What follows belongs to an exercise in optimizing a design on an open flow for small area, a short achievable clock period and few clock cycles per item; a production flow would make more cautious choices.
RTL that was checked went through simulation tests only; none was proved equivalent to the original.
Some runs may be left out. An edit can pass the tests and still lose a function that they never use.
No functional check of the RTL was part of runs 1, 2 and 11.

## flow/design.v in outline (module list and top-level ports)
// module rsa_fa: 4 lines
// module rsa_han: 4 lines
// module rsa_or2: 1 lines
// module rsa_xor2: 1 lines
// module rsa_xnor2: 1 lines
// module rsa_nand2: 1 lines
// module rsa_nor2: 1 lines
// module rsa_inv: 1 lines
// module rsa_aoi21: 1 lines
// module rsa_oai21: 1 lines
// module rsa_qn: 5 lines
// module rsa_add: 1347 lines
// module rsa_mulcs: 76 lines
// module Rsa256Core: 5142 lines
module Rsa256Core (
  input          i_clk,
  input          i_rst,
  input          i_start,
  input  [255:0] i_a,
  input  [255:0] i_d,
  input  [255:0] i_n,
  output [255:0] o_a_pow_d,
  output         o_finished
);
  // ...
==> flow/flow/run.sh <==
#!/bin/bash
# Own layout flow: the standard synthesis, then the standard ORFS layout steps with
# repair_timing aiming for extra setup slack (the clock and constraints are unchanged).
set -uo pipefail
KNOBS=$(cat flow/knobs.txt 2>/dev/null || echo "SETUP_SLACK_MARGIN=10")
[[ -f flow/env.sh ]] && source flow/env.sh
bash standard.sh synth > synth.log 2>&1 || { tail -50 synth.log; exit 1; }
bash standard.sh $KNOBS finish > layout.log 2>&1 || { tail -50 layout.log; exit 1; }
==> flow/flow/env.sh <==
export BUFFER_PORTS_ARGS="-buffer_cell sky130_fd_sc_hd__buf_4"
==> flow/flow/knobs.txt <==
SETUP_SLACK_MARGIN=11.5 SLEW_MARGIN=40
==> flow/standard.sh <==
#!/bin/bash
# synth_recipe.tcl (not shown) runs the flow's synth.tcl, then flattens the netlist and writes it again
# the make line also repeats each setting of config.mk as NAME=value (left out here)
make -C /OpenROAD-flow-scripts/flow DESIGN_CONFIG=/design/flow/config.mk WORK_HOME=/design/flow/orfs CLKGATE_MAP_FILE= SYNTH_SCRIPT=/design/flow/synth_recipe.tcl "${@:-finish}"
==> flow/config.mk <==
export PLATFORM = sky130hd
export DESIGN_NAME = Rsa256Core
export DESIGN_NICKNAME = Rsa256Core
export VERILOG_FILES = /design/flow/design.v
export SDC_FILE = /design/flow/constraint.sdc
export NUM_CORES = 8
export LEC_CHECK = 0
export CAP_MARGIN = 20
export CORE_MARGIN = 2
export CORE_UTILIZATION = 40
export SETUP_SLACK_MARGIN = 0.5
export SLEW_MARGIN = 20
export SYNTH_HIERARCHICAL = 1
==> flow/constraint.sdc <==
create_clock -name core_clock -period 16.0 [get_ports {i_clk}]
set_input_delay 3.2000 -clock core_clock [delete_from_list [all_inputs] [get_ports {i_clk}]]
set_output_delay 3.2000 -clock core_clock [all_outputs]
set_load 0.01 [all_outputs]
Figure 1. Power grid (run 1).
Drawn at 0.5 px/um. Pins as bars on the die edge. Tap cells in gray.
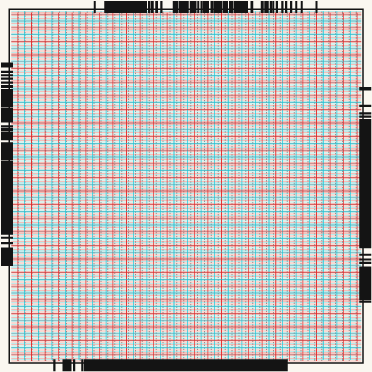
| net | color |
|---|---|
| VDD | cyan |
| VSS | red |
tap cells: 6,475
rows: 257
met1 rails: 258
signal pins: 1,028
met4 straps: 51
Die H: 705 um
Die Wd: 705 um

Figure 2. Cell classes on the final placement (run 1).
Drawn at 1 px/um.
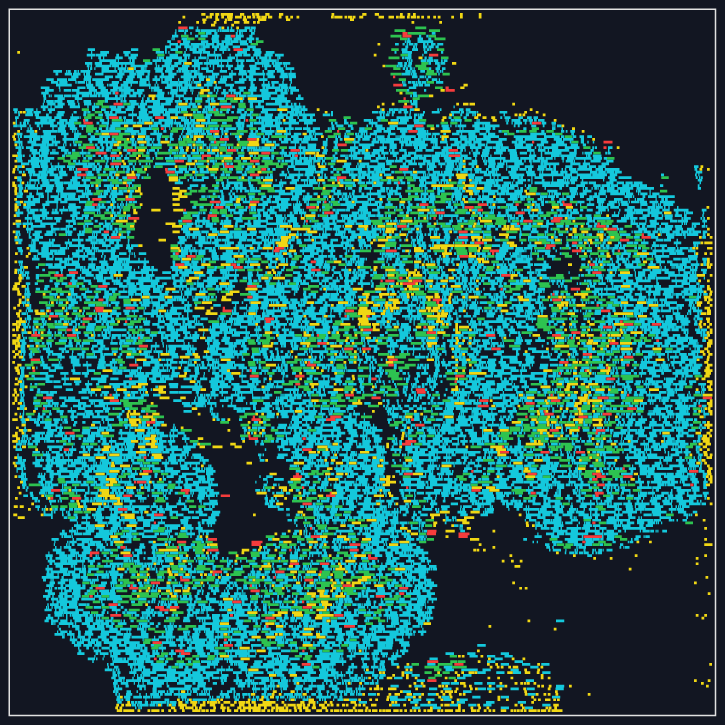
| class | color | cells | share of their area |
|---|---|---|---|
| clock drivers and dummy loads | red | 369 | 3.0% |
| remaining logic cells | cyan | 15,327 | 70% |
| remaining buffers and delay cells | yellow | 2,077 | 11% |
| registers | green | 1,548 | 16% |

Figure 3. Clock network drawn from the DEF (run 1).
Drawn at 1 px/um.
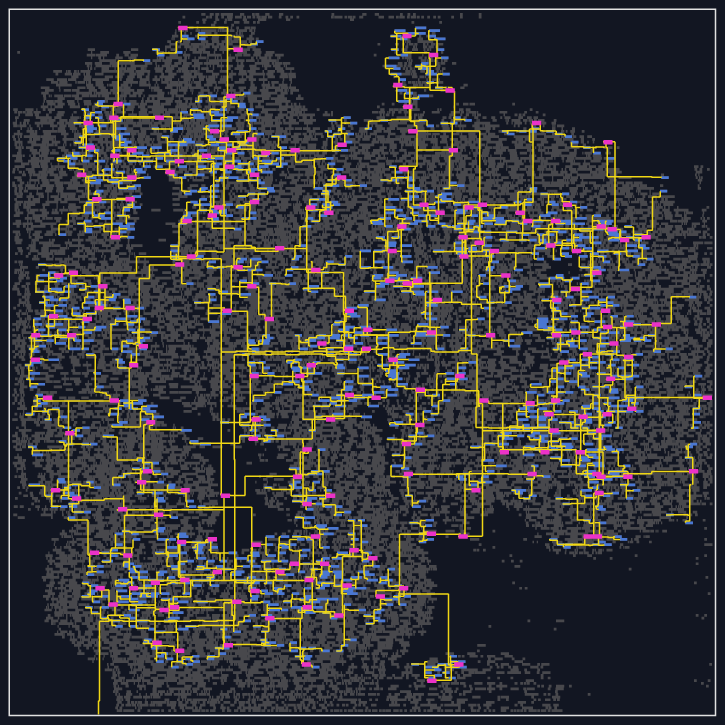
[clock-net drivers] magenta | count: 198
[clock wires] yellow | length: 27.9 mm
[flip-flops] blue | count: 1,548
routed clock nets: 199
Skew-Pair Late Insertion Delay: 1.06 ns
skew final: 0.134 ns

==> impl_metrics.tcl, run 1 <==
set metrics [dict create \
    status "complete, no violations" \
    arrival_ns 1.73 \
    final_net_count 24900 \
    crit_type "reg -> out" \
    rsz0062_at_grt "yes" \
    syn-instance-count 18800 \
    io_buffer_count 1027 \
    utilization_pct 47.9 \
    worstSetupPathDepth 1 \
    cts_hold_buf 0 \
    max-cap-violations 0 \
    place_ws_ns 9.59 \
    fin_crit_sh_pct 30.8 \
    setup_viol 0 \
    place_area_mm2 0.207 \
    dp.cells 24600 \
    grt_pass1_wl_mm 1350 \
    clkTransAtPathRegs_ns 0.06 \
    r2r_cells 15 \
    drc_errors 0 \
    critPathTopFamily "flip-flops" \
    core_area_mm2 0.489 \
    dpl.hpwl_mm 658 \
    h-tree-depth 4 \
    antenna_found_initial 184 \
    crit_chain "buf_6" \
    worst_slew_pin_slew_ns 1.17 \
    start_kind "flop" \
    crit_path_max_incr_delay_ns 0.51 \
    maxSlewHeadroom_pct 21.7 \
    crit_path_max_fanout 1 \
    path_buf_inv 1 \
    wl_mm 1020 \
    num_vias 167000 \
    synth.avg_cell_area_um2 10.5 \
    fmax_ghz 0.203 \
    drive_gt1_share_pct 24.0 \
    gp_congestion 1.01 \
    rows 257 \
    first_iter_violations 23700 \
    most-common-layout-cells "5,004 x nand2_1, 3,509 x fa_1, 1,292 x buf_4, 889 x fa_2, 883 x dfxtp_1" \
    crit_required_ns 12.80 \
    grt_start_max_net_pins 137 \
    drtPass1Iterations 8 \
    yosys_warnings 7 \
    dieArea_mm2 0.497 \
    grt_use_total_pct 38.7 \
    globalRouteOverflowTotal 0 \
    setup_ws_ns 11.07 \
    cts_num_sinks 1548 \
    syn2layout_area_growth_pct 19.3 \
    cts_tree "done" \
    drtAntennaViolNets 0 \
    viasPerCell 6.45 \
    start_util_pct 40.1 \
    final_cell_area_mm2 0.234 \
    fin_cells 25900 \
    hold_violations 0 \
    cpMaxStageDelayCell "dfrtp_2" \
    syn-cell-area_mm2 0.196 \
    grt_pass1_vias 167000 \
    layout_commonest_cell "nand2_1" \
    whs_ns 0.466 \
    reg2reg_setup_slack_ns 11.35 \
    end_kind "output port" \
    slew_violations 0 \
    hold_path_class "reg -> reg" \
    wl_per_cell_um 39.4 \
    clk_path_buf_depth 4 \
    num_io_pins 1028 \
    tns_ns 0 \
    root_buffer "clkbuf_16" \
    holdPathStages 2 \
    post-route-min-period_ns 4.93 \
    cts_made_buffers 198 \
]
run 1: routing by layer:
layer  share of wire (%)  track usage (%)
met1                  33             46.2
met2                  40             53.5
met5               0.098            0.817
met3                  16             17.6
met4                  11             30.9
run 1: final cells by class:
cell class | instances | area, um^2
fillers | 44200 | 255000
multi-input cells | 15200 | 158000
flip-flops and latches | 1548 | 35600
repair buffers | 2077 | 24700
well taps | 6475 | 8100
clock buffers | 262 | 5650
clock inverters | 107 | 1140
inverters | 174 | 678
diodes | 85 | 213
run 1: timing repair:
action,CTS,global route
setup endpoints to repair,1455,1136
resized for setup,1364,1297
cloned,118,102
setup buffers,376,237
endpoints found under the hold margin,0,0
pin swaps,134,786
==> run 1 -> run 2 <==
==> flow/flow/knobs.txt (replaced) <==
SETUP_SLACK_MARGIN=11.25 SLEW_MARGIN=40
Figure 4. Clock network drawn from the DEF (run 2).
Drawn at 1 px/um.
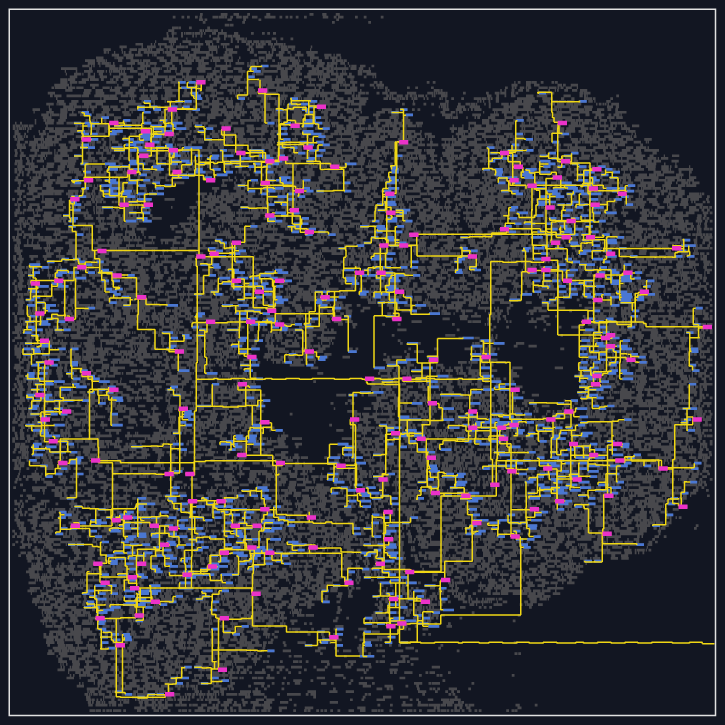
[clock-net drivers] magenta | count: 197
[clock wires] yellow | length: 27.4 mm
[flip-flops] blue | count: 1,548
routed clock nets: 198
skew final: 0.0928 ns

Figure 5. Power grid (run 2).
Drawn at 0.5 px/um. Pins as bars on the die edge. Tap cells in gray.
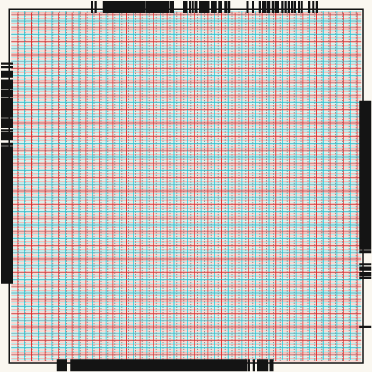
Placeable Area: 0.489 mm^2

==> run 2 against run 1 <==
Against the previous run:
- fmax rose by 2.2%
- sequential share of layout area rose by 0.81 points
- cell count decreased by 1.6%
- routed wire length shrank 7.4%
- worst hold slack better by 0.0062 ns
- first-iteration DRC count down 12%
==> impl_metrics.tcl, run 2 <==
set metrics [dict create \
    cts_hold_buf 0 \
    end_kind "flop" \
    clkTransAtPathRegs_ns 0.06 \
    max-cap-violations 0 \
    tns_ns 0 \
    busiest_layer "met2" \
    die_h_um 705 \
    syn2layout_area_growth_pct 13.1 \
    layout_commonest_cell "nand2_1" \
    status "complete, no violations" \
    wl_per_cell_um 37.1 \
    met1_length_mm 332 \
    grt_pass1_wl_mm 1290 \
    start_util_pct 40.1 \
    drtAntennaViolNets 0 \
    cts_tree "done" \
    path_buf_inv 4 \
    worstSetupPathDepth 18 \
    clk_latency_ns 0.98 \
    gp_congestion 0.985 \
    fmax_ghz 0.207 \
    syn-instance-count 18800 \
    place_area_mm2 0.207 \
    clk_path_buf_depth 4 \
    drtPass1Iterations 6 \
    setup_viol 0 \
    crit_type "reg -> reg" \
    root_buffer "clkbuf_16" \
    top_layer_used "met5" \
    start_kind "flop" \
    slew_violations 0 \
    hold_violations 0 \
    drive_gt1_share_pct 16.3 \
    viasPerCell 6.30 \
    reg2reg_setup_slack_ns 11.17 \
    fp.dieW_um 705 \
    post-route-min-period_ns 4.83 \
    arrival_ns 5.69 \
    h-tree-depth 4 \
    whs_ns 0.472 \
    wl_met2_mm 396 \
    fillerInstances 45800 \
    crit_required_ns 16.86 \
    cts_made_buffers 197 \
    most-common-layout-cells "5,122 x nand2_1, 4,398 x fa_1, 1,366 x buf_4, 909 x dfxtp_1, 703 x a21oi_1" \
    holdPathStages 2 \
    grt_use_total_pct 36.7 \
    crit_path_max_incr_delay_ns 0.62 \
    grt_pass1_vias 164000 \
    syn-cell-area_mm2 0.196 \
    wl_met3_mm 144 \
    rsz0062_at_grt "yes" \
    synth.avg_cell_area_um2 10.5 \
    final_net_count 24500 \
    grt.met3_usage_pct 16.4 \
    fin_cells 25500 \
]
Figure 6. Cell classes on the final placement (run 2).
Drawn at 1 px/um.
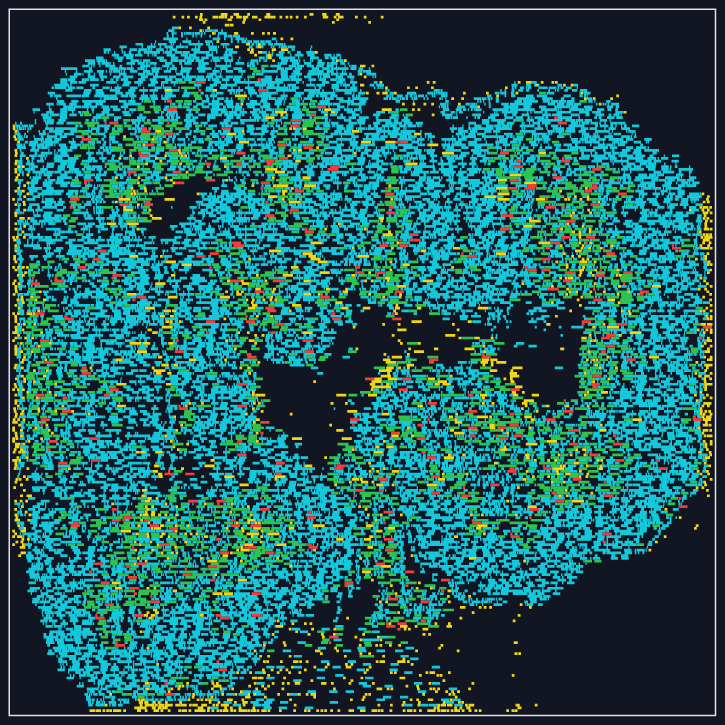
| class | color | cells | share of their area |
|---|---|---|---|
| clock drivers and dummy loads | red | 368 | 3.2% |
| registers | green | 1,548 | 17% |
| remaining logic cells | cyan | 15,327 | 73% |
| remaining buffers and delay cells | yellow | 1,677 | 7.7% |
final cell utilization of the core: 45.4%
Rows: 257
sequential cell area share: 16.0%
post-route cell area: 0.222 mm^2

## run 2: changes by cell type in the layout (fill, tap and decap cells not counted), sizes merged
cell / previous run / this run
clkbuf: 358 / 308
inv: 186 / 192
bufbuf: 19 / 30
clkinvlp: 17 / 11
buf: 1962 / 1619
clkinv: 63 / 50
bufinv: 15 / 9
diode: 85 / 69
## run 2: area by class of cell
type	count	area (um^2)	share of cell area, %
clock inverters	88	895	0.403
flip-flops and latches	1548	35600	16.0
repair buffers	1677	16400	7.39
clock buffers	280	5890	2.65
diodes	69	173	0.0777
multi-input cells	15200	154000	69.5
inverters	174	681	0.306
well taps	6475	8100	3.65
## run 2: what timing repair did
item	CTS	global route
pin swaps	13	29
endpoints found under the setup margin	1376	779
cloned	45	26
gates resized for setup	799	147
buffers inserted	304	40
==> run 2 -> run 3 <==
--- a/flow/design.v
+++ b/flow/design.v
@@ -1453,19 +1453,26 @@
   output         o_finished
 );
-  localparam OP_SQ = 2'd0, OP_MUL = 2'd1, OP_OUT = 2'd2, OP_DONE = 2'd3;
+  localparam OP_SQ = 3'd0, OP_MUL1 = 3'd1, OP_MUL3 = 3'd2, OP_PRE = 3'd3, OP_OUT = 3'd4, OP_DONE = 3'd5,
+             OP_NONE = 3'd7;
   reg         st_idle, st_cl, st_ca, st_scan, st_setup, st_mont;
   reg         ph_in, ph_nt, ph_fr;
   reg         fin_r;
-  reg  [1:0]  op;           
+  reg  [2:0]  op;           
+  reg  [2:0]  mulpend;      
+  reg         sqleft;       
+  reg         pre_bit;      
+  reg         wr_a3;        
+  reg         keepb;        
   reg         first;        
   reg  [8:0]  cnt;
   reg         last;         
-  reg  [7:0]  idx;          
+  reg  [8:0]  idx;          
   reg         scan_ph;
-  reg  [15:0] d_l1;
+  reg  [16:0] d_l1;         
   reg  [281:0] Sn, Cn;     
   reg         cinn;           
   reg  [272:0] B;          
   reg  [272:0] A;          
+  reg  [272:0] A3;         
   reg  [271:0] NT;        
   reg  [7:0]  q;          
@@ -1480,5 +1487,7 @@
   assign o_a_pow_d = B[256:1];
   assign o_finished = fin_r;
-  wire dbit = d_l1[idx[3:0]];
+  wire dbit = d_l1[idx[3:0] + 1];
+  wire dbit1 = d_l1[idx[3:0]];
+  wire [256:0] dpad = {i_d, 1'b0};
   function automatic [7:0] mulk(input [7:0] x, input [7:0] y);
     mulk = x * y;
@@ -6462,12 +6471,16 @@
   wire [7:0] dfb = xsb[didx * 8 +: 8];
   wire [7:0] dfa = xsa[didx * 8 +: 8];
-  wire [7:0] dfetch = (op == OP_SQ) ? dfb : (op == OP_MUL) ? dfa : 8'd0;
+  wire [311:0] xs3 = {39'd0, A3};
+  wire [7:0] df3 = xs3[didx * 8 +: 8];
+  wire [7:0] dfetch = (op == OP_SQ) ? dfb : (op == OP_MUL1 || op == OP_PRE) ? dfa : (op == OP_MUL3) ? df3 : 8'd0;
   wire [23:0] lowP = ~Sn[23:0] + ~Cn[23:0] + {23'd0, ~cinn};
-  wire [23:0] bnew = first ? B[23:0] : lowP;
-  wire [23:0] dfirst = (op == OP_SQ) ? bnew : (op == OP_MUL) ? A[23:0] : 24'd1;
+  wire [23:0] bnew = (first || keepb) ? B[23:0] : lowP;
+  wire [23:0] dfirst = (op == OP_SQ) ? bnew : (op == OP_MUL1 || op == OP_PRE) ? A[23:0] :
+                            (op == OP_MUL3) ? A3[23:0] : 24'd1;
   rsa_mulcs u_m0 (.a(dfirst[7:0]), .b(bnew[7:0]), .sn(m0sn), .cn(m0cn));
   wire mont_last = st_mont && (cnt == 35);
-  wire scan_done = st_scan && scan_ph && (dbit || idx == 8'd0);
-  wire d_zero = st_scan && scan_ph && !dbit && idx == 8'd0;
+  wire scan_done = st_scan && scan_ph && (dbit || idx == 9'd0);
+  wire d_zero = st_scan && scan_ph && !dbit && idx == 9'd0;
+  wire win11 = dbit && dbit1 && idx != 9'd0;
   wire nt_first = ph_nt && (cnt == 0);
   wire nmbit = npr[15];
@@ -6498,5 +6511,5 @@
   end
   always @(posedge i_clk) begin
-    d_l1 <= i_d[{idx[7:4], 4'd0} +: 16];
+    d_l1 <= dpad[{idx[7:4], 4'd0} +: 17];
     if (st_idle) begin
       A <= {17'd0, i_a};
@@ -6504,5 +6517,5 @@
       cnt <= 0;
       last <= 1'b0;
-      idx <= 8'd255;
+      idx <= 9'd255;
       scan_ph <= 1'b0;
       F <= 0;
@@ -6528,8 +6541,16 @@
       scan_ph <= ~scan_ph;
       first <= 1'b1;
+      wr_a3 <= 1'b0;
+      keepb <= 1'b0;
       if (scan_ph) begin
-        if (dbit) op <= (idx == 8'd0) ? OP_OUT : OP_SQ;
-        else if (idx == 8'd0) begin op <= OP_DONE; first <= 1'b0; end
-        if (idx != 8'd0) idx <= idx - 8'd1;
+        if (dbit) begin
+          op <= (idx == 9'd0) ? OP_OUT : OP_SQ;
+          mulpend <= OP_PRE;
+          sqleft <= 1'b0;
+          pre_bit <= dbit1;
+          idx <= idx - 9'd2;
+        end else if (idx == 9'd0) begin
+          op <= OP_DONE; first <= 1'b0;
+        end else idx <= idx - 9'd1;
       end
     end
@@ -6537,5 +6558,8 @@
       cnt <= 0;
       first <= 1'b0;
-      if (!first) B <= P;
+      if (!first && !keepb) B <= P;
+      if (wr_a3) A3 <= P;
+      wr_a3 <= 1'b0;
+      keepb <= 1'b0;
       dig <= dfirst[7:0];
       dign <= dfirst[15:8];
@@ -6562,12 +6586,16 @@
       q <= qnext;
       if (cnt == 35) begin
-        case (op)
-          OP_SQ: if (dbit) op <= OP_MUL;
-                 else if (idx == 8'd0) op <= OP_OUT;
-                 else begin op <= OP_SQ; idx <= idx - 8'd1; end
-          OP_MUL: if (idx == 8'd0) op <= OP_OUT;
-                  else begin op <= OP_SQ; idx <= idx - 8'd1; end
-          default: op <= OP_DONE;
-        endcase
+        wr_a3 <= (op == OP_PRE);
+        keepb <= (op == OP_PRE) && !pre_bit;
+        if (op == OP_OUT) op <= OP_DONE;
+        else if (op == OP_SQ && sqleft) sqleft <= 1'b0;
+        else if (op == OP_SQ && mulpend != OP_NONE) begin op <= mulpend; mulpend <= OP_NONE; end
+        else if (idx[8]) op <= OP_OUT;
+        else begin
+          op <= OP_SQ;
+          sqleft <= win11;
+          mulpend <= !dbit ? OP_NONE : win11 ? OP_MUL3 : OP_MUL1;
+          idx <= idx - (win11 ? 9'd2 : 9'd1);
+        end
       end
     end
--- a/flow/config.mk
+++ b/flow/config.mk
@@ -8,5 +8,5 @@
 export CAP_MARGIN = 20
 export CORE_MARGIN = 2
-export CORE_UTILIZATION = 40
+export CORE_UTILIZATION = 60
 export SETUP_SLACK_MARGIN = 0.5
 export SLEW_MARGIN = 20
Figure 7. Metal layers overlaid (run 3).
Drawn at 1 px/um.
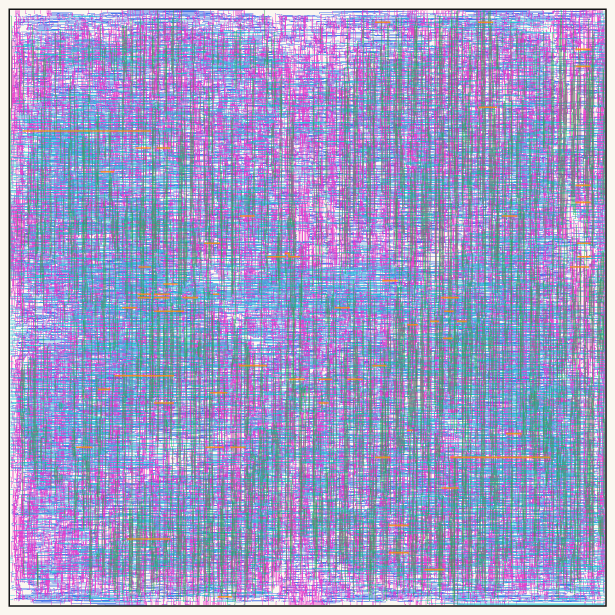
| layer | color | wire length |
|---|---|---|
| M4 | green | 105 mm |
| M2 | magenta | 384 mm |
| M3 | cyan | 159 mm |
| M5 | orange | 1,090 um |
| M1 | blue | 306 mm |

Figure 8. Power grid (run 3).
Pins as bars on the die edge. Tap cells in gray.
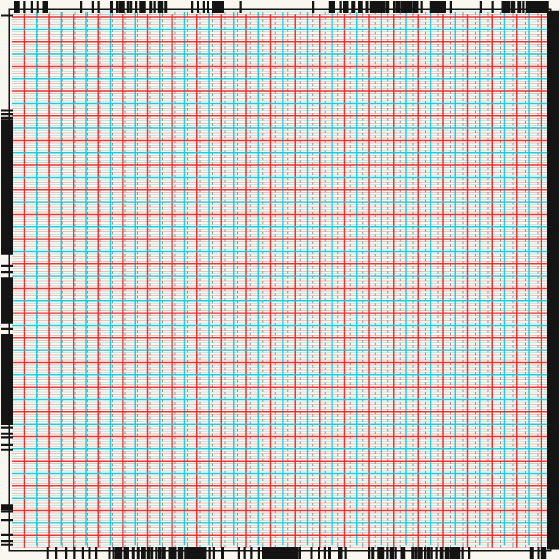
| net | color |
|---|---|
| VDD | cyan |
| VSS | red |
rows: 217
met1 rails: 218
signal pins: 1,028
met4 straps: 43
Placeable Area: 0.349 mm^2
Die H: 595 um
Die Wd: 595 um

==> run 3 against run 2 <==
Against the previous run:
- first-iteration DRC count increased by 19%
- utilization increased by 22 points
- cell count decreased by 2.6%
- register-to-register slack got worse by 0.03 ns
- via count increased by 8.0%
- largest cell class unchanged
- global-route usage increased by 16 points
- critical path depth decreased by 3
- critical path type unchanged
- still clean
==> impl_metrics.tcl, run 3 <==
set metrics [dict create \
    tns_ns 0 \
    clkTransAtPathRegs_ns 0.06 \
    wl_mm 955 \
    drtAntennaViolNets 0 \
    final_net_count 25700 \
    setup_ws_ns 11.14 \
    cts_tree "done" \
    status "complete, no violations" \
    crit_path_max_fanout 8 \
    grt_start_max_net_pins 136 \
    fin_cells 24800 \
    num_vias 173000 \
    path_buf_inv 4 \
    dieArea_mm2 0.354 \
    rsz0062_at_grt "yes" \
    globalRouteOverflowTotal 0 \
    setup_viol 0 \
    place_area_mm2 0.218 \
    post-route-min-period_ns 4.86 \
    maxSlewHeadroom_pct 26.3 \
    yosys_warnings 7 \
    viasPerCell 6.99 \
    layout_commonest_cell "nand2_1" \
    cts_made_buffers 223 \
    end_kind "flop" \
    wl_per_cell_um 38.5 \
    fmax_ghz 0.206 \
    root_buffer "clkbuf_16" \
    reg2reg_setup_slack_ns 11.14 \
    syn-instance-count 19900 \
    crit_path_frequent_cell "buf_12" \
    h-tree-depth 4 \
    slew_violations 0 \
    whs_ns 0.466 \
    first_iter_violations 24800 \
    grt_pass1_wl_mm 1300 \
    grt_pass1_vias 174000 \
    worst_slew_pin_slew_ns 1.11 \
    r2r_cells 15 \
    grt_use_total_pct 52.2 \
    drive_gt1_share_pct 16.6 \
    syn2layout_area_growth_pct 12.0 \
    arrival_ns 5.73 \
    max-cap-violations 0 \
    drtPass1Iterations 9 \
    hold_path_class "reg -> reg" \
    fin_skew_ns 0.0919 \
    place_ws_ns 9.93 \
    clk_latency_ns 1.02 \
    crit_required_ns 16.87 \
    crit_chain "ha_1 -> nand4_1 -> nor3_1 -> inv_1 -> nor4_1 -> buf_4 -> o2111ai_2 -> nand3_4 -> buf_12 -> a21oi_4 -> buf_12 -> o41ai_4 -> a31o_1 -> xnor2_2 -> mux2_2" \
    fillerInstances 27000 \
    syn-cell-area_mm2 0.210 \
    gp_congestion 1.02 \
    crit_type "reg -> reg" \
    clk_path_buf_depth 4 \
    most-common-layout-cells "5,146 x nand2_1, 4,371 x fa_1, 1,381 x buf_4, 1,268 x a21oi_1, 926 x dfxtp_1" \
    cts_num_sinks 1831 \
    start_util_pct 60.2 \
    hold_violations 0 \
    num_io_pins 1028 \
    io_buffer_count 1027 \
    drc_errors 0 \
    dp.cells 23800 \
    antenna_found_initial 110 \
    holdPathStages 0 \
    critPathTopFamily "simple AND/OR/NAND/NOR gates" \
    start_kind "flop" \
    worstSetupPathDepth 15 \
    cpMaxStageDelayCell "nor3_1" \
    crit_path_max_incr_delay_ns 0.76 \
    dpl.hpwl_mm 642 \
    synth.avg_cell_area_um2 10.5 \
    fin_crit_sh_pct 30.4 \
]
Testbench counts for the RTL of run 3, summed over its fixed seeds: cycles 318,787, ops 24.
Figure 9. Cell classes on the final placement (run 3).
Drawn at 1 px/um.
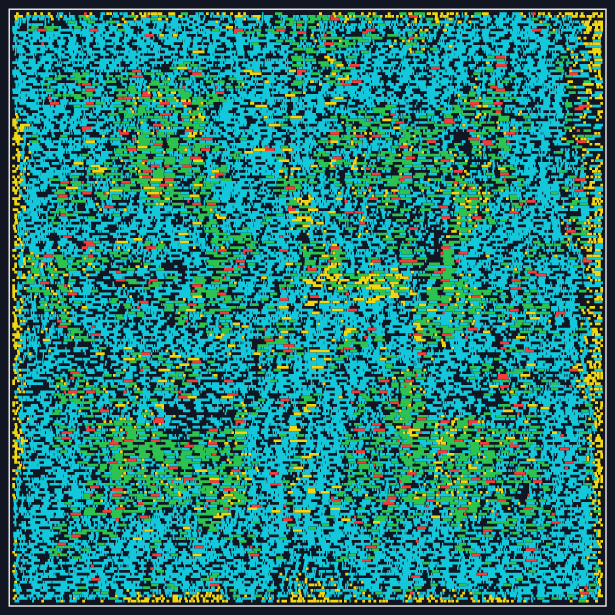
| class | color | cells | share of their area |
|---|---|---|---|
| remaining logic cells | cyan | 16,146 | 70% |
| clock drivers and dummy loads | red | 418 | 3.4% |
| remaining buffers and delay cells | yellow | 1,733 | 7.5% |
| registers | green | 1,831 | 19% |
sequential cell area share: 18.7%
post-route cell area: 0.235 mm^2
Rows: 217
final cell utilization of the core: 67.4%

[run 3: area by class of cell]
| cell class | count | area [um^2] | area share [%] |
|---|---|---|---|
| antenna | 66 | 165 | 0.0703 |
| clock buffer | 290 | 6250 | 2.66 |
| clock inverter | 128 | 1500 | 0.637 |
| multi-input combinational | 15900 | 159000 | 67.8 |
| timing repair buffer | 1733 | 17100 | 7.28 |
| inverter | 213 | 815 | 0.347 |
| tap | 4599 | 5750 | 2.45 |
| sequential | 1831 | 44000 | 18.7 |
[run 3: what timing repair did]
action / CTS / global route
hold buffers: 0 / 0
resized for setup: 848 / 173
pin swaps: 12 / 91
cloned: 44 / 52
setup buffers: 294 / 65
setup endpoints to repair: 1547 / 846
[run 3: per-layer routing]
metal / part of all wire [%] / track usage, %
met5: 0.11 / 0.297
met1: 32 / 63.2
met2: 40 / 72.5
met3: 17 / 22.2
met4: 11 / 43.1
==> run 3 -> run 4 <==
--- a/flow/config.mk
+++ b/flow/config.mk
@@ -8,5 +8,5 @@
 export CAP_MARGIN = 20
 export CORE_MARGIN = 2
-export CORE_UTILIZATION = 60
+export CORE_UTILIZATION = 40
 export SETUP_SLACK_MARGIN = 0.5
 export SLEW_MARGIN = 20
Figure 10. Metal layers overlaid (run 4).
Drawn at 1 px/um.
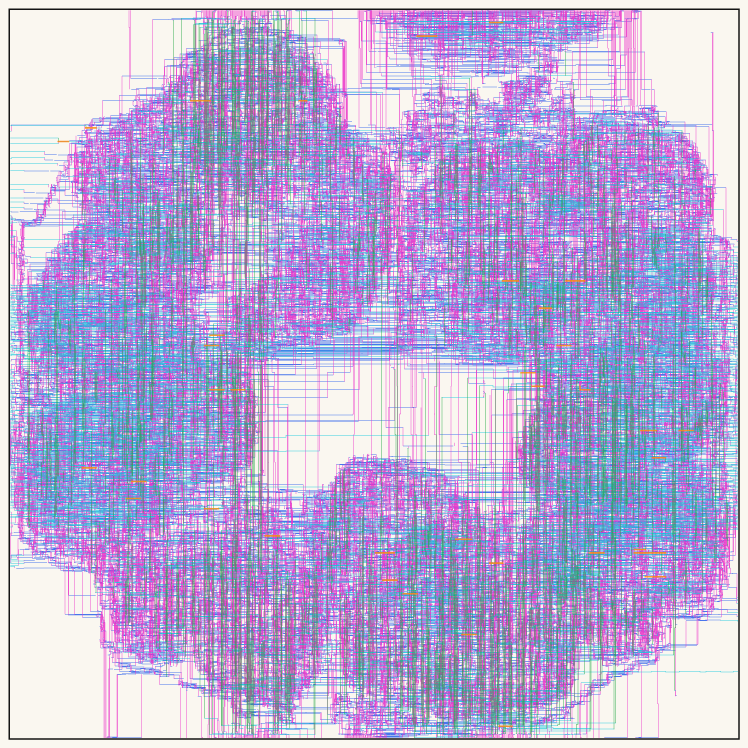
| layer | color | wire length |
|---|---|---|
| M2 | magenta | 412 mm |
| M5 | orange | 522 um |
| M1 | blue | 345 mm |
| M3 | cyan | 143 mm |
| M4 | green | 83.4 mm |
GRT Total Usage: 35.5%
DR vias: 170,000
WL per Instance: 36.2 um

Figure 11. Clock network drawn from the DEF (run 4).
Drawn at 1 px/um.
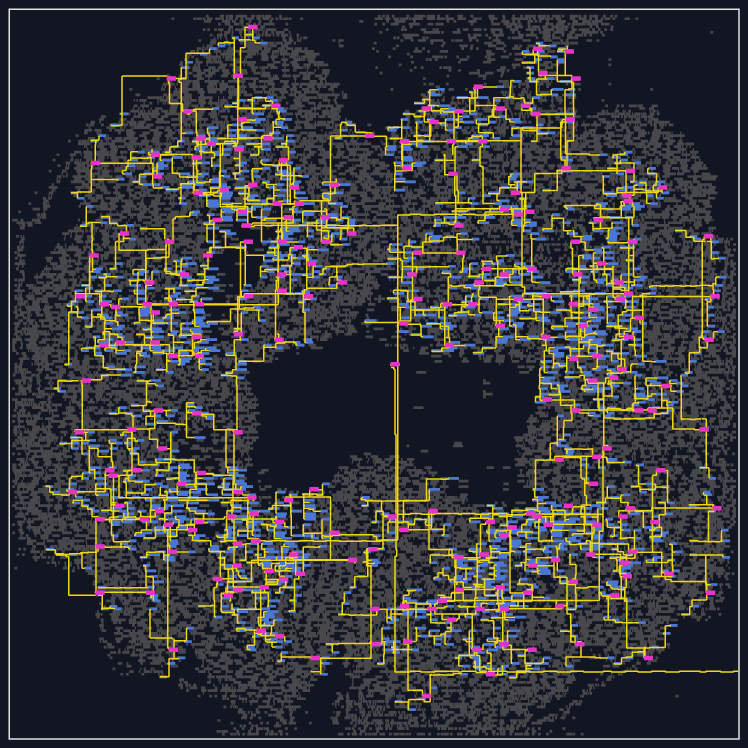
Skew-Pair Late Insertion Delay: 1.07 ns
skew final: 0.127 ns

==> run 4 against run 3 <==
Against the previous run:
- sequential share of layout area is 0.39 points lower
- routed wire length up 3.1%
- cell area increased by 2.1%
- fmax is 0.64% lower
- clock skew up 0.035 ns
- count of clock-buffer cells in the layout shrank 4
- via count shrank 2.1%
- non-clock buffer count increased by 45
==> impl_metrics.tcl, run 4 <==
set metrics [dict create \
    crit_required_ns 12.80 \
    cts_made_buffers 232 \
    max-cap-violations 0 \
    rsz0062_at_grt "yes" \
    met1_length_mm 345 \
    antenna_found_initial 108 \
    reg2reg_setup_slack_ns 11.24 \
    path_buf_inv 1 \
    grt_pass1_wl_mm 1340 \
    syn-instance-count 19900 \
    top_layer_used "met5" \
    place_ws_ns 9.57 \
    start_kind "flop" \
    hold_path_class "reg -> reg" \
    grt_start_max_net_pins 163 \
    cts_tree "done" \
    clkTransAtPathRegs_ns 0.06 \
    cpMaxStageDelayCell "dfxtp_4" \
    crit_type "reg -> out" \
    viasPerCell 6.24 \
    synth.avg_cell_area_um2 10.5 \
    cts_num_sinks 1831 \
    wl_met2_mm 412 \
    post-route-min-period_ns 4.89 \
    first_iter_violations 22300 \
    arrival_ns 1.69 \
    worstSetupPathDepth 1 \
    wl_met3_mm 143 \
    dpl.hpwl_mm 660 \
    crit_path_max_incr_delay_ns 0.51 \
    busiest_layer "met2" \
    wl_mm 985 \
    maxSlewHeadroom_pct 28.3 \
    yosys_warnings 7 \
    hold_violations 0 \
    drtPass1Iterations 8 \
    grt_pass1_vias 172000 \
    die_h_um 728 \
    use_met2_pct 51.2 \
    final_net_count 25800 \
    worst_slew_pin_slew_ns 1.08 \
    drive_gt1_share_pct 17.1 \
    critPathTopFamily "flip-flops" \
    fmax_ghz 0.204 \
    most-common-layout-cells "5,142 x nand2_1, 4,387 x fa_1, 1,266 x a21oi_1, 1,262 x buf_4, 906 x dfxtp_1" \
    dieArea_mm2 0.530 \
    clk_path_buf_depth 4 \
    end_kind "output port" \
    syn2layout_area_growth_pct 14.4 \
    root_buffer "clkbuf_16" \
    gp_congestion 0.970 \
    tns_ns 0 \
    rows 265 \
    drc_errors 0 \
    slew_violations 0 \
    r2r_cells 13 \
    start_util_pct 40.2 \
    io_buffer_count 1027 \
    syn-cell-area_mm2 0.210 \
    holdPathStages 0 \
    layout_commonest_cell "nand2_1" \
    num_io_pins 1028 \
    status "complete, no violations" \
    h-tree-depth 4 \
    globalRouteOverflowTotal 0 \
    whs_ns 0.430 \
    fp.dieW_um 728 \
    setup_viol 0 \
    crit_chain "buf_6" \
    drtAntennaViolNets 0 \
    fin_crit_sh_pct 30.6 \
    grt.met3_usage_pct 14.2 \
    fillerInstances 47900 \
    setup_ws_ns 11.11 \
    core_area_mm2 0.522 \
    grtUsageMet1_pct 43.9 \
    crit_path_max_fanout 2 \
]
Figure 12. Cell classes on the final placement (run 4).
Drawn at 1 px/um.
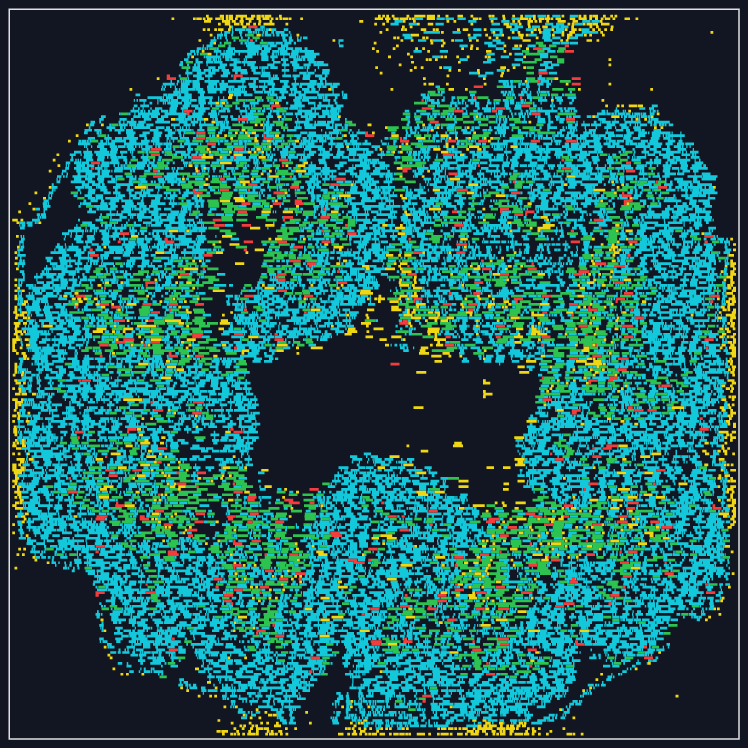
| class | color | cells | share of their area |
|---|---|---|---|
| remaining buffers and delay cells | yellow | 1,778 | 8.0% |
| registers | green | 1,831 | 19% |
| remaining logic cells | cyan | 16,146 | 69% |
| clock drivers and dummy loads | red | 437 | 3.5% |

run 4: repair_timing:
action	in CTS	in global routing
pin swaps	12	38
endpoints found under the setup margin	1639	927
buffers inserted	317	76
hold buffers	0	0
gates resized for setup	1042	216
gates cloned	56	53
run 4: layout make-up:
class | instances | area (um^2) | share of cell area [%]
clock buffers | 286 | 6370 | 2.65
flip-flops and latches | 1831 | 44000 | 18.3
diodes | 53 | 133 | 0.0553
multi-input cells | 15900 | 160000 | 66.5
well taps | 6942 | 8690 | 3.62
repair buffers | 1778 | 18600 | 7.74
inverters | 213 | 815 | 0.339
clock inverters | 151 | 1770 | 0.736
run 4: through the flow:
step                area (um^2)  util, %  std cells
finish                   240000     46.0      27200
global placement         220000     42.1      26200
CTS                      237000     45.4      27000
detailed placement       221000     42.4      26200
global route             240000     46.0      27100
floorplan                210000        -      19900
==> run 5: too many edits to list; what changed since run 4 <==
flow/design.v: 6614 -> 6637 lines; modules unchanged: 10
  rsa_qn: edited, 5 -> 69 lines
  rsa_add: edited, 1347 -> 1339 lines
  rsa_mulcs: edited, 76 -> 76 lines
  Rsa256Core: edited, 5170 -> 5137 lines
==> module rsa_mulcs as of run 5 <==
module rsa_mulcs (input [7:0] a, input [7:0] b, output [7:0] sn, output [7:0] cn);
  wire [63:0] ppn;
  assign ppn[0] = ~(a[0] & b[0]);
  assign ppn[1] = ~(a[0] & b[1]);
  assign ppn[2] = ~(a[0] & b[2]);
  assign ppn[3] = ~(a[0] & b[3]);
  assign ppn[4] = ~(a[0] & b[4]);
  assign ppn[5] = ~(a[0] & b[5]);
  assign ppn[6] = ~(a[0] & b[6]);
  assign ppn[7] = ~(a[0] & b[7]);
  assign ppn[8] = ~(a[1] & b[0]);
  assign ppn[9] = ~(a[1] & b[1]);
  assign ppn[10] = ~(a[1] & b[2]);
  assign ppn[11] = ~(a[1] & b[3]);
  assign ppn[12] = ~(a[1] & b[4]);
  assign ppn[13] = ~(a[1] & b[5]);
  assign ppn[14] = ~(a[1] & b[6]);
  assign ppn[16] = ~(a[2] & b[0]);
  assign ppn[17] = ~(a[2] & b[1]);
  assign ppn[18] = ~(a[2] & b[2]);
  assign ppn[19] = ~(a[2] & b[3]);
  assign ppn[20] = ~(a[2] & b[4]);
  assign ppn[21] = ~(a[2] & b[5]);
  assign ppn[24] = ~(a[3] & b[0]);
  assign ppn[25] = ~(a[3] & b[1]);
  assign ppn[26] = ~(a[3] & b[2]);
  assign ppn[27] = ~(a[3] & b[3]);
  assign ppn[28] = ~(a[3] & b[4]);
  assign ppn[32] = ~(a[4] & b[0]);
  assign ppn[33] = ~(a[4] & b[1]);
  assign ppn[34] = ~(a[4] & b[2]);
  assign ppn[35] = ~(a[4] & b[3]);
  assign ppn[40] = ~(a[5] & b[0]);
  assign ppn[41] = ~(a[5] & b[1]);
  assign ppn[42] = ~(a[5] & b[2]);
  assign ppn[48] = ~(a[6] & b[0]);
  assign ppn[49] = ~(a[6] & b[1]);
  assign ppn[56] = ~(a[7] & b[0]);
  wire ms4317, mc4317; rsa_fa u_mf4317 (.a(ppn[6]), .b(ppn[13]), .c(ppn[20]), .s(ms4317), .y(mc4317));
  wire ms4318, mc4318; rsa_fa u_mf4318 (.a(ppn[7]), .b(ppn[14]), .c(ppn[21]), .s(ms4318), .y(mc4318));
  wire ms4319, mc4319; rsa_fa u_mf4319 (.a(ppn[28]), .b(ppn[35]), .c(ppn[42]), .s(ms4319), .y(mc4319));
  wire ms4320, mc4320; rsa_fa u_mf4320 (.a(ppn[4]), .b(ppn[11]), .c(ppn[18]), .s(ms4320), .y(mc4320));
  wire ms4321, mc4321; rsa_fa u_mf4321 (.a(ppn[5]), .b(ppn[12]), .c(ppn[19]), .s(ms4321), .y(mc4321));
  wire ms4322, mc4322; rsa_fa u_mf4322 (.a(ppn[26]), .b(ppn[33]), .c(ppn[40]), .s(ms4322), .y(mc4322));
  wire ms4323, mc4323; rsa_fa u_mf4323 (.a(ppn[27]), .b(ppn[34]), .c(ppn[41]), .s(ms4323), .y(mc4323));
  wire mhs21, mhc21; rsa_han u_mh21 (.a(ppn[48]), .b(ms4317), .s(mhs21), .y(mhc21));
  wire ms4324, mc4324; rsa_fa u_mf4324 (.a(ppn[49]), .b(ppn[56]), .c(mc4317), .s(ms4324), .y(mc4324));
  wire mhs22, mhc22; rsa_han u_mh22 (.a(ms4318), .b(ms4319), .s(mhs22), .y(mhc22));
  wire ms4325, mc4325; rsa_fa u_mf4325 (.a(ppn[3]), .b(ppn[10]), .c(ppn[17]), .s(ms4325), .y(mc4325));
  wire ms4326, mc4326; rsa_fa u_mf4326 (.a(ppn[25]), .b(ppn[32]), .c(ms4320), .s(ms4326), .y(mc4326));
  wire ms4327, mc4327; rsa_fa u_mf4327 (.a(mc4320), .b(ms4321), .c(ms4322), .s(ms4327), .y(mc4327));
  wire ms4328, mc4328; rsa_fa u_mf4328 (.a(mc4321), .b(mc4322), .c(ms4323), .s(ms4328), .y(mc4328));
  wire ms4329, mc4329; rsa_fa u_mf4329 (.a(mc4323), .b(mhc21), .c(mhs22), .s(ms4329), .y(mc4329));
  wire ms4330, mc4330; rsa_fa u_mf4330 (.a(ppn[2]), .b(ppn[9]), .c(ppn[16]), .s(ms4330), .y(mc4330));
  wire mhs23, mhc23; rsa_han u_mh23 (.a(ppn[24]), .b(ms4325), .s(mhs23), .y(mhc23));
  wire mhs24, mhc24; rsa_han u_mh24 (.a(mc4325), .b(ms4326), .s(mhs24), .y(mhc24));
  wire mhs25, mhc25; rsa_han u_mh25 (.a(mc4326), .b(ms4327), .s(mhs25), .y(mhc25));
  wire ms4331, mc4331; rsa_fa u_mf4331 (.a(mhs21), .b(mc4327), .c(ms4328), .s(ms4331), .y(mc4331));
  wire ms4332, mc4332; rsa_fa u_mf4332 (.a(ms4324), .b(mc4328), .c(ms4329), .s(ms4332), .y(mc4332));
  assign sn[0] = ppn[0];
  assign cn[0] = 1'b1;
  assign sn[1] = ppn[1];
  assign cn[1] = ppn[8];
  assign sn[2] = ms4330;
  assign cn[2] = 1'b1;
  assign sn[3] = mc4330;
  assign cn[3] = mhs23;
  assign sn[4] = mhc23;
  assign cn[4] = mhs24;
  assign sn[5] = mhc24;
  assign cn[5] = mhs25;
  assign sn[6] = mhc25;
  assign cn[6] = ms4331;
  assign sn[7] = mc4331;
  assign cn[7] = ms4332;
endmodule
==> module rsa_qn as of run 5 <==
module rsa_qn (input [15:0] sn, input [15:0] cn, input cinn, input [7:0] dbsn, input [7:0] dbcn,
              input [1:0] qc, input [1:0] hc, output [7:0] q);
  wire [2:0] cpn;
  assign cpn[0] = ~(qc[0] & hc[0]);
  assign cpn[1] = ~(qc[0] & hc[1]);
  assign cpn[2] = ~(qc[1] & hc[0]);
  wire qs4333, qc4333; rsa_fa u_qf4333 (.a(sn[14]), .b(cn[14]), .c(dbsn[6]), .s(qs4333), .y(qc4333));
  wire qs4334, qc4334; rsa_fa u_qf4334 (.a(sn[15]), .b(cn[15]), .c(dbsn[7]), .s(qs4334), .y(qc4334));
  wire qs4335, qc4335; rsa_fa u_qf4335 (.a(dbcn[7]), .b(cpn[1]), .c(cpn[2]), .s(qs4335), .y(qc4335));
  wire qs4336, qc4336; rsa_fa u_qf4336 (.a(sn[8]), .b(cn[8]), .c(dbsn[0]), .s(qs4336), .y(qc4336));
  wire qs4337, qc4337; rsa_fa u_qf4337 (.a(sn[9]), .b(cn[9]), .c(dbsn[1]), .s(qs4337), .y(qc4337));
  wire qs4338, qc4338; rsa_fa u_qf4338 (.a(sn[10]), .b(cn[10]), .c(dbsn[2]), .s(qs4338), .y(qc4338));
  wire qs4339, qc4339; rsa_fa u_qf4339 (.a(sn[11]), .b(cn[11]), .c(dbsn[3]), .s(qs4339), .y(qc4339));
  wire qs4340, qc4340; rsa_fa u_qf4340 (.a(sn[12]), .b(cn[12]), .c(dbsn[4]), .s(qs4340), .y(qc4340));
  wire qs4341, qc4341; rsa_fa u_qf4341 (.a(sn[13]), .b(cn[13]), .c(dbsn[5]), .s(qs4341), .y(qc4341));
  wire qs4342, qc4342; rsa_fa u_qf4342 (.a(dbcn[6]), .b(cpn[0]), .c(qs4333), .s(qs4342), .y(qc4342));
  wire qs4343, qc4343; rsa_fa u_qf4343 (.a(qc4333), .b(qs4334), .c(qs4335), .s(qs4343), .y(qc4343));
  wire qs4344, qc4344; rsa_fa u_qf4344 (.a(cinn), .b(sn[0]), .c(cn[0]), .s(qs4344), .y(qc4344));
  wire qhs26, qhc26; rsa_han u_qh26 (.a(sn[1]), .b(cn[1]), .s(qhs26), .y(qhc26));
  wire qhs27, qhc27; rsa_han u_qh27 (.a(sn[2]), .b(cn[2]), .s(qhs27), .y(qhc27));
  wire qhs28, qhc28; rsa_han u_qh28 (.a(sn[3]), .b(cn[3]), .s(qhs28), .y(qhc28));
  wire qhs29, qhc29; rsa_han u_qh29 (.a(sn[4]), .b(cn[4]), .s(qhs29), .y(qhc29));
  wire qhs30, qhc30; rsa_han u_qh30 (.a(sn[5]), .b(cn[5]), .s(qhs30), .y(qhc30));
  wire qhs31, qhc31; rsa_han u_qh31 (.a(sn[6]), .b(cn[6]), .s(qhs31), .y(qhc31));
  wire qhs32, qhc32; rsa_han u_qh32 (.a(sn[7]), .b(cn[7]), .s(qhs32), .y(qhc32));
  wire qhs33, qhc33; rsa_han u_qh33 (.a(dbcn[0]), .b(qs4336), .s(qhs33), .y(qhc33));
  wire qs4345, qc4345; rsa_fa u_qf4345 (.a(dbcn[1]), .b(qc4336), .c(qs4337), .s(qs4345), .y(qc4345));
  wire qs4346, qc4346; rsa_fa u_qf4346 (.a(dbcn[2]), .b(qc4337), .c(qs4338), .s(qs4346), .y(qc4346));
  wire qs4347, qc4347; rsa_fa u_qf4347 (.a(dbcn[3]), .b(qc4338), .c(qs4339), .s(qs4347), .y(qc4347));
  wire qs4348, qc4348; rsa_fa u_qf4348 (.a(dbcn[4]), .b(qc4339), .c(qs4340), .s(qs4348), .y(qc4348));
  wire qs4349, qc4349; rsa_fa u_qf4349 (.a(dbcn[5]), .b(qc4340), .c(qs4341), .s(qs4349), .y(qc4349));
  wire qhs34, qhc34; rsa_han u_qh34 (.a(qc4341), .b(qs4342), .s(qhs34), .y(qhc34));
  wire qhs35, qhc35; rsa_han u_qh35 (.a(qc4342), .b(qs4343), .s(qhs35), .y(qhc35));
  wire [15:0] vsn, vcn;
  assign vsn[0] = qs4344;
  assign vcn[0] = 1'b1;
  assign vsn[1] = qc4344;
  assign vcn[1] = qhs26;
  assign vsn[2] = qhc26;
  assign vcn[2] = qhs27;
  assign vsn[3] = qhc27;
  assign vcn[3] = qhs28;
  assign vsn[4] = qhc28;
  assign vcn[4] = qhs29;
  assign vsn[5] = qhc29;
  assign vcn[5] = qhs30;
  assign vsn[6] = qhc30;
  assign vcn[6] = qhs31;
  assign vsn[7] = qhc31;
  assign vcn[7] = qhs32;
  assign vsn[8] = qhc32;
  assign vcn[8] = qhs33;
  assign vsn[9] = qhc33;
  assign vcn[9] = qs4345;
  assign vsn[10] = qc4345;
  assign vcn[10] = qs4346;
  assign vsn[11] = qc4346;
  assign vcn[11] = qs4347;
  assign vsn[12] = qc4347;
  assign vcn[12] = qs4348;
  assign vsn[13] = qc4348;
  assign vcn[13] = qs4349;
  assign vsn[14] = qc4349;
  assign vcn[14] = qhs34;
  assign vsn[15] = qhc34;
  assign vcn[15] = qhs35;
  wire [15:0] un = vsn + vcn + 16'd1;
  assign q = ~un[15:8];
endmodule
==> flow/flow/knobs.txt (replaced) <==
SETUP_SLACK_MARGIN=11.4 SLEW_MARGIN=40
Figure 13. Metal layers overlaid (run 5).
Drawn at 1 px/um.
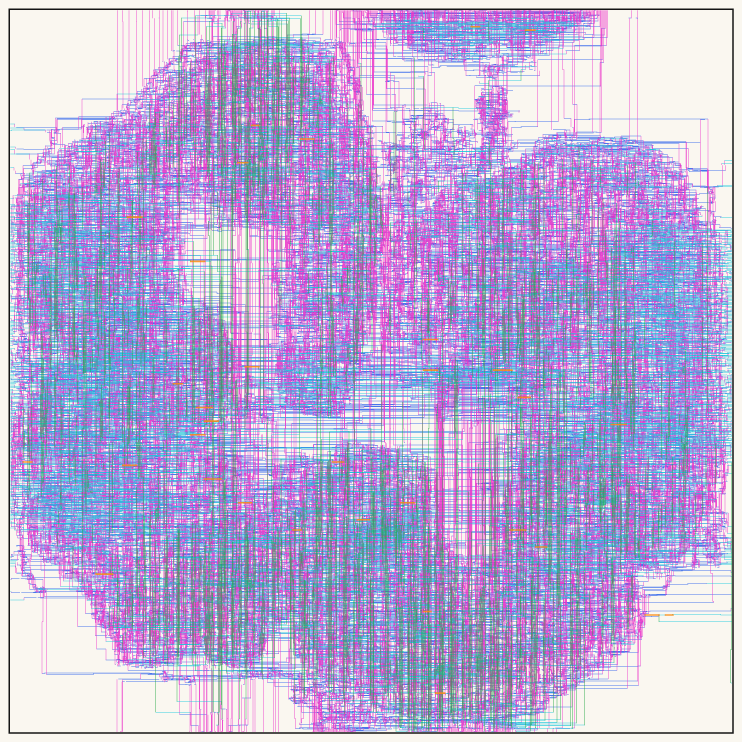
GRT Total Usage: 36.1%
DR vias: 167,000
DRT Wirelength: 986 mm
WL per Instance: 37.4 um

Figure 14. Power grid (run 5).
Drawn at 0.5 px/um. Pins as bars on the die edge. Tap cells in gray.
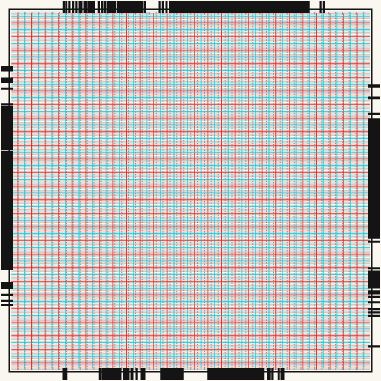
Die H: 722 um
Die Wd: 722 um
Placeable Area: 0.513 mm^2

==> run 5 against run 4 <==
Against the previous run:
- clock skew is 0.014 ns lower
- first-iteration DRC count fell by 2.9%
- count of clock-buffer cells in the layout fell by 5
- critical path depth grew 1
- die area down 1.6%
- worst setup slack better by 0.074 ns
- cell area decreased by 0.65%
- global-route usage up 0.61 points
- sequential cell count is 18 lower
- non-clock buffer count up 112
- highest routed layer unchanged
==> impl_metrics.tcl, run 5 <==
set metrics [dict create \
    io_buffer_count 1027 \
    multi_input_area_share_pct 66.2 \
    fillerInstances 46800 \
    synth.avg_cell_area_um2 10.8 \
    fin_skew_ns 0.113 \
    hold_violations 0 \
    grt_pass1_vias 171000 \
    yosys_warnings 7 \
    grt_pass1_wl_mm 1330 \
    holdPathStages 0 \
    worst_slew_pin_slew_ns 1.11 \
    start_kind "flop" \
    cts_tree "done" \
    first_iter_violations 21700 \
    status "complete, no violations" \
    dominant_cells "multi-input combinational cells" \
    crit_type "reg -> out" \
    dieArea_mm2 0.522 \
    cts_hold_buf 0 \
    n_tap_cell 6757 \
    wl_met3_mm 146 \
    met1_length_mm 342 \
    crit_chain "buf_12 -> buf_8" \
    arrival_ns 1.62 \
    fmax_ghz 0.207 \
    max-cap-violations 0 \
    root_buffer "clkbuf_16" \
    end_kind "output port" \
    h-tree-depth 4 \
    drtAntennaViolNets 0 \
    clk_path_buf_depth 4 \
    maxSlewHeadroom_pct 25.9 \
    multi_input_area_mm2 0.158 \
    slew_violations 0 \
    syn-instance-count 19200 \
    post_cts_buffers 365 \
    grt_start_max_net_pins 142 \
    nClkBuffers 281 \
    crit_required_ns 12.80 \
    rows 263 \
    seq_share_pct 18.3 \
    cts_num_sinks 1813 \
    cts_made_buffers 219 \
    reg2reg_setup_slack_ns 11.35 \
    syn-cell-area_mm2 0.206 \
    tns_ns 0 \
    hold_path_class "reg -> reg" \
    wl_met2_mm 415 \
    register_area_mm2 0.0436 \
    buffer_area_share_pct 8.54 \
    drive_gt1_share_pct 18.8 \
    drc_errors 0 \
    postCtsResizedCells 1136 \
    crit_path_max_fanout 2 \
    start_util_pct 40.2 \
    top_layer_used "met5" \
    cpMaxStageDelayCell "dfxtp_2" \
    clk_latency_ns 1.03 \
    globalRouteOverflowTotal 0 \
    post-route-min-period_ns 4.82 \
    buffers 1890 \
    viasPerCell 6.34 \
    antenna_cells 46 \
    most-common-layout-cells "5,090 x nand2_1, 4,305 x fa_1, 1,299 x buf_4, 883 x dfxtp_1, 702 x a21oi_1" \
    antenna_found_initial 77 \
    inverters 130 \
    seq_cells 1813 \
    gp_congestion 0.972 \
    clkTransAtPathRegs_ns 0.06 \
    rsz0062_at_grt "yes" \
    drtPass1Iterations 8 \
    place_ws_ns 9.78 \
    num-multi-input-gates 15300 \
    crit_path_max_incr_delay_ns 0.36 \
    r2r_cells 13 \
    setup_viol 0 \
    clk_share_pct 3.12 \
    setup_ws_ns 11.18 \
    fin_crit_sh_pct 30.1 \
    final_net_count 25100 \
    dpl.hpwl_mm 660 \
    syn2layout_area_growth_pct 15.6 \
    layout_commonest_cell "nand2_1" \
]
Testbench counts for the RTL of run 5, summed over its fixed seeds: cycles 310,004, ops 24.
Figure 15. Final layout (run 5).
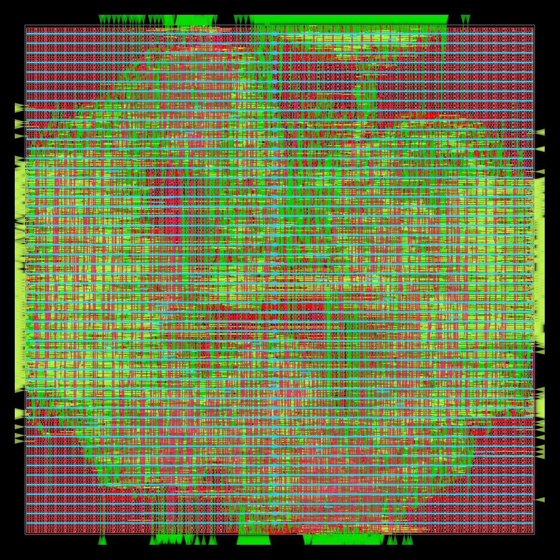
post-route cell area: 0.238 mm^2
# IOs: 1,028
final cell utilization of the core: 46.5%

-- run 5: per-layer routing --
layer | up-vias | track usage (%)
met4 | 64 | 22.9
met1 | 87200 | 44.4
met3 | 2917 | 14.8
met2 | 13100 | 52.6
met5 | - | 0
li1 | 63700 | -
-- run 5: stage by stage --
| step | std cells | instance area [um^2] | hold slack (ns) | util, % |
|---|---|---|---|---|
| after global routing | 26300 | 238000 | 0.443 | 46.4 |
| after detailed placement | 25300 | 217000 | 0.396 | 42.3 |
| final | 26300 | 238000 | 0.416 | 46.5 |
| after floorplan | 19200 | 206000 | 0.367 | - |
| after CTS | 26100 | 234000 | 0.411 | 45.6 |
| after global placement | 25200 | 216000 | 0.404 | 42.1 |
-- run 5: worst max-delay path, delay by kind of cell, from the launching register on --
| kind | cells | cell delay, ns |
|---|---|---|
| flip-flops | 1 | 0.36 |
| buffers and inverters | 2 | 0.27 |
==> run 5 -> run 6 <==
==> flow/flow/knobs.txt (replaced) <==
SETUP_SLACK_MARGIN=11.4 SLEW_MARGIN=40 TNS_END_PERCENT=10
Figure 16. Cell classes on the final placement (run 6).
Drawn at 1 px/um.
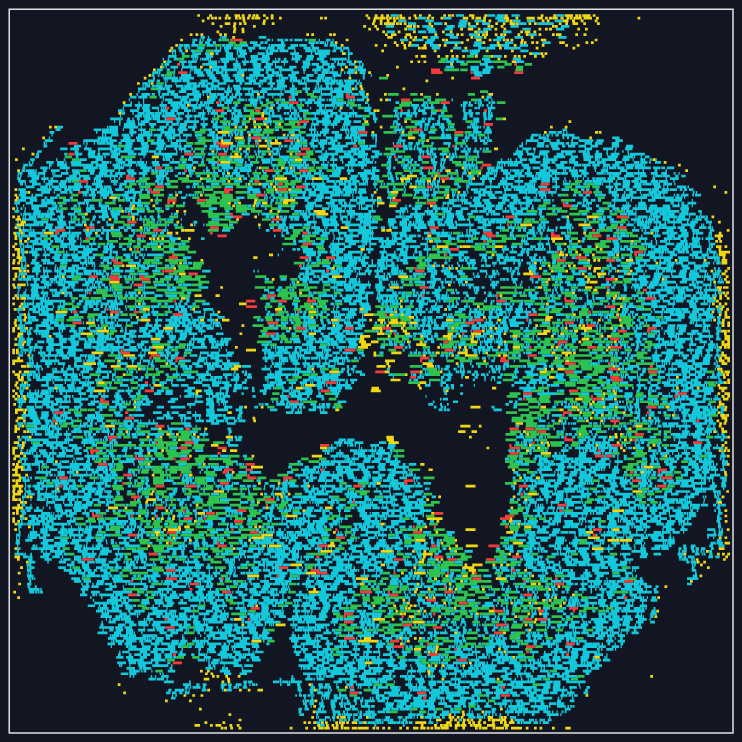
sequential cell area share: 18.6%
Rows: 263
final cell utilization of the core: 45.8%

Figure 17. Power grid (run 6).
Drawn at 0.5 px/um. Pins as bars on the die edge. Tap cells in gray.
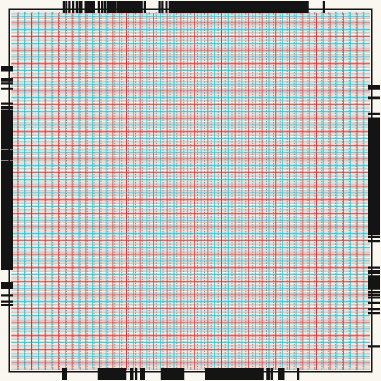
| net | color |
|---|---|
| VDD | cyan |
| VSS | red |
tap cells: 6,757
signal pins: 1,028
met5 straps: 52
met1 rails: 264
met4 straps: 52

==> run 6 against run 5 <==
Against the previous run:
- non-clock buffer count fell by 129
- critical path type unchanged
- critical endpoint is now o_a_pow_d[176]
- largest cell class unchanged
- sequential cell count did not move
- critical path depth fell by 1
- sequential share of layout area rose by 0.29 points
- register-to-register slack got worse by 0.16 ns
- die area did not move
- clock skew fell by 0.026 ns
- cell count fell by 0.47%
==> impl_metrics.tcl, run 6 <==
set metrics [dict create \
    reg2reg_setup_slack_ns 11.19 \
    root_buffer "clkbuf_16" \
    grtUsageMet1_pct 44.1 \
    final_net_count 24900 \
    end_kind "output port" \
    post-route-min-period_ns 4.90 \
    viasPerCell 6.27 \
    dp.cells 25300 \
    clk_latency_ns 1.03 \
    use_met2_pct 51.7 \
    clk_path_buf_depth 4 \
    io_buffer_count 1027 \
    drc_errors 0 \
    num_vias 164000 \
    tns_ns 0 \
    status "complete, no violations" \
    start_util_pct 40.2 \
    worst_slew_pin_slew_ns 1.01 \
    max-cap-violations 0 \
    wl_met2_mm 400 \
    fin_skew_ns 0.0861 \
    start_kind "flop" \
    path_buf_inv 1 \
    place_ws_ns 9.45 \
    core_area_mm2 0.513 \
    syn-instance-count 19200 \
    crit_chain "buf_4" \
    globalRouteOverflowTotal 0 \
    maxSlewHeadroom_pct 31.0 \
    hold_violations 0 \
    grt.met3_usage_pct 13.3 \
    cts_made_buffers 228 \
    drtAntennaViolNets 0 \
    holdPathStages 0 \
    syn2layout_area_growth_pct 13.8 \
    top_layer_used "met5" \
    syn-cell-area_mm2 0.206 \
    synth.avg_cell_area_um2 10.8 \
    dpl.hpwl_mm 660 \
    grt_start_max_net_pins 134 \
    wl_mm 939 \
    cts_num_sinks 1813 \
    worstSetupPathDepth 1 \
    wl_per_cell_um 35.8 \
    wl_met3_mm 128 \
    drive_gt1_share_pct 18.0 \
    yosys_warnings 7 \
    crit_path_max_fanout 11 \
    die_h_um 722 \
    fin_cells 26200 \
    crit_type "reg -> out" \
    setup_viol 0 \
    hold_path_class "reg -> reg" \
    antenna_found_initial 70 \
    cts_hold_buf 0 \
    h-tree-depth 4 \
    cpMaxStageDelayCell "dfxtp_4" \
    critPathTopFamily "flip-flops" \
    fp.dieW_um 722 \
    setup_ws_ns 11.10 \
    rsz0062_at_grt "yes" \
    busiest_layer "met2" \
    crit_path_max_incr_delay_ns 0.49 \
    drtPass1Iterations 7 \
    crit_required_ns 12.80 \
    grt_pass1_wl_mm 1310 \
    grt_pass1_vias 169000 \
    clkTransAtPathRegs_ns 0.06 \
    most-common-layout-cells "5,090 x nand2_1, 4,346 x fa_1, 1,506 x buf_4, 871 x dfxtp_1, 701 x a21oi_1" \
    fin_crit_sh_pct 30.6 \
    fillerInstances 47500 \
    dieArea_mm2 0.522 \
    first_iter_violations 19900 \
    num_io_pins 1028 \
    cts_tree "done" \
    layout_commonest_cell "nand2_1" \
    met1_length_mm 336 \
    grt_use_total_pct 35.3 \
    gp_congestion 0.978 \
    r2r_cells 11 \
    fmax_ghz 0.204 \
    slew_violations 0 \
    arrival_ns 1.70 \
]
Figure 18. Metal layers overlaid (run 6).
Drawn at 1 px/um.
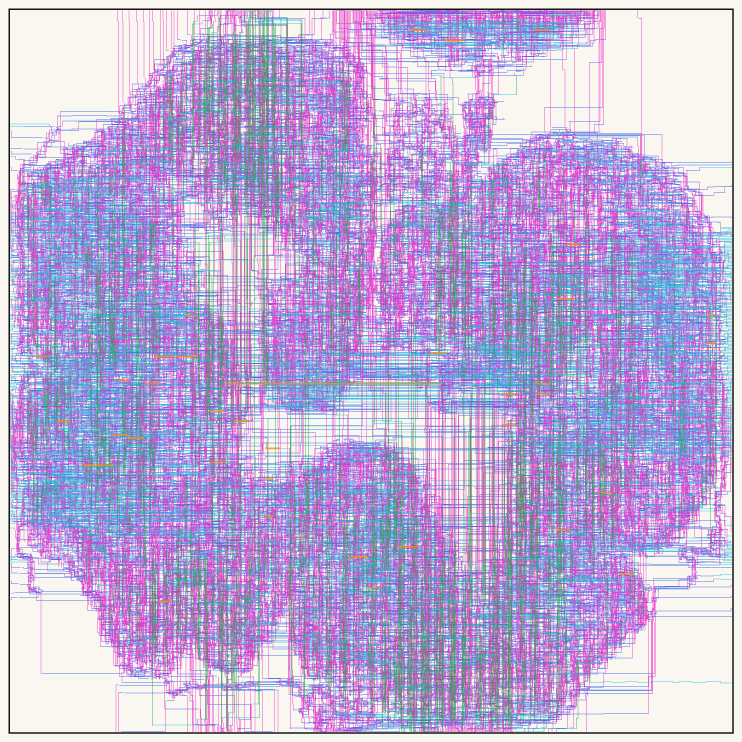
| layer | color | wire length |
|---|---|---|
| M3 | cyan | 128 mm |
| M4 | green | 74.5 mm |
| M1 | blue | 336 mm |
| M5 | orange | 690 um |
| M2 | magenta | 400 mm |

-- run 6: layout make-up --
cell class,count,area (um^2),share of cell area [%]
clock buffer,281,6150,2.62
tap,6757,8450,3.60
antenna,30,75.1,0.0320
timing repair buffer,1761,16800,7.15
clock inverter,150,1590,0.675
multi-input combinational,15300,158000,67.1
sequential,1813,43600,18.6
inverter,130,523,0.223
-- run 6: repair_timing --
item / CTS / global route
endpoints found under the setup margin: 1623 / 1428
pin swaps: 34 / 101
buffers inserted: 272 / 120
cloned: 66 / 9
resized for setup: 821 / 317
-- run 6: stage by stage --
step	instance area, um^2	util [%]	hold WS [ns]
after CTS	232000	45.2	0.437
after detailed placement	217000	42.3	0.423
after global routing	235000	45.7	0.456
after floorplan	206000	-	0.367
final	235000	45.8	0.428
after global placement	216000	42.1	0.416
==> run 6 -> run 7 <==
==> flow/flow/knobs.txt (replaced) <==
SETUP_SLACK_MARGIN=11.25 SLEW_MARGIN=40
Figure 19. Cell classes on the final placement (run 7).
Drawn at 1 px/um.
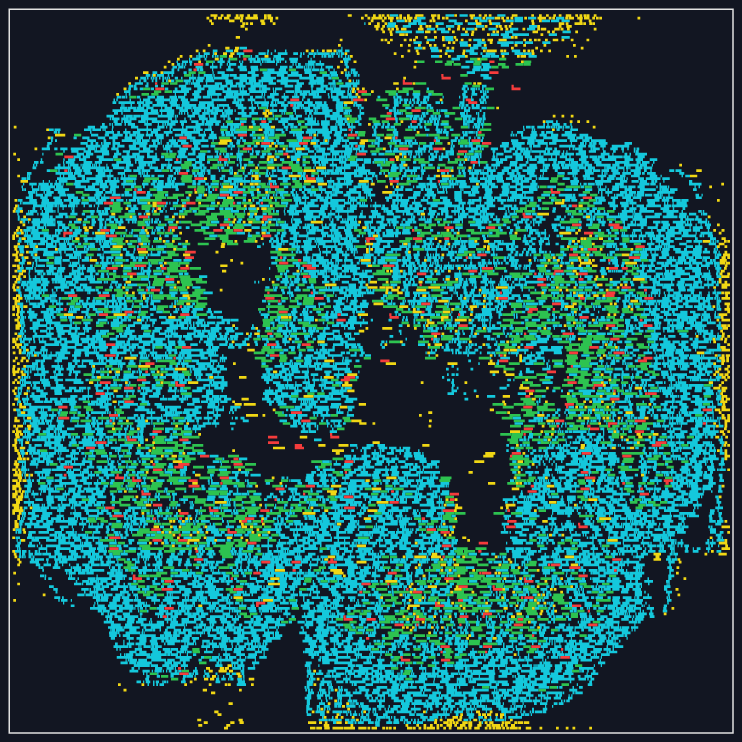
final cell utilization of the core: 45.6%
post-route cell area: 0.234 mm^2
sequential cell area share: 18.6%

Figure 20. Clock network drawn from the DEF (run 7).
Drawn at 1 px/um.
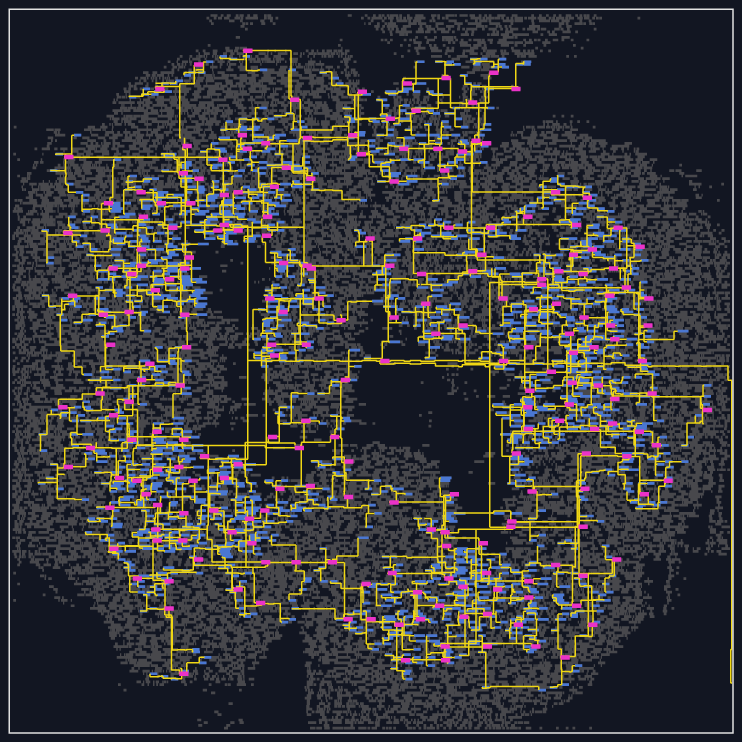
[clock-net drivers] magenta | count: 225
[clock wires] yellow | length: 31.1 mm
[flip-flops] blue | count: 1,813
routed clock nets: 226

==> run 7 against run 6 <==
Against the previous run:
- cell count shrank 0.12%
- worst setup slack gained 0.069 ns
- global-route usage shrank 0.45 points
==> impl_metrics.tcl, run 7 <==
set metrics [dict create \
    fillerInstances 47400 \
    grtUsageMet1_pct 43.4 \
    most-common-layout-cells "5,093 x nand2_1, 4,367 x fa_1, 1,341 x buf_4, 909 x dfxtp_1, 710 x a21oi_1" \
    clk_latency_ns 1.02 \
    dpl.hpwl_mm 655 \
    post-route-min-period_ns 4.83 \
    fin_crit_sh_pct 30.2 \
    cts_tree "done" \
    register_area_mm2 0.0436 \
    hold_path_class "reg -> reg" \
    drc_errors 0 \
    fp.dieW_um 722 \
    antenna_found_initial 88 \
    start_kind "flop" \
    wl_met2_mm 398 \
    grt.met3_usage_pct 13.8 \
    grt_pass1_wl_mm 1290 \
    fmax_ghz 0.207 \
    tns_ns 0 \
    gp_congestion 0.982 \
    grt_use_total_pct 34.8 \
    cts_num_sinks 1813 \
    holdPathStages 0 \
    num_io_pins 1028 \
    crit_path_max_fanout 2 \
    worst_slew_pin_slew_ns 1.02 \
    use_met2_pct 51.0 \
    syn2layout_area_growth_pct 13.4 \
    core_area_mm2 0.513 \
    syn-cell-area_mm2 0.206 \
    h-tree-depth 4 \
    busiest_layer "met2" \
    synth.avg_cell_area_um2 10.8 \
    clkTransAtPathRegs_ns 0.06 \
    max-cap-violations 0 \
    reg2reg_setup_slack_ns 11.22 \
    grt_pass1_vias 167000 \
    first_iter_violations 19300 \
    top_layer_used "met5" \
    maxSlewHeadroom_pct 32.2 \
    yosys_warnings 7 \
    drtAntennaViolNets 0 \
    rsz0062_at_grt "yes" \
    drive_gt1_share_pct 17.1 \
    viasPerCell 6.24 \
    status "complete, no violations" \
    crit_type "reg -> out" \
    r2r_cells 16 \
    num_vias 163000 \
    fin_skew_ns 0.0859 \
    syn-instance-count 19200 \
    place_area_mm2 0.217 \
    wl_per_cell_um 35.5 \
    drtPass1Iterations 9 \
    die_h_um 722 \
    grt_start_max_net_pins 173 \
    crit_required_ns 12.80 \
    start_util_pct 40.2 \
    arrival_ns 1.63 \
    layout_commonest_cell "nand2_1" \
    slew_violations 0 \
    dieArea_mm2 0.522 \
    rows 263 \
    cts_made_buffers 225 \
    clk_path_buf_depth 4 \
    end_kind "output port" \
    multi_input_area_mm2 0.157 \
    wl_met3_mm 130 \
    final_net_count 24900 \
    wl_mm 930 \
    hold_violations 0 \
    setup_viol 0 \
    root_buffer "clkbuf_16" \
    globalRouteOverflowTotal 0 \
    met1_length_mm 332 \
    io_buffer_count 1027 \
]
Figure 21. Power grid (run 7).
Drawn at 0.5 px/um. Pins as bars on the die edge. Tap cells in gray.
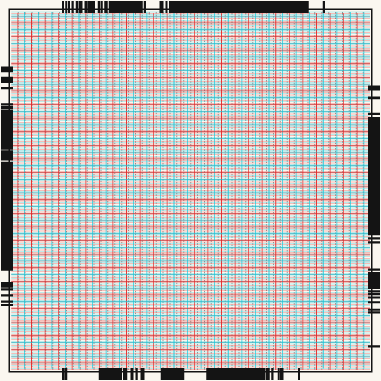

[run 7: critical path: stages, from the launching register on]
cell and delay, ns:
dfxtp_2 0.35, buf_12 0.13, buf_8 0.13
[run 7: stage by stage]
stage | hold WS, ns | setup WS, ns | instances
after CTS | 0.416 | 11.12 | 26000
final | 0.421 | 11.17 | 26200
after global routing | 0.432 | 11.12 | 26100
after detailed placement | 0.396 | 9.34 | 25300
after global placement | 0.401 | 9.20 | 25200
after floorplan | 0.367 | 11.33 | 19200
[run 7: area by class of cell]
type	instances	share of cell area (%)
diodes	46	0.0492
clock buffers	292	2.65
clock inverters	133	0.666
inverters	130	0.219
multi-input cells	15300	67.1
flip-flops and latches	1813	18.6
well taps	6757	3.61
repair buffers	1719	7.07
[run 7: repair_timing]
action / CTS / global route
pin swaps: 22 / 53
buffers inserted: 313 / 56
cloned: 40 / 18
endpoints found under the hold margin: 0 / 0
hold buffers: 0 / 0
setup endpoints to repair: 1664 / 854
gates resized for setup: 963 / 169
==> run 7 -> run 8 <==
--- a/flow/config.mk
+++ b/flow/config.mk
@@ -8,5 +8,5 @@
 export CAP_MARGIN = 20
 export CORE_MARGIN = 2
-export CORE_UTILIZATION = 40
+export CORE_UTILIZATION = 55
 export SETUP_SLACK_MARGIN = 0.5
 export SLEW_MARGIN = 20
Figure 22. Cell classes on the final placement (run 8).
Drawn at 1 px/um.
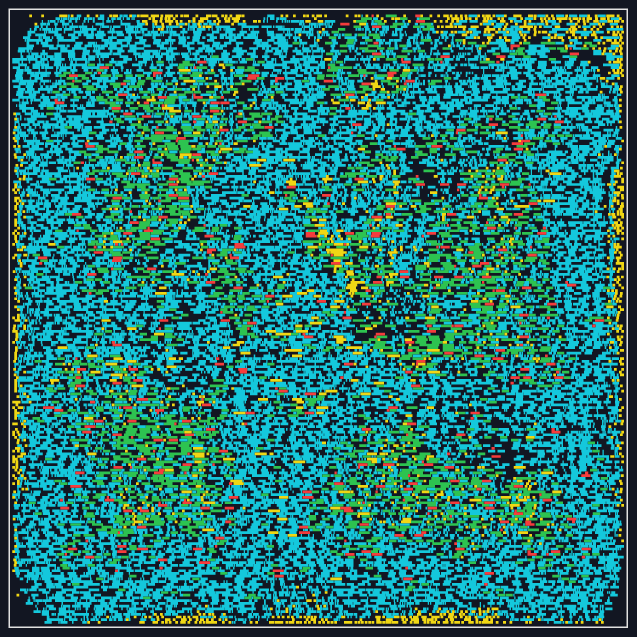
Rows: 224
sequential cell area share: 18.8%
post-route cell area: 0.231 mm^2
Placeable Area: 0.373 mm^2
final cell utilization of the core: 62.1%

Figure 23. Final layout (run 8).
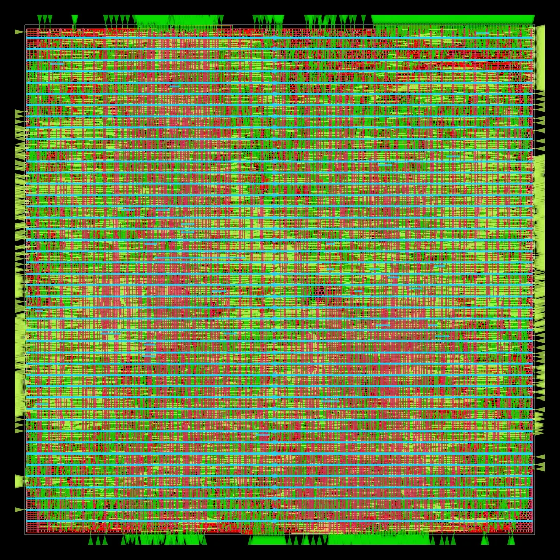
die footprint: 0.380 mm^2
Die Wd: 617 um
final non-filler cell total: 24,400
DRT Wirelength: 906 mm
Die H: 617 um

==> run 8 against run 7 <==
Against the previous run:
- sequential cell count did not move
- register-to-register slack worse by 0.03 ns
- first-iteration DRC count grew 8.6%
- still clean on timing, DRC and antenna
- worst setup slack worse by 0.014 ns
- sequential share of layout area rose by 0.21 points
- critical path type unchanged
==> impl_metrics.tcl, run 8 <==
set metrics [dict create \
    globalRouteOverflowTotal 0 \
    grt_pass1_wl_mm 1260 \
    crit_type "reg -> out" \
    setup_ws_ns 11.16 \
    dpl.hpwl_mm 622 \
    first_iter_violations 20900 \
    wl_per_cell_um 37.1 \
    grtUsageMet1_pct 59.7 \
    place_area_mm2 0.215 \
    status "complete, no violations" \
    fillerInstances 30800 \
    cts_tree "done" \
    syn-instance-count 19200 \
    multi_input_area_mm2 0.157 \
    drtAntennaViolNets 0 \
    start_kind "flop" \
    cts_made_buffers 223 \
    dp.cells 23500 \
    start_util_pct 55.4 \
    yosys_warnings 7 \
    drc_errors 0 \
    use_met2_pct 66.9 \
    holdPathStages 0 \
    final_net_count 24900 \
    grt_start_max_net_pins 225 \
    post-route-min-period_ns 4.84 \
    drtPass1Iterations 8 \
    gp_congestion 0.998 \
    clk_path_buf_depth 4 \
    h-tree-depth 4 \
    root_buffer "clkbuf_16" \
    crit_required_ns 12.80 \
    synth.avg_cell_area_um2 10.8 \
    viasPerCell 6.74 \
    num_vias 165000 \
    syn2layout_area_growth_pct 12.1 \
    whs_ns 0.423 \
    tns_ns 0 \
    slew_violations 0 \
    hold_path_class "reg -> reg" \
    maxSlewHeadroom_pct 29.6 \
    antenna_found_initial 81 \
    register_area_mm2 0.0436 \
    most-common-layout-cells "5,086 x nand2_1, 4,365 x fa_1, 1,445 x buf_4, 902 x dfxtp_1, 711 x a21oi_1" \
    place_ws_ns 9.50 \
    cts_num_sinks 1813 \
    fmax_ghz 0.206 \
    worst_slew_pin_slew_ns 1.05 \
    grt.met3_usage_pct 16.8 \
    end_kind "output port" \
    clk_latency_ns 1.02 \
    r2r_cells 17 \
    rsz0062_at_grt "yes" \
    clkTransAtPathRegs_ns 0.06 \
]
Figure 24. Clock network drawn from the DEF (run 8).
Drawn at 1 px/um.
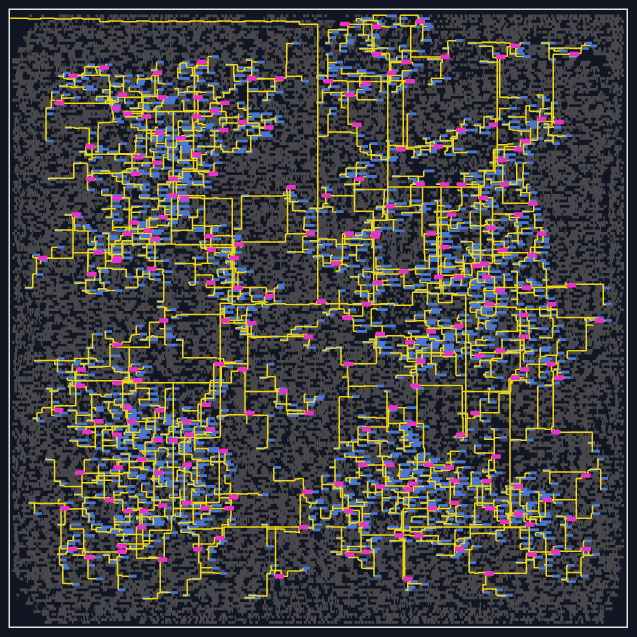
[flip-flops] blue | count: 1,813
[clock-net drivers] magenta | count: 223
[clock wires] yellow | length: 29.6 mm
flops lie: all over the die

## run 8: cell count changes in the layout (fill, tap and decap cells not counted), sizes merged
| cell | before | now |
|---|---|---|
| buf | 1669 | 1673 |
| bufbuf | 31 | 36 |
| bufinv | 24 | 17 |
| clkbuf | 311 | 318 |
| clkinv | 67 | 70 |
| clkinvlp | 20 | 19 |
| diode | 46 | 49 |
| inv | 152 | 149 |
## run 8: area by class of cell
cell class | instances | share of cell area [%]
flip-flops and latches | 1813 | 18.8
repair buffers | 1732 | 7.23
clock inverters | 125 | 0.593
clock buffers | 295 | 2.64
well taps | 4972 | 2.69
inverters | 130 | 0.223
diodes | 49 | 0.0530
multi-input cells | 15300 | 67.7
## run 8: routing by layer
metal  up-vias  share of wire, %
li1      63300                 -
met1     85400                35
met4        60               9.1
met5         -             0.053
met2     12800                42
met3      2875                14
## run 8: repair_timing
action                                   CTS  global route
buffers inserted                         306            54
endpoints found under the hold margin      0             0
pin swaps                                 21            28
endpoints found under the setup margin  1651           766
cloned                                    53            25
hold buffers                               0             0
gates resized for setup                  849           150
## run 8: critical path, stage by stage (launching register included)
cell	delay, ns
dfxtp_2	0.34
buf_12	0.17
buf_6	0.12
==> run 8 -> run 9 <==
--- a/flow/config.mk
+++ b/flow/config.mk
@@ -8,5 +8,5 @@
 export CAP_MARGIN = 20
 export CORE_MARGIN = 2
-export CORE_UTILIZATION = 55
+export CORE_UTILIZATION = 48
 export SETUP_SLACK_MARGIN = 0.5
 export SLEW_MARGIN = 20
Figure 25. Cell classes on the final placement (run 9).
Drawn at 1 px/um.
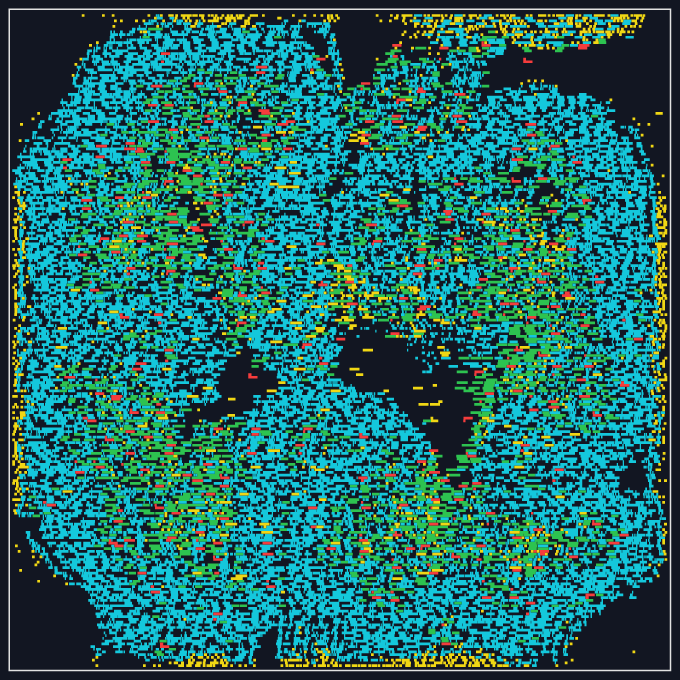
post-route cell area: 0.231 mm^2
Placeable Area: 0.428 mm^2
sequential cell area share: 18.8%
final cell utilization of the core: 54.1%
Rows: 240

Figure 26. Final layout (run 9).
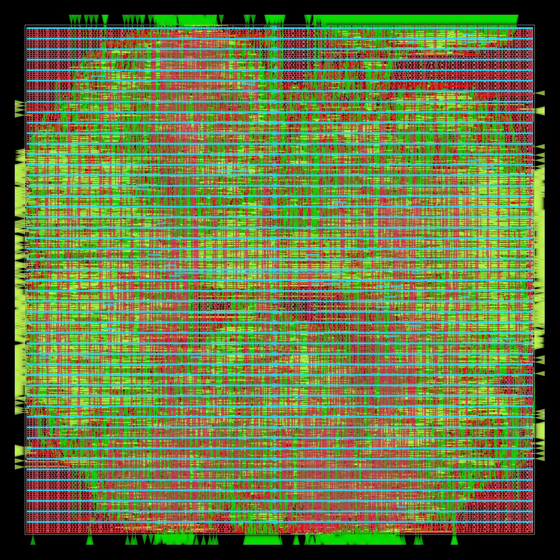
Die H: 660 um
DRT Wirelength: 904 mm
die footprint: 0.435 mm^2
Die Wd: 660 um

==> run 9 against run 8 <==
Against the previous run:
- sequential cell count did not move
- routed wire length decreased by 0.28%
- fmax is 0.26% higher
- worst hold slack lost 0.0026 ns
- synthesized cell count did not move
- global-route usage shrank 6.7 points
- utilization shrank 7.9 points
- critical path type unchanged
==> impl_metrics.tcl, run 9 <==
set metrics [dict create \
    globalRouteOverflowTotal 0 \
    crit_path_max_fanout 2 \
    register_area_mm2 0.0435 \
    hold_path_class "reg -> reg" \
    whs_ns 0.421 \
    crit_path_frequent_cell "buf_6" \
    antenna_cells 27 \
    cts_made_buffers 221 \
    syn-cell-area_mm2 0.206 \
    slew_violations 0 \
    viasPerCell 6.49 \
    path_buf_inv 2 \
    buffers 1694 \
    antenna_found_initial 68 \
    drive_gt1_share_pct 16.9 \
    wl_per_cell_um 36.1 \
    grt_start_max_net_pins 177 \
    seq_cells 1813 \
    tns_ns 0 \
    gp_congestion 0.997 \
    drtPass1Iterations 7 \
    num_vias 163000 \
    cts_tree "done" \
    reg2reg_setup_slack_ns 11.22 \
    buffer_area_share_pct 6.87 \
    final_net_count 24900 \
    crit_chain "buf_6 -> buf_6" \
    use_met2_pct 59.0 \
    start_util_pct 48.3 \
    grt_pass1_vias 166000 \
    rsz0062_at_grt "yes" \
    drc_errors 0 \
    layout_commonest_cell "nand2_1" \
    hold_violations 0 \
    yosys_warnings 7 \
    setup_viol 0 \
    nClkBuffers 278 \
    busiest_layer "met2" \
    multi_input_area_mm2 0.157 \
    critPathTopFamily "flip-flops" \
    grt_pass1_wl_mm 1250 \
    status "complete, no violations" \
    r2r_cells 11 \
    crit_type "reg -> out" \
    fmax_ghz 0.207 \
    top_layer_used "met5" \
    maxSlewHeadroom_pct 30.8 \
    clk_share_pct 3.29 \
    n_tap_cell 5687 \
    syn2layout_area_growth_pct 12.2 \
    clkTransAtPathRegs_ns 0.06 \
    dpl.hpwl_mm 633 \
    grt_use_total_pct 40.4 \
    cts_num_sinks 1813 \
    start_kind "flop" \
    worstSetupPathDepth 2 \
    num-multi-input-gates 15300 \
    end_kind "output port" \
    holdPathStages 0 \
    fillerInstances 37400 \
    cts_hold_buf 0 \
    cpMaxStageDelayCell "dfxtp_2" \
    wl_met3_mm 121 \
    wl_met2_mm 386 \
    arrival_ns 1.63 \
    grtUsageMet1_pct 50.7 \
    fin_skew_ns 0.0934 \
    io_buffer_count 1027 \
    crit_required_ns 12.80 \
    dominant_cells "multi-input combinational cells" \
    root_buffer "clkbuf_16" \
    synth.avg_cell_area_um2 10.8 \
    inverters 130 \
    worst_slew_pin_slew_ns 1.03 \
    post-route-min-period_ns 4.83 \
    most-common-layout-cells "5,090 x nand2_1, 4,366 x fa_1, 1,420 x buf_4, 916 x dfxtp_1, 709 x a21oi_1" \
    drtAntennaViolNets 0 \
    multi_input_area_share_pct 67.7 \
    fin_crit_sh_pct 30.2 \
    num_io_pins 1028 \
    max-cap-violations 0 \
    met1_length_mm 317 \
    h-tree-depth 4 \
    clk_path_buf_depth 4 \
    grt.met3_usage_pct 14.4 \
    clk_latency_ns 1.01 \
    crit_path_max_incr_delay_ns 0.33 \
    syn-instance-count 19200 \
    first_iter_violations 19700 \
]
Figure 27. Power grid (run 9).
Pins as bars on the die edge. Tap cells in gray.
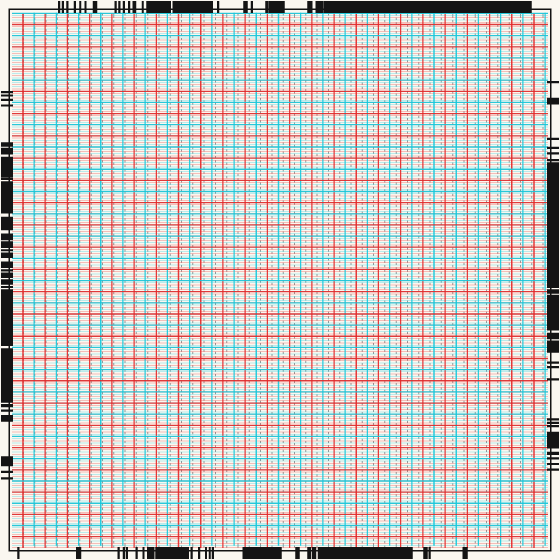

## run 9: cell types whose count changed in the layout (fill, tap and decap cells not counted), moves of 11 or more
| cell | change |
|---|---|
| a2bb2oi_1 | -20 |
| a2bb2oi_2 | +19 |
| buf_12 | -11 |
| buf_4 | -25 |
| buf_6 | +21 |
| bufbuf_16 | -17 |
| clkbuf_1 | -19 |
| clkinv_2 | +13 |
| dfxtp_1 | +14 |
| dfxtp_2 | -12 |
| diode_2 | -22 |
| xnor2_1 | +14 |
| xnor2_2 | -13 |
## run 9: timing repair
action,in CTS,in global routing
resized for setup,837,177
hold endpoints to repair,0,0
gates cloned,26,28
pin swaps,17,35
buffers inserted,303,38
endpoints found under the setup margin,1620,719
## run 9: metrics by stage
step	util, %	worst slack [ns]	area (um^2)	std cells
finish	54.1	11.17	231000	25100
global route	54.1	11.15	231000	25000
CTS	53.6	11.16	229000	24900
detailed placement	50.4	10.02	216000	24200
global placement	50.3	9.95	215000	24200
floorplan	-	11.33	206000	19200
==> run 9 -> run 10 <==
--- a/flow/config.mk
+++ b/flow/config.mk
@@ -9,4 +9,6 @@
 export CORE_MARGIN = 2
 export CORE_UTILIZATION = 48
+export CTS_CLUSTER_DIAMETER = 80
+export CTS_CLUSTER_SIZE = 30
 export SETUP_SLACK_MARGIN = 0.5
 export SLEW_MARGIN = 20
Figure 28. Metal layers overlaid (run 10).
Drawn at 1 px/um.
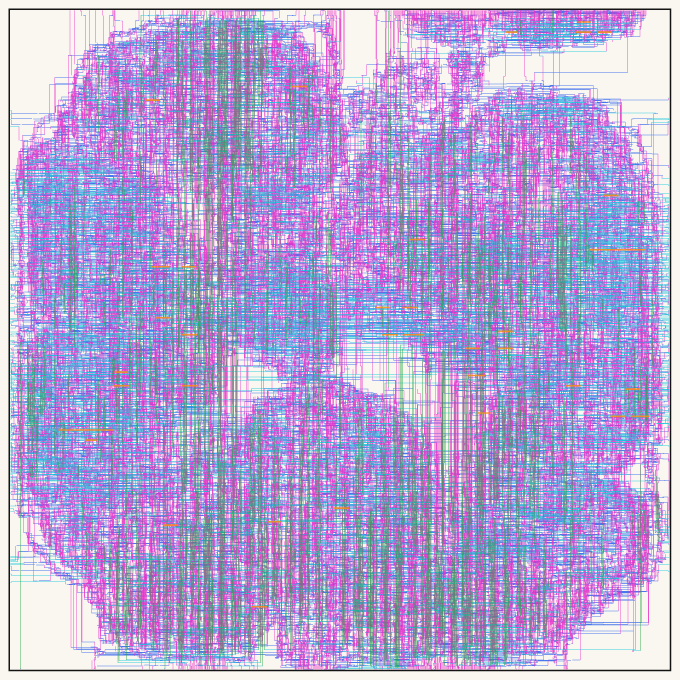
| layer | color | wire length |
|---|---|---|
| M5 | orange | 559 um |
| M3 | cyan | 122 mm |
| M1 | blue | 316 mm |
| M4 | green | 76.5 mm |
| M2 | magenta | 387 mm |
DR vias: 162,000
DRT Wirelength: 902 mm
WL per Instance: 36.2 um

Figure 29. Final layout (run 10).
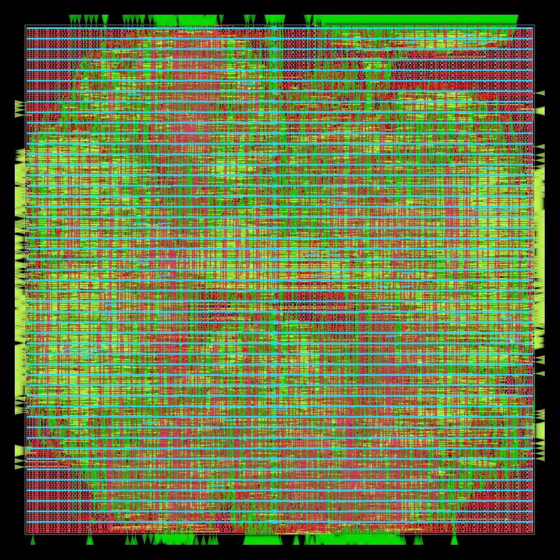
post-route cell area: 0.229 mm^2
final non-filler cell total: 24,900
final cell utilization of the core: 53.7%

==> run 10 against run 9 <==
Against the previous run:
- still clean
- clock skew is 0.013 ns lower
- via count is 0.56% lower
- cell area is 0.86% lower
- count of clock-buffer cells in the layout is 121 lower
- register-to-register slack worse by 0.06 ns
- cell count is 0.58% lower
==> impl_metrics.tcl, run 10 <==
set metrics [dict create \
    crit_required_ns 16.81 \
    antenna_found_initial 69 \
    setup_viol 0 \
    holdPathStages 0 \
    die_h_um 660 \
    grt_pass1_wl_mm 1250 \
    end_kind "flop" \
    layout_commonest_cell "nand2_1" \
    drive_gt1_share_pct 16.4 \
    clkTransAtPathRegs_ns 0.10 \
    num_io_pins 1028 \
    hold_violations 0 \
    first_iter_violations 20400 \
    rsz0062_at_grt "yes" \
    reg2reg_setup_slack_ns 11.16 \
    antenna_cells 34 \
    slew_violations 0 \
    most-common-layout-cells "5,092 x nand2_1, 4,368 x fa_1, 1,423 x buf_4, 916 x dfxtp_1, 710 x a21oi_1" \
    io_buffer_count 1027 \
    fp.dieW_um 660 \
    inverters 130 \
    whs_ns 0.432 \
    viasPerCell 6.49 \
    multi_input_area_share_pct 68.2 \
    buffer_area_share_pct 6.91 \
    drtAntennaViolNets 0 \
    grt_start_max_net_pins 177 \
    place_area_mm2 0.216 \
    fin_crit_sh_pct 30.3 \
    drc_errors 0 \
    grt_pass1_vias 165000 \
    cts_num_sinks 1813 \
    setup_ws_ns 11.16 \
    syn-cell-area_mm2 0.206 \
    cpMaxStageDelayCell "fa_1" \
    h-tree-depth 4 \
    dpl.hpwl_mm 633 \
    dieArea_mm2 0.435 \
    crit_path_max_fanout 40 \
    cts_tree "done" \
    num-multi-input-gates 15300 \
    status "complete, no violations" \
    worst_slew_pin_slew_ns 0.996 \
    seq_cells 1813 \
    tns_ns 0 \
    fmax_ghz 0.207 \
    register_area_mm2 0.0435 \
    multi_input_area_mm2 0.157 \
    rows 240 \
    r2r_cells 11 \
    drtPass1Iterations 8 \
    dominant_cells "multi-input combinational cells" \
    crit_type "reg -> reg" \
    cts_hold_buf 0 \
    clk_share_pct 2.52 \
    cts_made_buffers 145 \
    n_tap_cell 5687 \
    max-cap-violations 0 \
    root_buffer "clkbuf_16" \
    buffers 1693 \
    clk_path_buf_depth 4 \
    globalRouteOverflowTotal 0 \
    syn2layout_area_growth_pct 11.2 \
    post-route-min-period_ns 4.84 \
    place_ws_ns 10.02 \
    seq_share_pct 19.0 \
    hold_path_class "reg -> reg" \
    start_util_pct 48.3 \
    crit_chain "buf_12 -> buf_16 -> buf_16 -> nand2_1 -> fa_1 -> fa_1 -> fa_1 -> fa_1 -> fa_1 -> fa_1 -> a2bb2oi_1" \
    nClkBuffers 157 \
    syn-instance-count 19200 \
    yosys_warnings 7 \
    maxSlewHeadroom_pct 33.1 \
    core_area_mm2 0.428 \
    crit_path_frequent_cell "fa_1" \
    arrival_ns 5.65 \
    final_net_count 24800 \
    synth.avg_cell_area_um2 10.8 \
    gp_congestion 0.997 \
    grt_use_total_pct 40.3 \
    crit_path_max_incr_delay_ns 0.56 \
    fillerInstances 37600 \
    dp.cells 24200 \
    start_kind "flop" \
]
Figure 30. Clock network drawn from the DEF (run 10).
Drawn at 1 px/um.
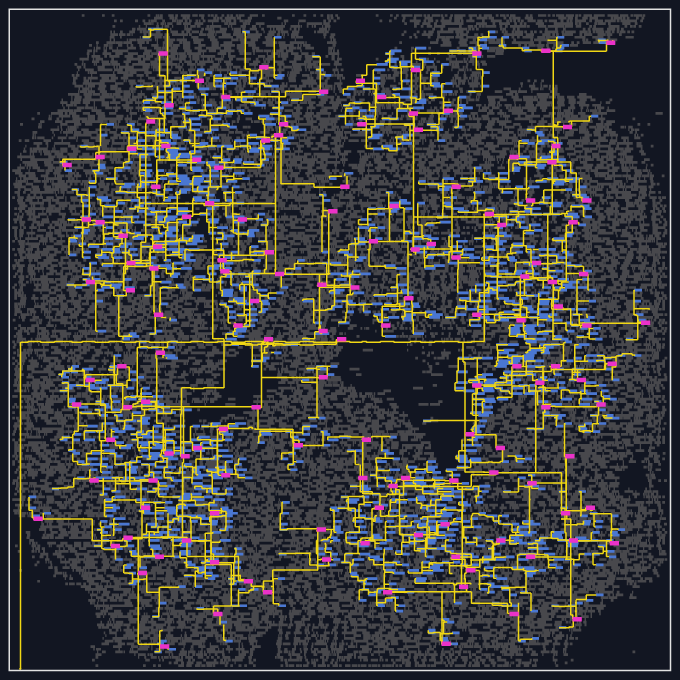
skew final: 0.0805 ns
Skew-Pair Late Insertion Delay: 0.98 ns

run 10: timing repair:
action | 4_1_cts | 5_1_grt
pin swaps | 12 | 35
buffers inserted | 301 | 38
cloned | 24 | 33
endpoints found under the setup margin | 1600 | 725
resized for setup | 817 | 176
run 10: layer usage:
| layer | GRT usage [%] | wire [um] | vias up |
|---|---|---|---|
| met2 | 58.9 | 387000 | 11600 |
| met4 | 26.6 | 76500 | 70 |
| met3 | 14.5 | 122000 | 2531 |
| met1 | 50.4 | 316000 | 84500 |
| li1 | - | - | 63000 |
| met5 | 0 | 558 | - |
run 10: worst max-delay path: cells and delay by family, from the launching register on:
| family | cells | cell delay, ns |
|---|---|---|
| simple gates | 1 | 0.12 |
| compound gates | 1 | 0.34 |
| flops | 1 | 0.45 |
| fa+ha+maj | 6 | 2.90 |
| buf+inv | 3 | 0.74 |
==> run 10 -> run 11 <==
--- a/flow/design.v
+++ b/flow/design.v
@@ -1509,11 +1509,13 @@
   output         o_finished
 );
-  localparam OP_SQ = 3'd0, OP_MUL1 = 3'd1, OP_MUL3 = 3'd2, OP_PRE = 3'd3, OP_OUT = 3'd4, OP_DONE = 3'd5,
-             OP_NONE = 3'd7;
+  localparam OP_SQ = 4'd0, OP_MUL1 = 4'd1, OP_MUL3 = 4'd2, OP_PRE = 4'd3, OP_OUT = 4'd4, OP_DONE = 4'd5,
+             OP_FSQ = 4'd6, OP_FMUL = 4'd8, OP_GOSCAN = 4'd9, OP_NONE = 4'd15;
   reg         st_idle, st_cl, st_ca, st_scan, st_setup, st_mont;
   reg         ph_in, ph_nt, ph_fr;
   reg         fin_r;
-  reg  [2:0]  op;           
-  reg  [2:0]  mulpend;      
+  reg  [3:0]  op;           
+  reg  [3:0]  mulpend;      
+  reg         fast, fpend, wr_a;
+  reg  [1:0]  fcnt;
   reg         sqleft;       
   reg         pre_bit;      
@@ -6495,13 +6497,14 @@
   wire [303:0] xs3 = {33'd0, A3};
   wire [7:0] df3 = xs3[didx * 8 +: 8];
-  wire [7:0] dfetch = (op == OP_SQ) ? dfb : (op == OP_MUL1 || op == OP_PRE) ? dfa : (op == OP_MUL3) ? df3 : 8'd0;
+  wire [7:0] dfetch = (op == OP_SQ || op == OP_FSQ) ? dfb : (op == OP_MUL1 || op == OP_PRE || op == OP_FMUL) ? dfa :
+                         (op == OP_MUL3) ? df3 : 8'd0;
   wire [23:0] lowP = ~Sn[23:0] + ~Cn[23:0] + {23'd0, ~cinn};
   wire [23:0] bnew = (first || keepb) ? B[23:0] : lowP;
-  wire [23:0] dfirst = (op == OP_SQ) ? bnew : (op == OP_MUL1 || op == OP_PRE) ? A[23:0] :
+  wire [23:0] dfirst = (op == OP_SQ || op == OP_FSQ) ? bnew : (op == OP_MUL1 || op == OP_PRE || op == OP_FMUL) ? A[23:0] :
                             (op == OP_MUL3) ? A3[23:0] : 24'd1;
   rsa_mulcs u_m0 (.a(dfirst[7:0]), .b(bnew[7:0]), .sn(m0sn), .cn(m0cn));
   wire mont_last = st_mont && (cnt == 34);
-  wire scan_done = st_scan && scan_ph && (dbit || idx == 9'd0);
-  wire d_zero = st_scan && scan_ph && !dbit && idx == 9'd0;
+  wire scan_done = st_scan && scan_ph && (fpend || dbit || idx == 9'd0);
+  wire d_zero = st_scan && scan_ph && !fpend && !dbit && idx == 9'd0;
   wire win11 = dbit && dbit1 && idx != 9'd0;
   wire nt_first = ph_nt && (cnt == 0);
@@ -6522,7 +6525,7 @@
       st_cl <= (st_idle && i_start) || (st_ca && !(ph_fr && last) && !(ph_nt && last)) || (st_setup && op == OP_DONE);
       st_ca <= st_cl;
-      st_scan <= (st_ca && ph_nt && last) || (st_scan && !scan_done);
+      st_scan <= (st_ca && ph_nt && last) || (st_scan && !scan_done) || (st_setup && op == OP_GOSCAN);
       st_setup <= scan_done || mont_last;
-      st_mont <= (st_setup && op != OP_DONE) || (st_mont && !mont_last);
+      st_mont <= (st_setup && op != OP_DONE && op != OP_GOSCAN) || (st_mont && !mont_last);
       if (st_idle && i_start) ph_in <= 1'b1;
       if (st_ca && ph_in && last) begin ph_in <= 1'b0; ph_nt <= 1'b1; end
@@ -6535,5 +6538,8 @@
     d_l1 <= dpad[{idx[7:4], 4'd0} +: 17];
     if (st_idle) begin
-      A <= {15'd0, i_a};
+      fast <= i_n[255];
+      fpend <= i_n[255];
+      wr_a <= 1'b0;
+      A <= i_n[255] ? {15'd0, 1'b1, 255'd0} : {15'd0, i_a};
       sgn <= 1'b0;
       cnt <= 0;
@@ -6552,5 +6558,5 @@
       if (ph_fr) F <= F << 1;
       cnt <= last ? 0 : cnt + 1'b1;
-      last <= ph_in ? (cnt == 270) : ph_nt ? (cnt == 12) : (cnt == 13);
+      last <= ph_in ? (cnt == (fast ? 32 : 270)) : ph_nt ? (cnt == 12) : (cnt == 13);
       if (last && !ph_nt) B <= P;
       if (ph_in && cnt < 13) begin
@@ -6567,5 +6573,9 @@
       keepb <= 1'b0;
       if (scan_ph) begin
-        if (dbit) begin
+        if (fpend) begin
+          op <= OP_FSQ;
+          fcnt <= 2'd3;
+          fpend <= 1'b0;
+        end else if (dbit) begin
           op <= (idx == 9'd0) ? OP_OUT : OP_SQ;
           mulpend <= OP_PRE;
@@ -6584,4 +6594,7 @@
       if (wr_a3) A3 <= P;
       wr_a3 <= 1'b0;
+      if (wr_a) A <= P;
+      wr_a <= 1'b0;
+      if (op == OP_GOSCAN) scan_ph <= 1'b0;
       keepb <= 1'b0;
       dig <= dfirst[7:0];
@@ -6608,8 +6621,14 @@
       dBcn <= mmcn;
       q <= qnext;
+      if (op == OP_FSQ) A <= {15'd0, i_a};
       if (cnt == 34) begin
         wr_a3 <= (op == OP_PRE);
         keepb <= (op == OP_PRE) && !pre_bit;
-        if (op == OP_OUT) op <= OP_DONE;
+        if (op == OP_FSQ) begin
+          if (fcnt != 2'd0) fcnt <= fcnt - 2'd1;
+          else op <= OP_FMUL;
+        end
+        else if (op == OP_FMUL) begin op <= OP_GOSCAN; wr_a <= 1'b1; end
+        else if (op == OP_OUT) op <= OP_DONE;
         else if (op == OP_SQ && sqleft) sqleft <= 1'b0;
         else if (op == OP_SQ && mulpend != OP_NONE) begin op <= mulpend; mulpend <= OP_NONE; end
--- a/flow/config.mk
+++ b/flow/config.mk
@@ -9,6 +9,4 @@
 export CORE_MARGIN = 2
 export CORE_UTILIZATION = 48
-export CTS_CLUSTER_DIAMETER = 80
-export CTS_CLUSTER_SIZE = 30
 export SETUP_SLACK_MARGIN = 0.5
 export SLEW_MARGIN = 20
Figure 31. Cell classes on the final placement (run 11).
Drawn at 1 px/um.
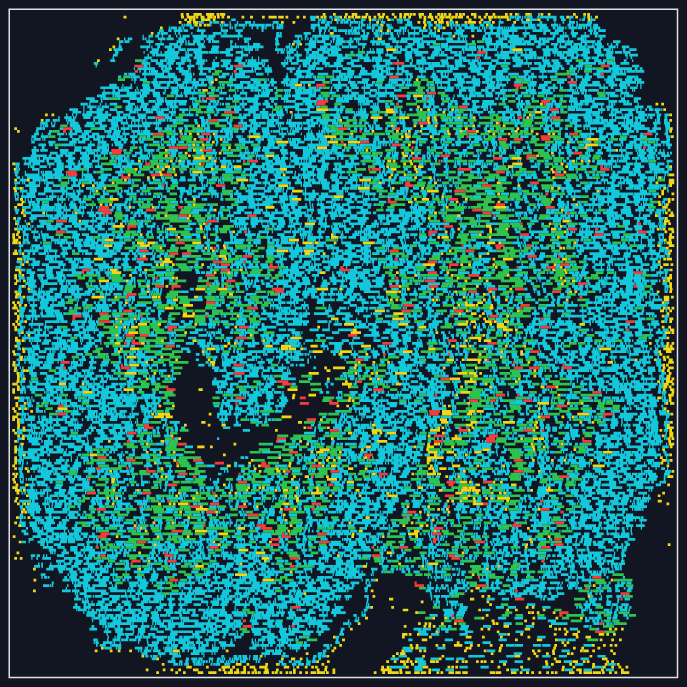
| class | color | cells | share of their area |
|---|---|---|---|
| registers | green | 1,820 | 19% |
| remaining buffers and delay cells | yellow | 1,830 | 7.6% |
| remaining logic cells | cyan | 15,997 | 70% |
| clock drivers and dummy loads | red | 421 | 3.3% |
post-route cell area: 0.239 mm^2
sequential cell area share: 18.3%
final cell utilization of the core: 54.6%
Rows: 243
Placeable Area: 0.438 mm^2

Figure 32. Power grid (run 11).
Pins as bars on the die edge. Tap cells in gray.
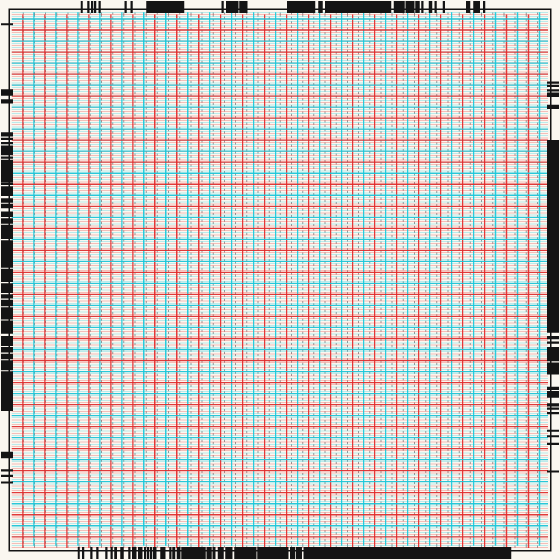
| net | color |
|---|---|
| VDD | cyan |
| VSS | red |
met5 straps: 48
met4 straps: 48
met1 rails: 244
tap cells: 5,757

==> run 11 against run 10 <==
Against the previous run:
- still clean on timing, DRC and antenna
- sequential share of layout area down 0.65 points
- via count is 8.2% higher
- worst setup slack improved by 0.0097 ns
- critical endpoint is now A[161]$_DFF_P_
==> impl_metrics.tcl, run 11 <==
set metrics [dict create \
    status "complete, no violations" \
    tns_ns 0 \
    crit_required_ns 16.85 \
    drtPass1Iterations 14 \
    dp.cells 24900 \
    cts_hold_buf 0 \
    final_net_count 25600 \
    clkTransAtPathRegs_ns 0.07 \
    fin_crit_sh_pct 30.2 \
    r2r_cells 20 \
    clk_latency_ns 1.01 \
    gp_congestion 0.993 \
    grt_pass1_wl_mm 1360 \
    cts_tree "done" \
    grtUsageMet1_pct 53.5 \
    crit_path_max_fanout 7 \
    use_met2_pct 61.7 \
    arrival_ns 5.68 \
    globalRouteOverflowTotal 0 \
    drive_gt1_share_pct 18.2 \
    end_kind "flop" \
    critPathTopFamily "compound AO/OA/AOI/OAI gates" \
    h-tree-depth 4 \
    drc_errors 0 \
    grt.met3_usage_pct 18.3 \
    fillerInstances 37800 \
    worst_slew_pin_slew_ns 0.975 \
    rsz0062_at_grt "yes" \
    cts_made_buffers 224 \
    syn2layout_area_growth_pct 13.4 \
    reg2reg_setup_slack_ns 11.17 \
    slew_violations 0 \
    grt_start_max_net_pins 210 \
    holdPathStages 1 \
    place_area_mm2 0.221 \
    crit_chain "ha_1 -> a21oi_1 -> o21ai_0 -> a221oi_2 -> o22a_1 -> a21oi_1 -> o21a_4 -> nor2_1 -> buf_4 -> o31ai_4 -> buf_6 -> a21oi_4 -> inv_1 -> a21o_1 -> a21o_1 -> xnor2_4 -> nor2_1 -> nor3_1 -> a21oi_1 -> o21ai_0" \
    path_buf_inv 3 \
    crit_path_frequent_cell "a21oi_1" \
    viasPerCell 6.76 \
    whs_ns 0.434 \
    syn-cell-area_mm2 0.211 \
    max-cap-violations 0 \
    crit_path_max_incr_delay_ns 0.41 \
    cpMaxStageDelayCell "a221oi_2" \
    place_ws_ns 9.84 \
    grt_pass1_vias 176000 \
    fin_cells 25900 \
    dpl.hpwl_mm 667 \
    num_io_pins 1028 \
    hold_path_class "reg -> reg" \
    setup_viol 0 \
    wl_mm 987 \
    setup_ws_ns 11.17 \
    fin_skew_ns 0.0957 \
    synth.avg_cell_area_um2 10.6 \
    start_util_pct 48.2 \
    crit_type "reg -> reg" \
    busiest_layer "met2" \
    most-common-layout-cells "5,109 x nand2_1, 4,365 x fa_1, 1,554 x buf_4, 851 x dfxtp_1, 717 x a21oi_1" \
    antenna_found_initial 104 \
    cts_num_sinks 1820 \
    hold_violations 0 \
    io_buffer_count 1027 \
    maxSlewHeadroom_pct 33.1 \
    post-route-min-period_ns 4.83 \
    fmax_ghz 0.207 \
    syn-instance-count 19900 \
    clk_path_buf_depth 4 \
    start_kind "flop" \
    root_buffer "clkbuf_16" \
    fp.dieW_um 667 \
    worstSetupPathDepth 20 \
    dieArea_mm2 0.444 \
    die_h_um 667 \
    first_iter_violations 23700 \
    layout_commonest_cell "nand2_1" \
    drtAntennaViolNets 0 \
    yosys_warnings 7 \
]
Figure 33. Metal layers overlaid (run 11).
Drawn at 1 px/um.
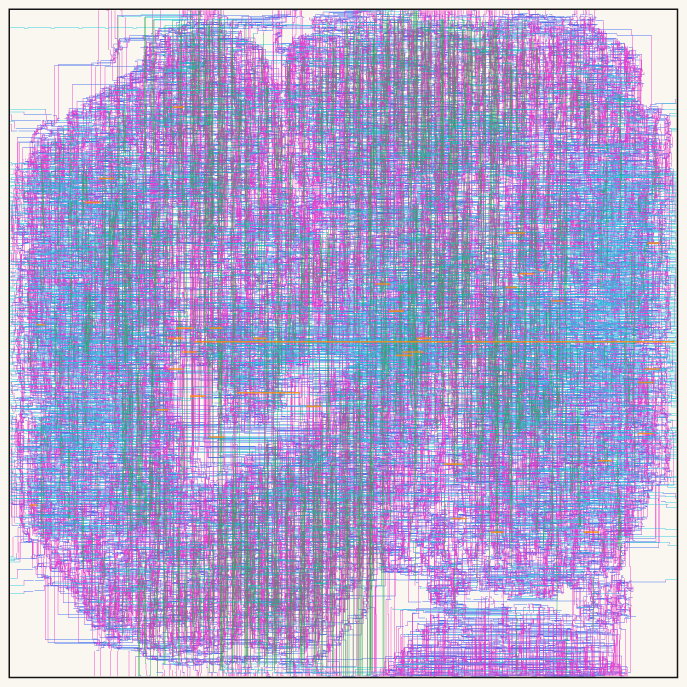
| layer | color | wire length |
|---|---|---|
| M5 | orange | 963 um |
| M2 | magenta | 410 mm |
| M1 | blue | 338 mm |
| M4 | green | 87.3 mm |
| M3 | cyan | 151 mm |
DR vias: 175,000
GRT Total Usage: 43.3%
WL per Instance: 38.1 um

run 11: repair_timing:
item / 4_1_cts / 5_1_grt
endpoints found under the setup margin: 1524 / 520
pin swaps: 43 / 72
gates resized for setup: 908 / 343
gates cloned: 57 / 23
buffers inserted: 338 / 63
run 11: final cells by class:
| class | count | area (um^2) | share of cell area [%] |
|---|---|---|---|
| Antenna cell | 53 | 133 | 0.0555 |
| Clock buffer | 295 | 6330 | 2.65 |
| Clock inverter | 126 | 1400 | 0.586 |
| Inverter | 137 | 546 | 0.228 |
| Multi-Input combinational cell | 15900 | 162000 | 67.8 |
| Sequential cell | 1820 | 43800 | 18.3 |
| Tap cell | 5757 | 7200 | 3.01 |
| Timing Repair Buffer | 1830 | 17500 | 7.34 |
run 11: per-layer routing:
layer	routed length [um]	share of wire (%)
met1	338000	34
met2	410000	42
met3	151000	15
met4	87300	8.8
met5	963	0.098

## Gallery

Metal layers overlaid.
Drawn at 1 px/um.
picture 1
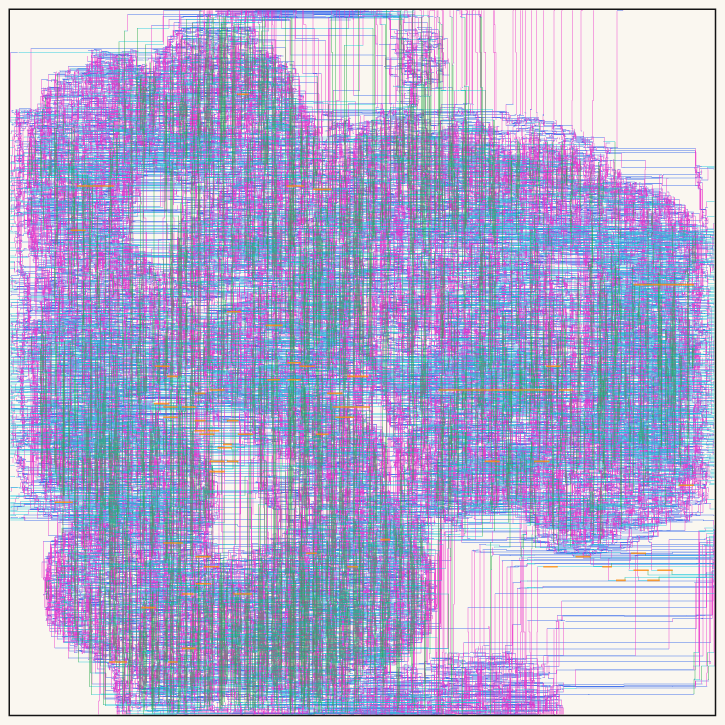
picture 2
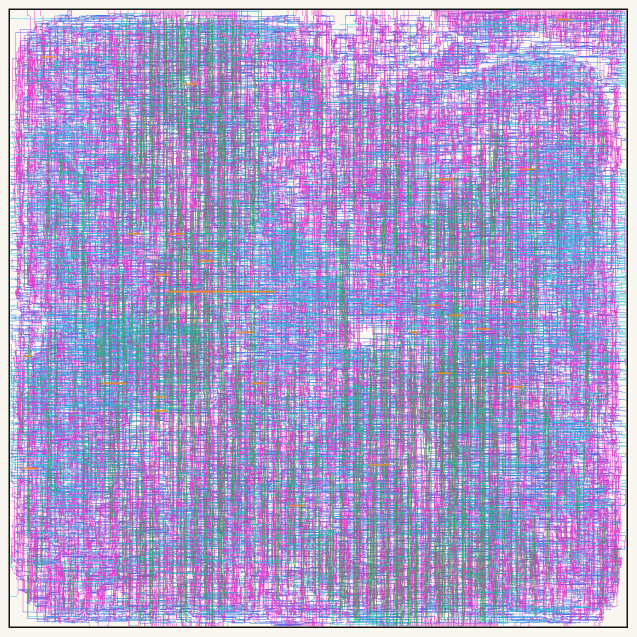
picture 3
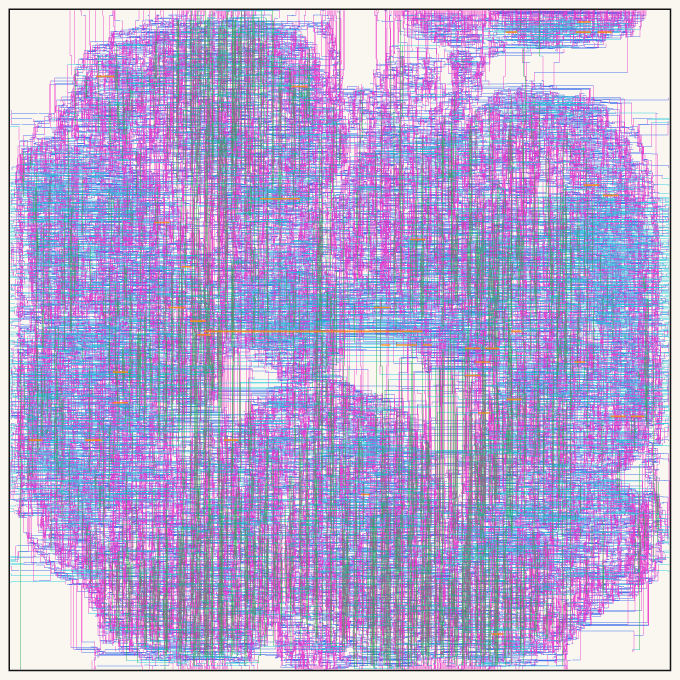
picture 4
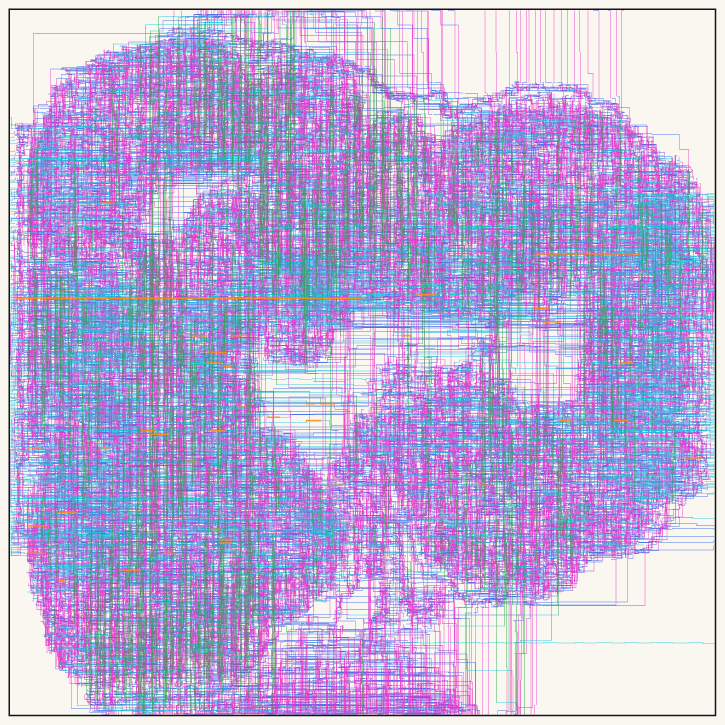
| picture | from |
|---|---|
| picture 4 | run 2 |
| picture 2 | run 8 |
| picture 3 | run 9 |
| picture 1 | run 1 |


==> gallery <==
Final layout.
panel A
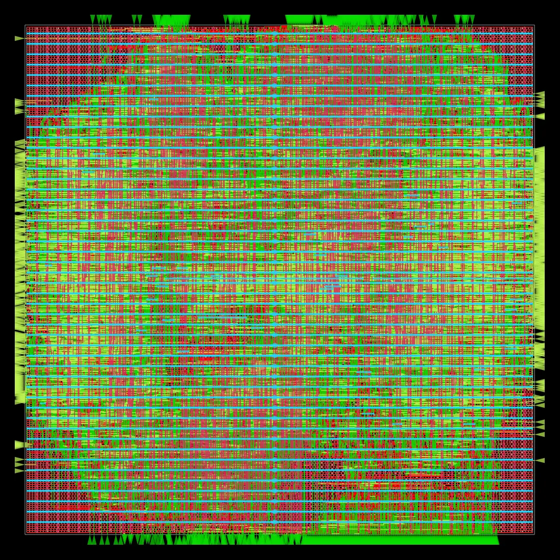
panel B
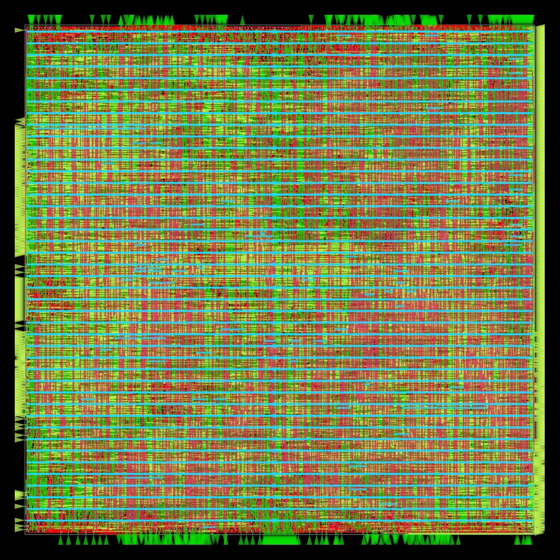
panel C
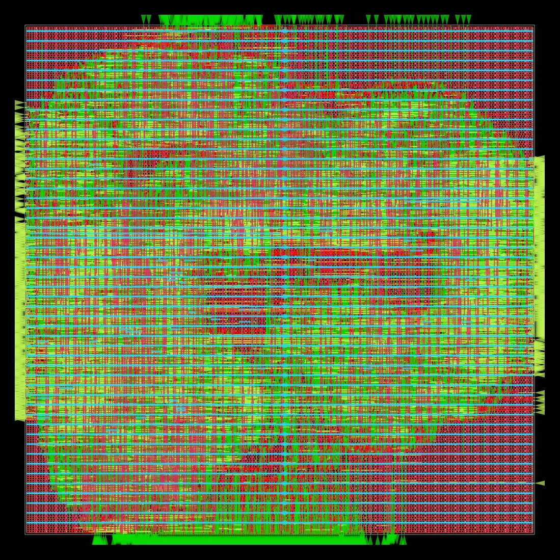
panel D
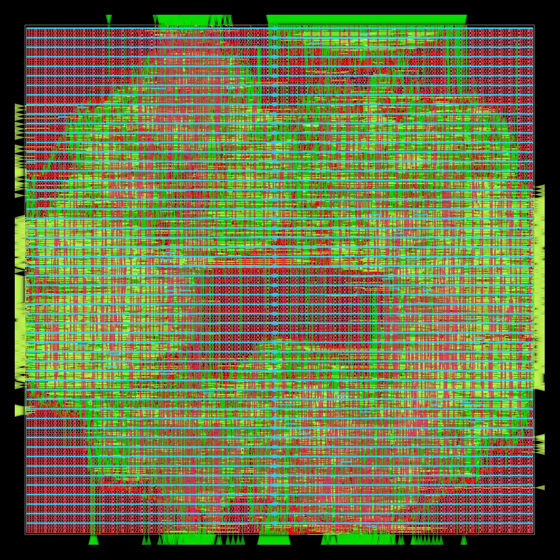
panel E
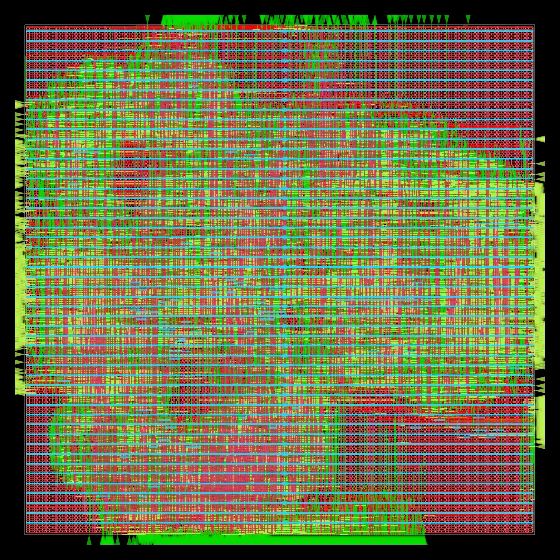
panel F
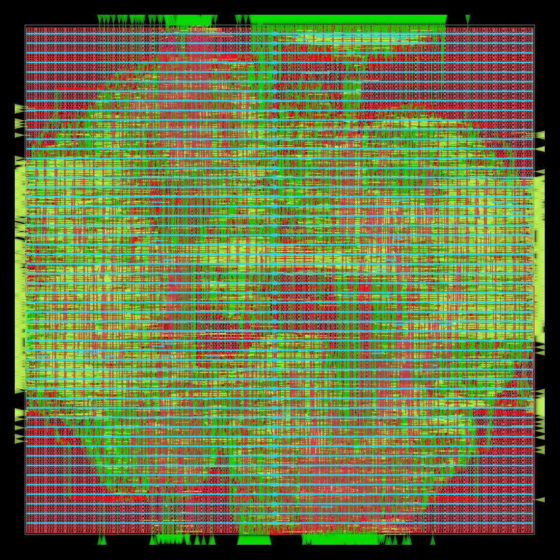
| from | picture |
|---|---|
| run 7 | panel F |
| run 3 | panel B |
| run 4 | panel D |
| run 1 | panel E |
| run 2 | panel C |
| run 11 | panel A |
Of these, smallest die: panel B

## port drivers added, routing unchanged
The flow's constraints put no driver on any port. The routed layouts listed below were extracted and timed again, unchanged, in two steps.
Step 1 sets driving cells, clkbuf_16 on the clock port and buf_2 on the other inputs (assumed; they add their load-dependent delay and slew).
Step 2, shift: input delay + t, output delay - t, t = (earliest + latest rising clock arrival at the registers) / 2. This alone moves slack from input paths to output paths.
Three values: no drivers, after step 1, after step 2; two values: the first two.
run | t (ns) | setup slack, ns | hold WS [ns] | worst setup path at the end
run 1 | 1.108 | 11.066 / 10.955 / 11.006 | 0.466 / 0.466 / 0.466 | input to register
run 2 | 1.048 | 11.171 / 11.060 / 11.153 | 0.472 / 0.472 / 0.472 | input to register
run 3 | 1.107 | 11.137 / 11.006 / 11.065 | 0.466 / 0.466 / 0.466 | input to register
run 4 | 1.143 | 11.105 / 10.971 / 11.057 | 0.430 / 0.430 / 0.430 | input to register
run 5 | 1.097 | 11.179 / 11.056 / 11.055 | 0.416 / 0.416 / 0.416 | input to register
run 6 | 1.113 | 11.102 / 10.979 / 11.191 | 0.428 / 0.428 / 0.428 | register to register
run 7 | 1.099 | 11.171 / 11.049 / 11.184 | 0.421 / 0.421 / 0.421 | input to register
run 8 | 1.113 | 11.157 / 11.028 / 11.124 | 0.423 / 0.423 / 0.423 | input to register
run 9 | 1.100 | 11.169 / 11.033 / 11.149 | 0.421 / 0.421 / 0.421 | input to register
run 10 | 1.071 | 11.160 / 11.036 / 11.143 | 0.432 / 0.432 / 0.432 | input to register
run 11 | 1.101 | 11.169 / 11.040 / 10.335 | 0.434 / 0.434 / 0.434 | input to register
After both steps every run listed still meets setup and hold. The setup slack of run 11, which loses most, moves by -0.129 ns with the drivers and by -0.834 ns with both steps.
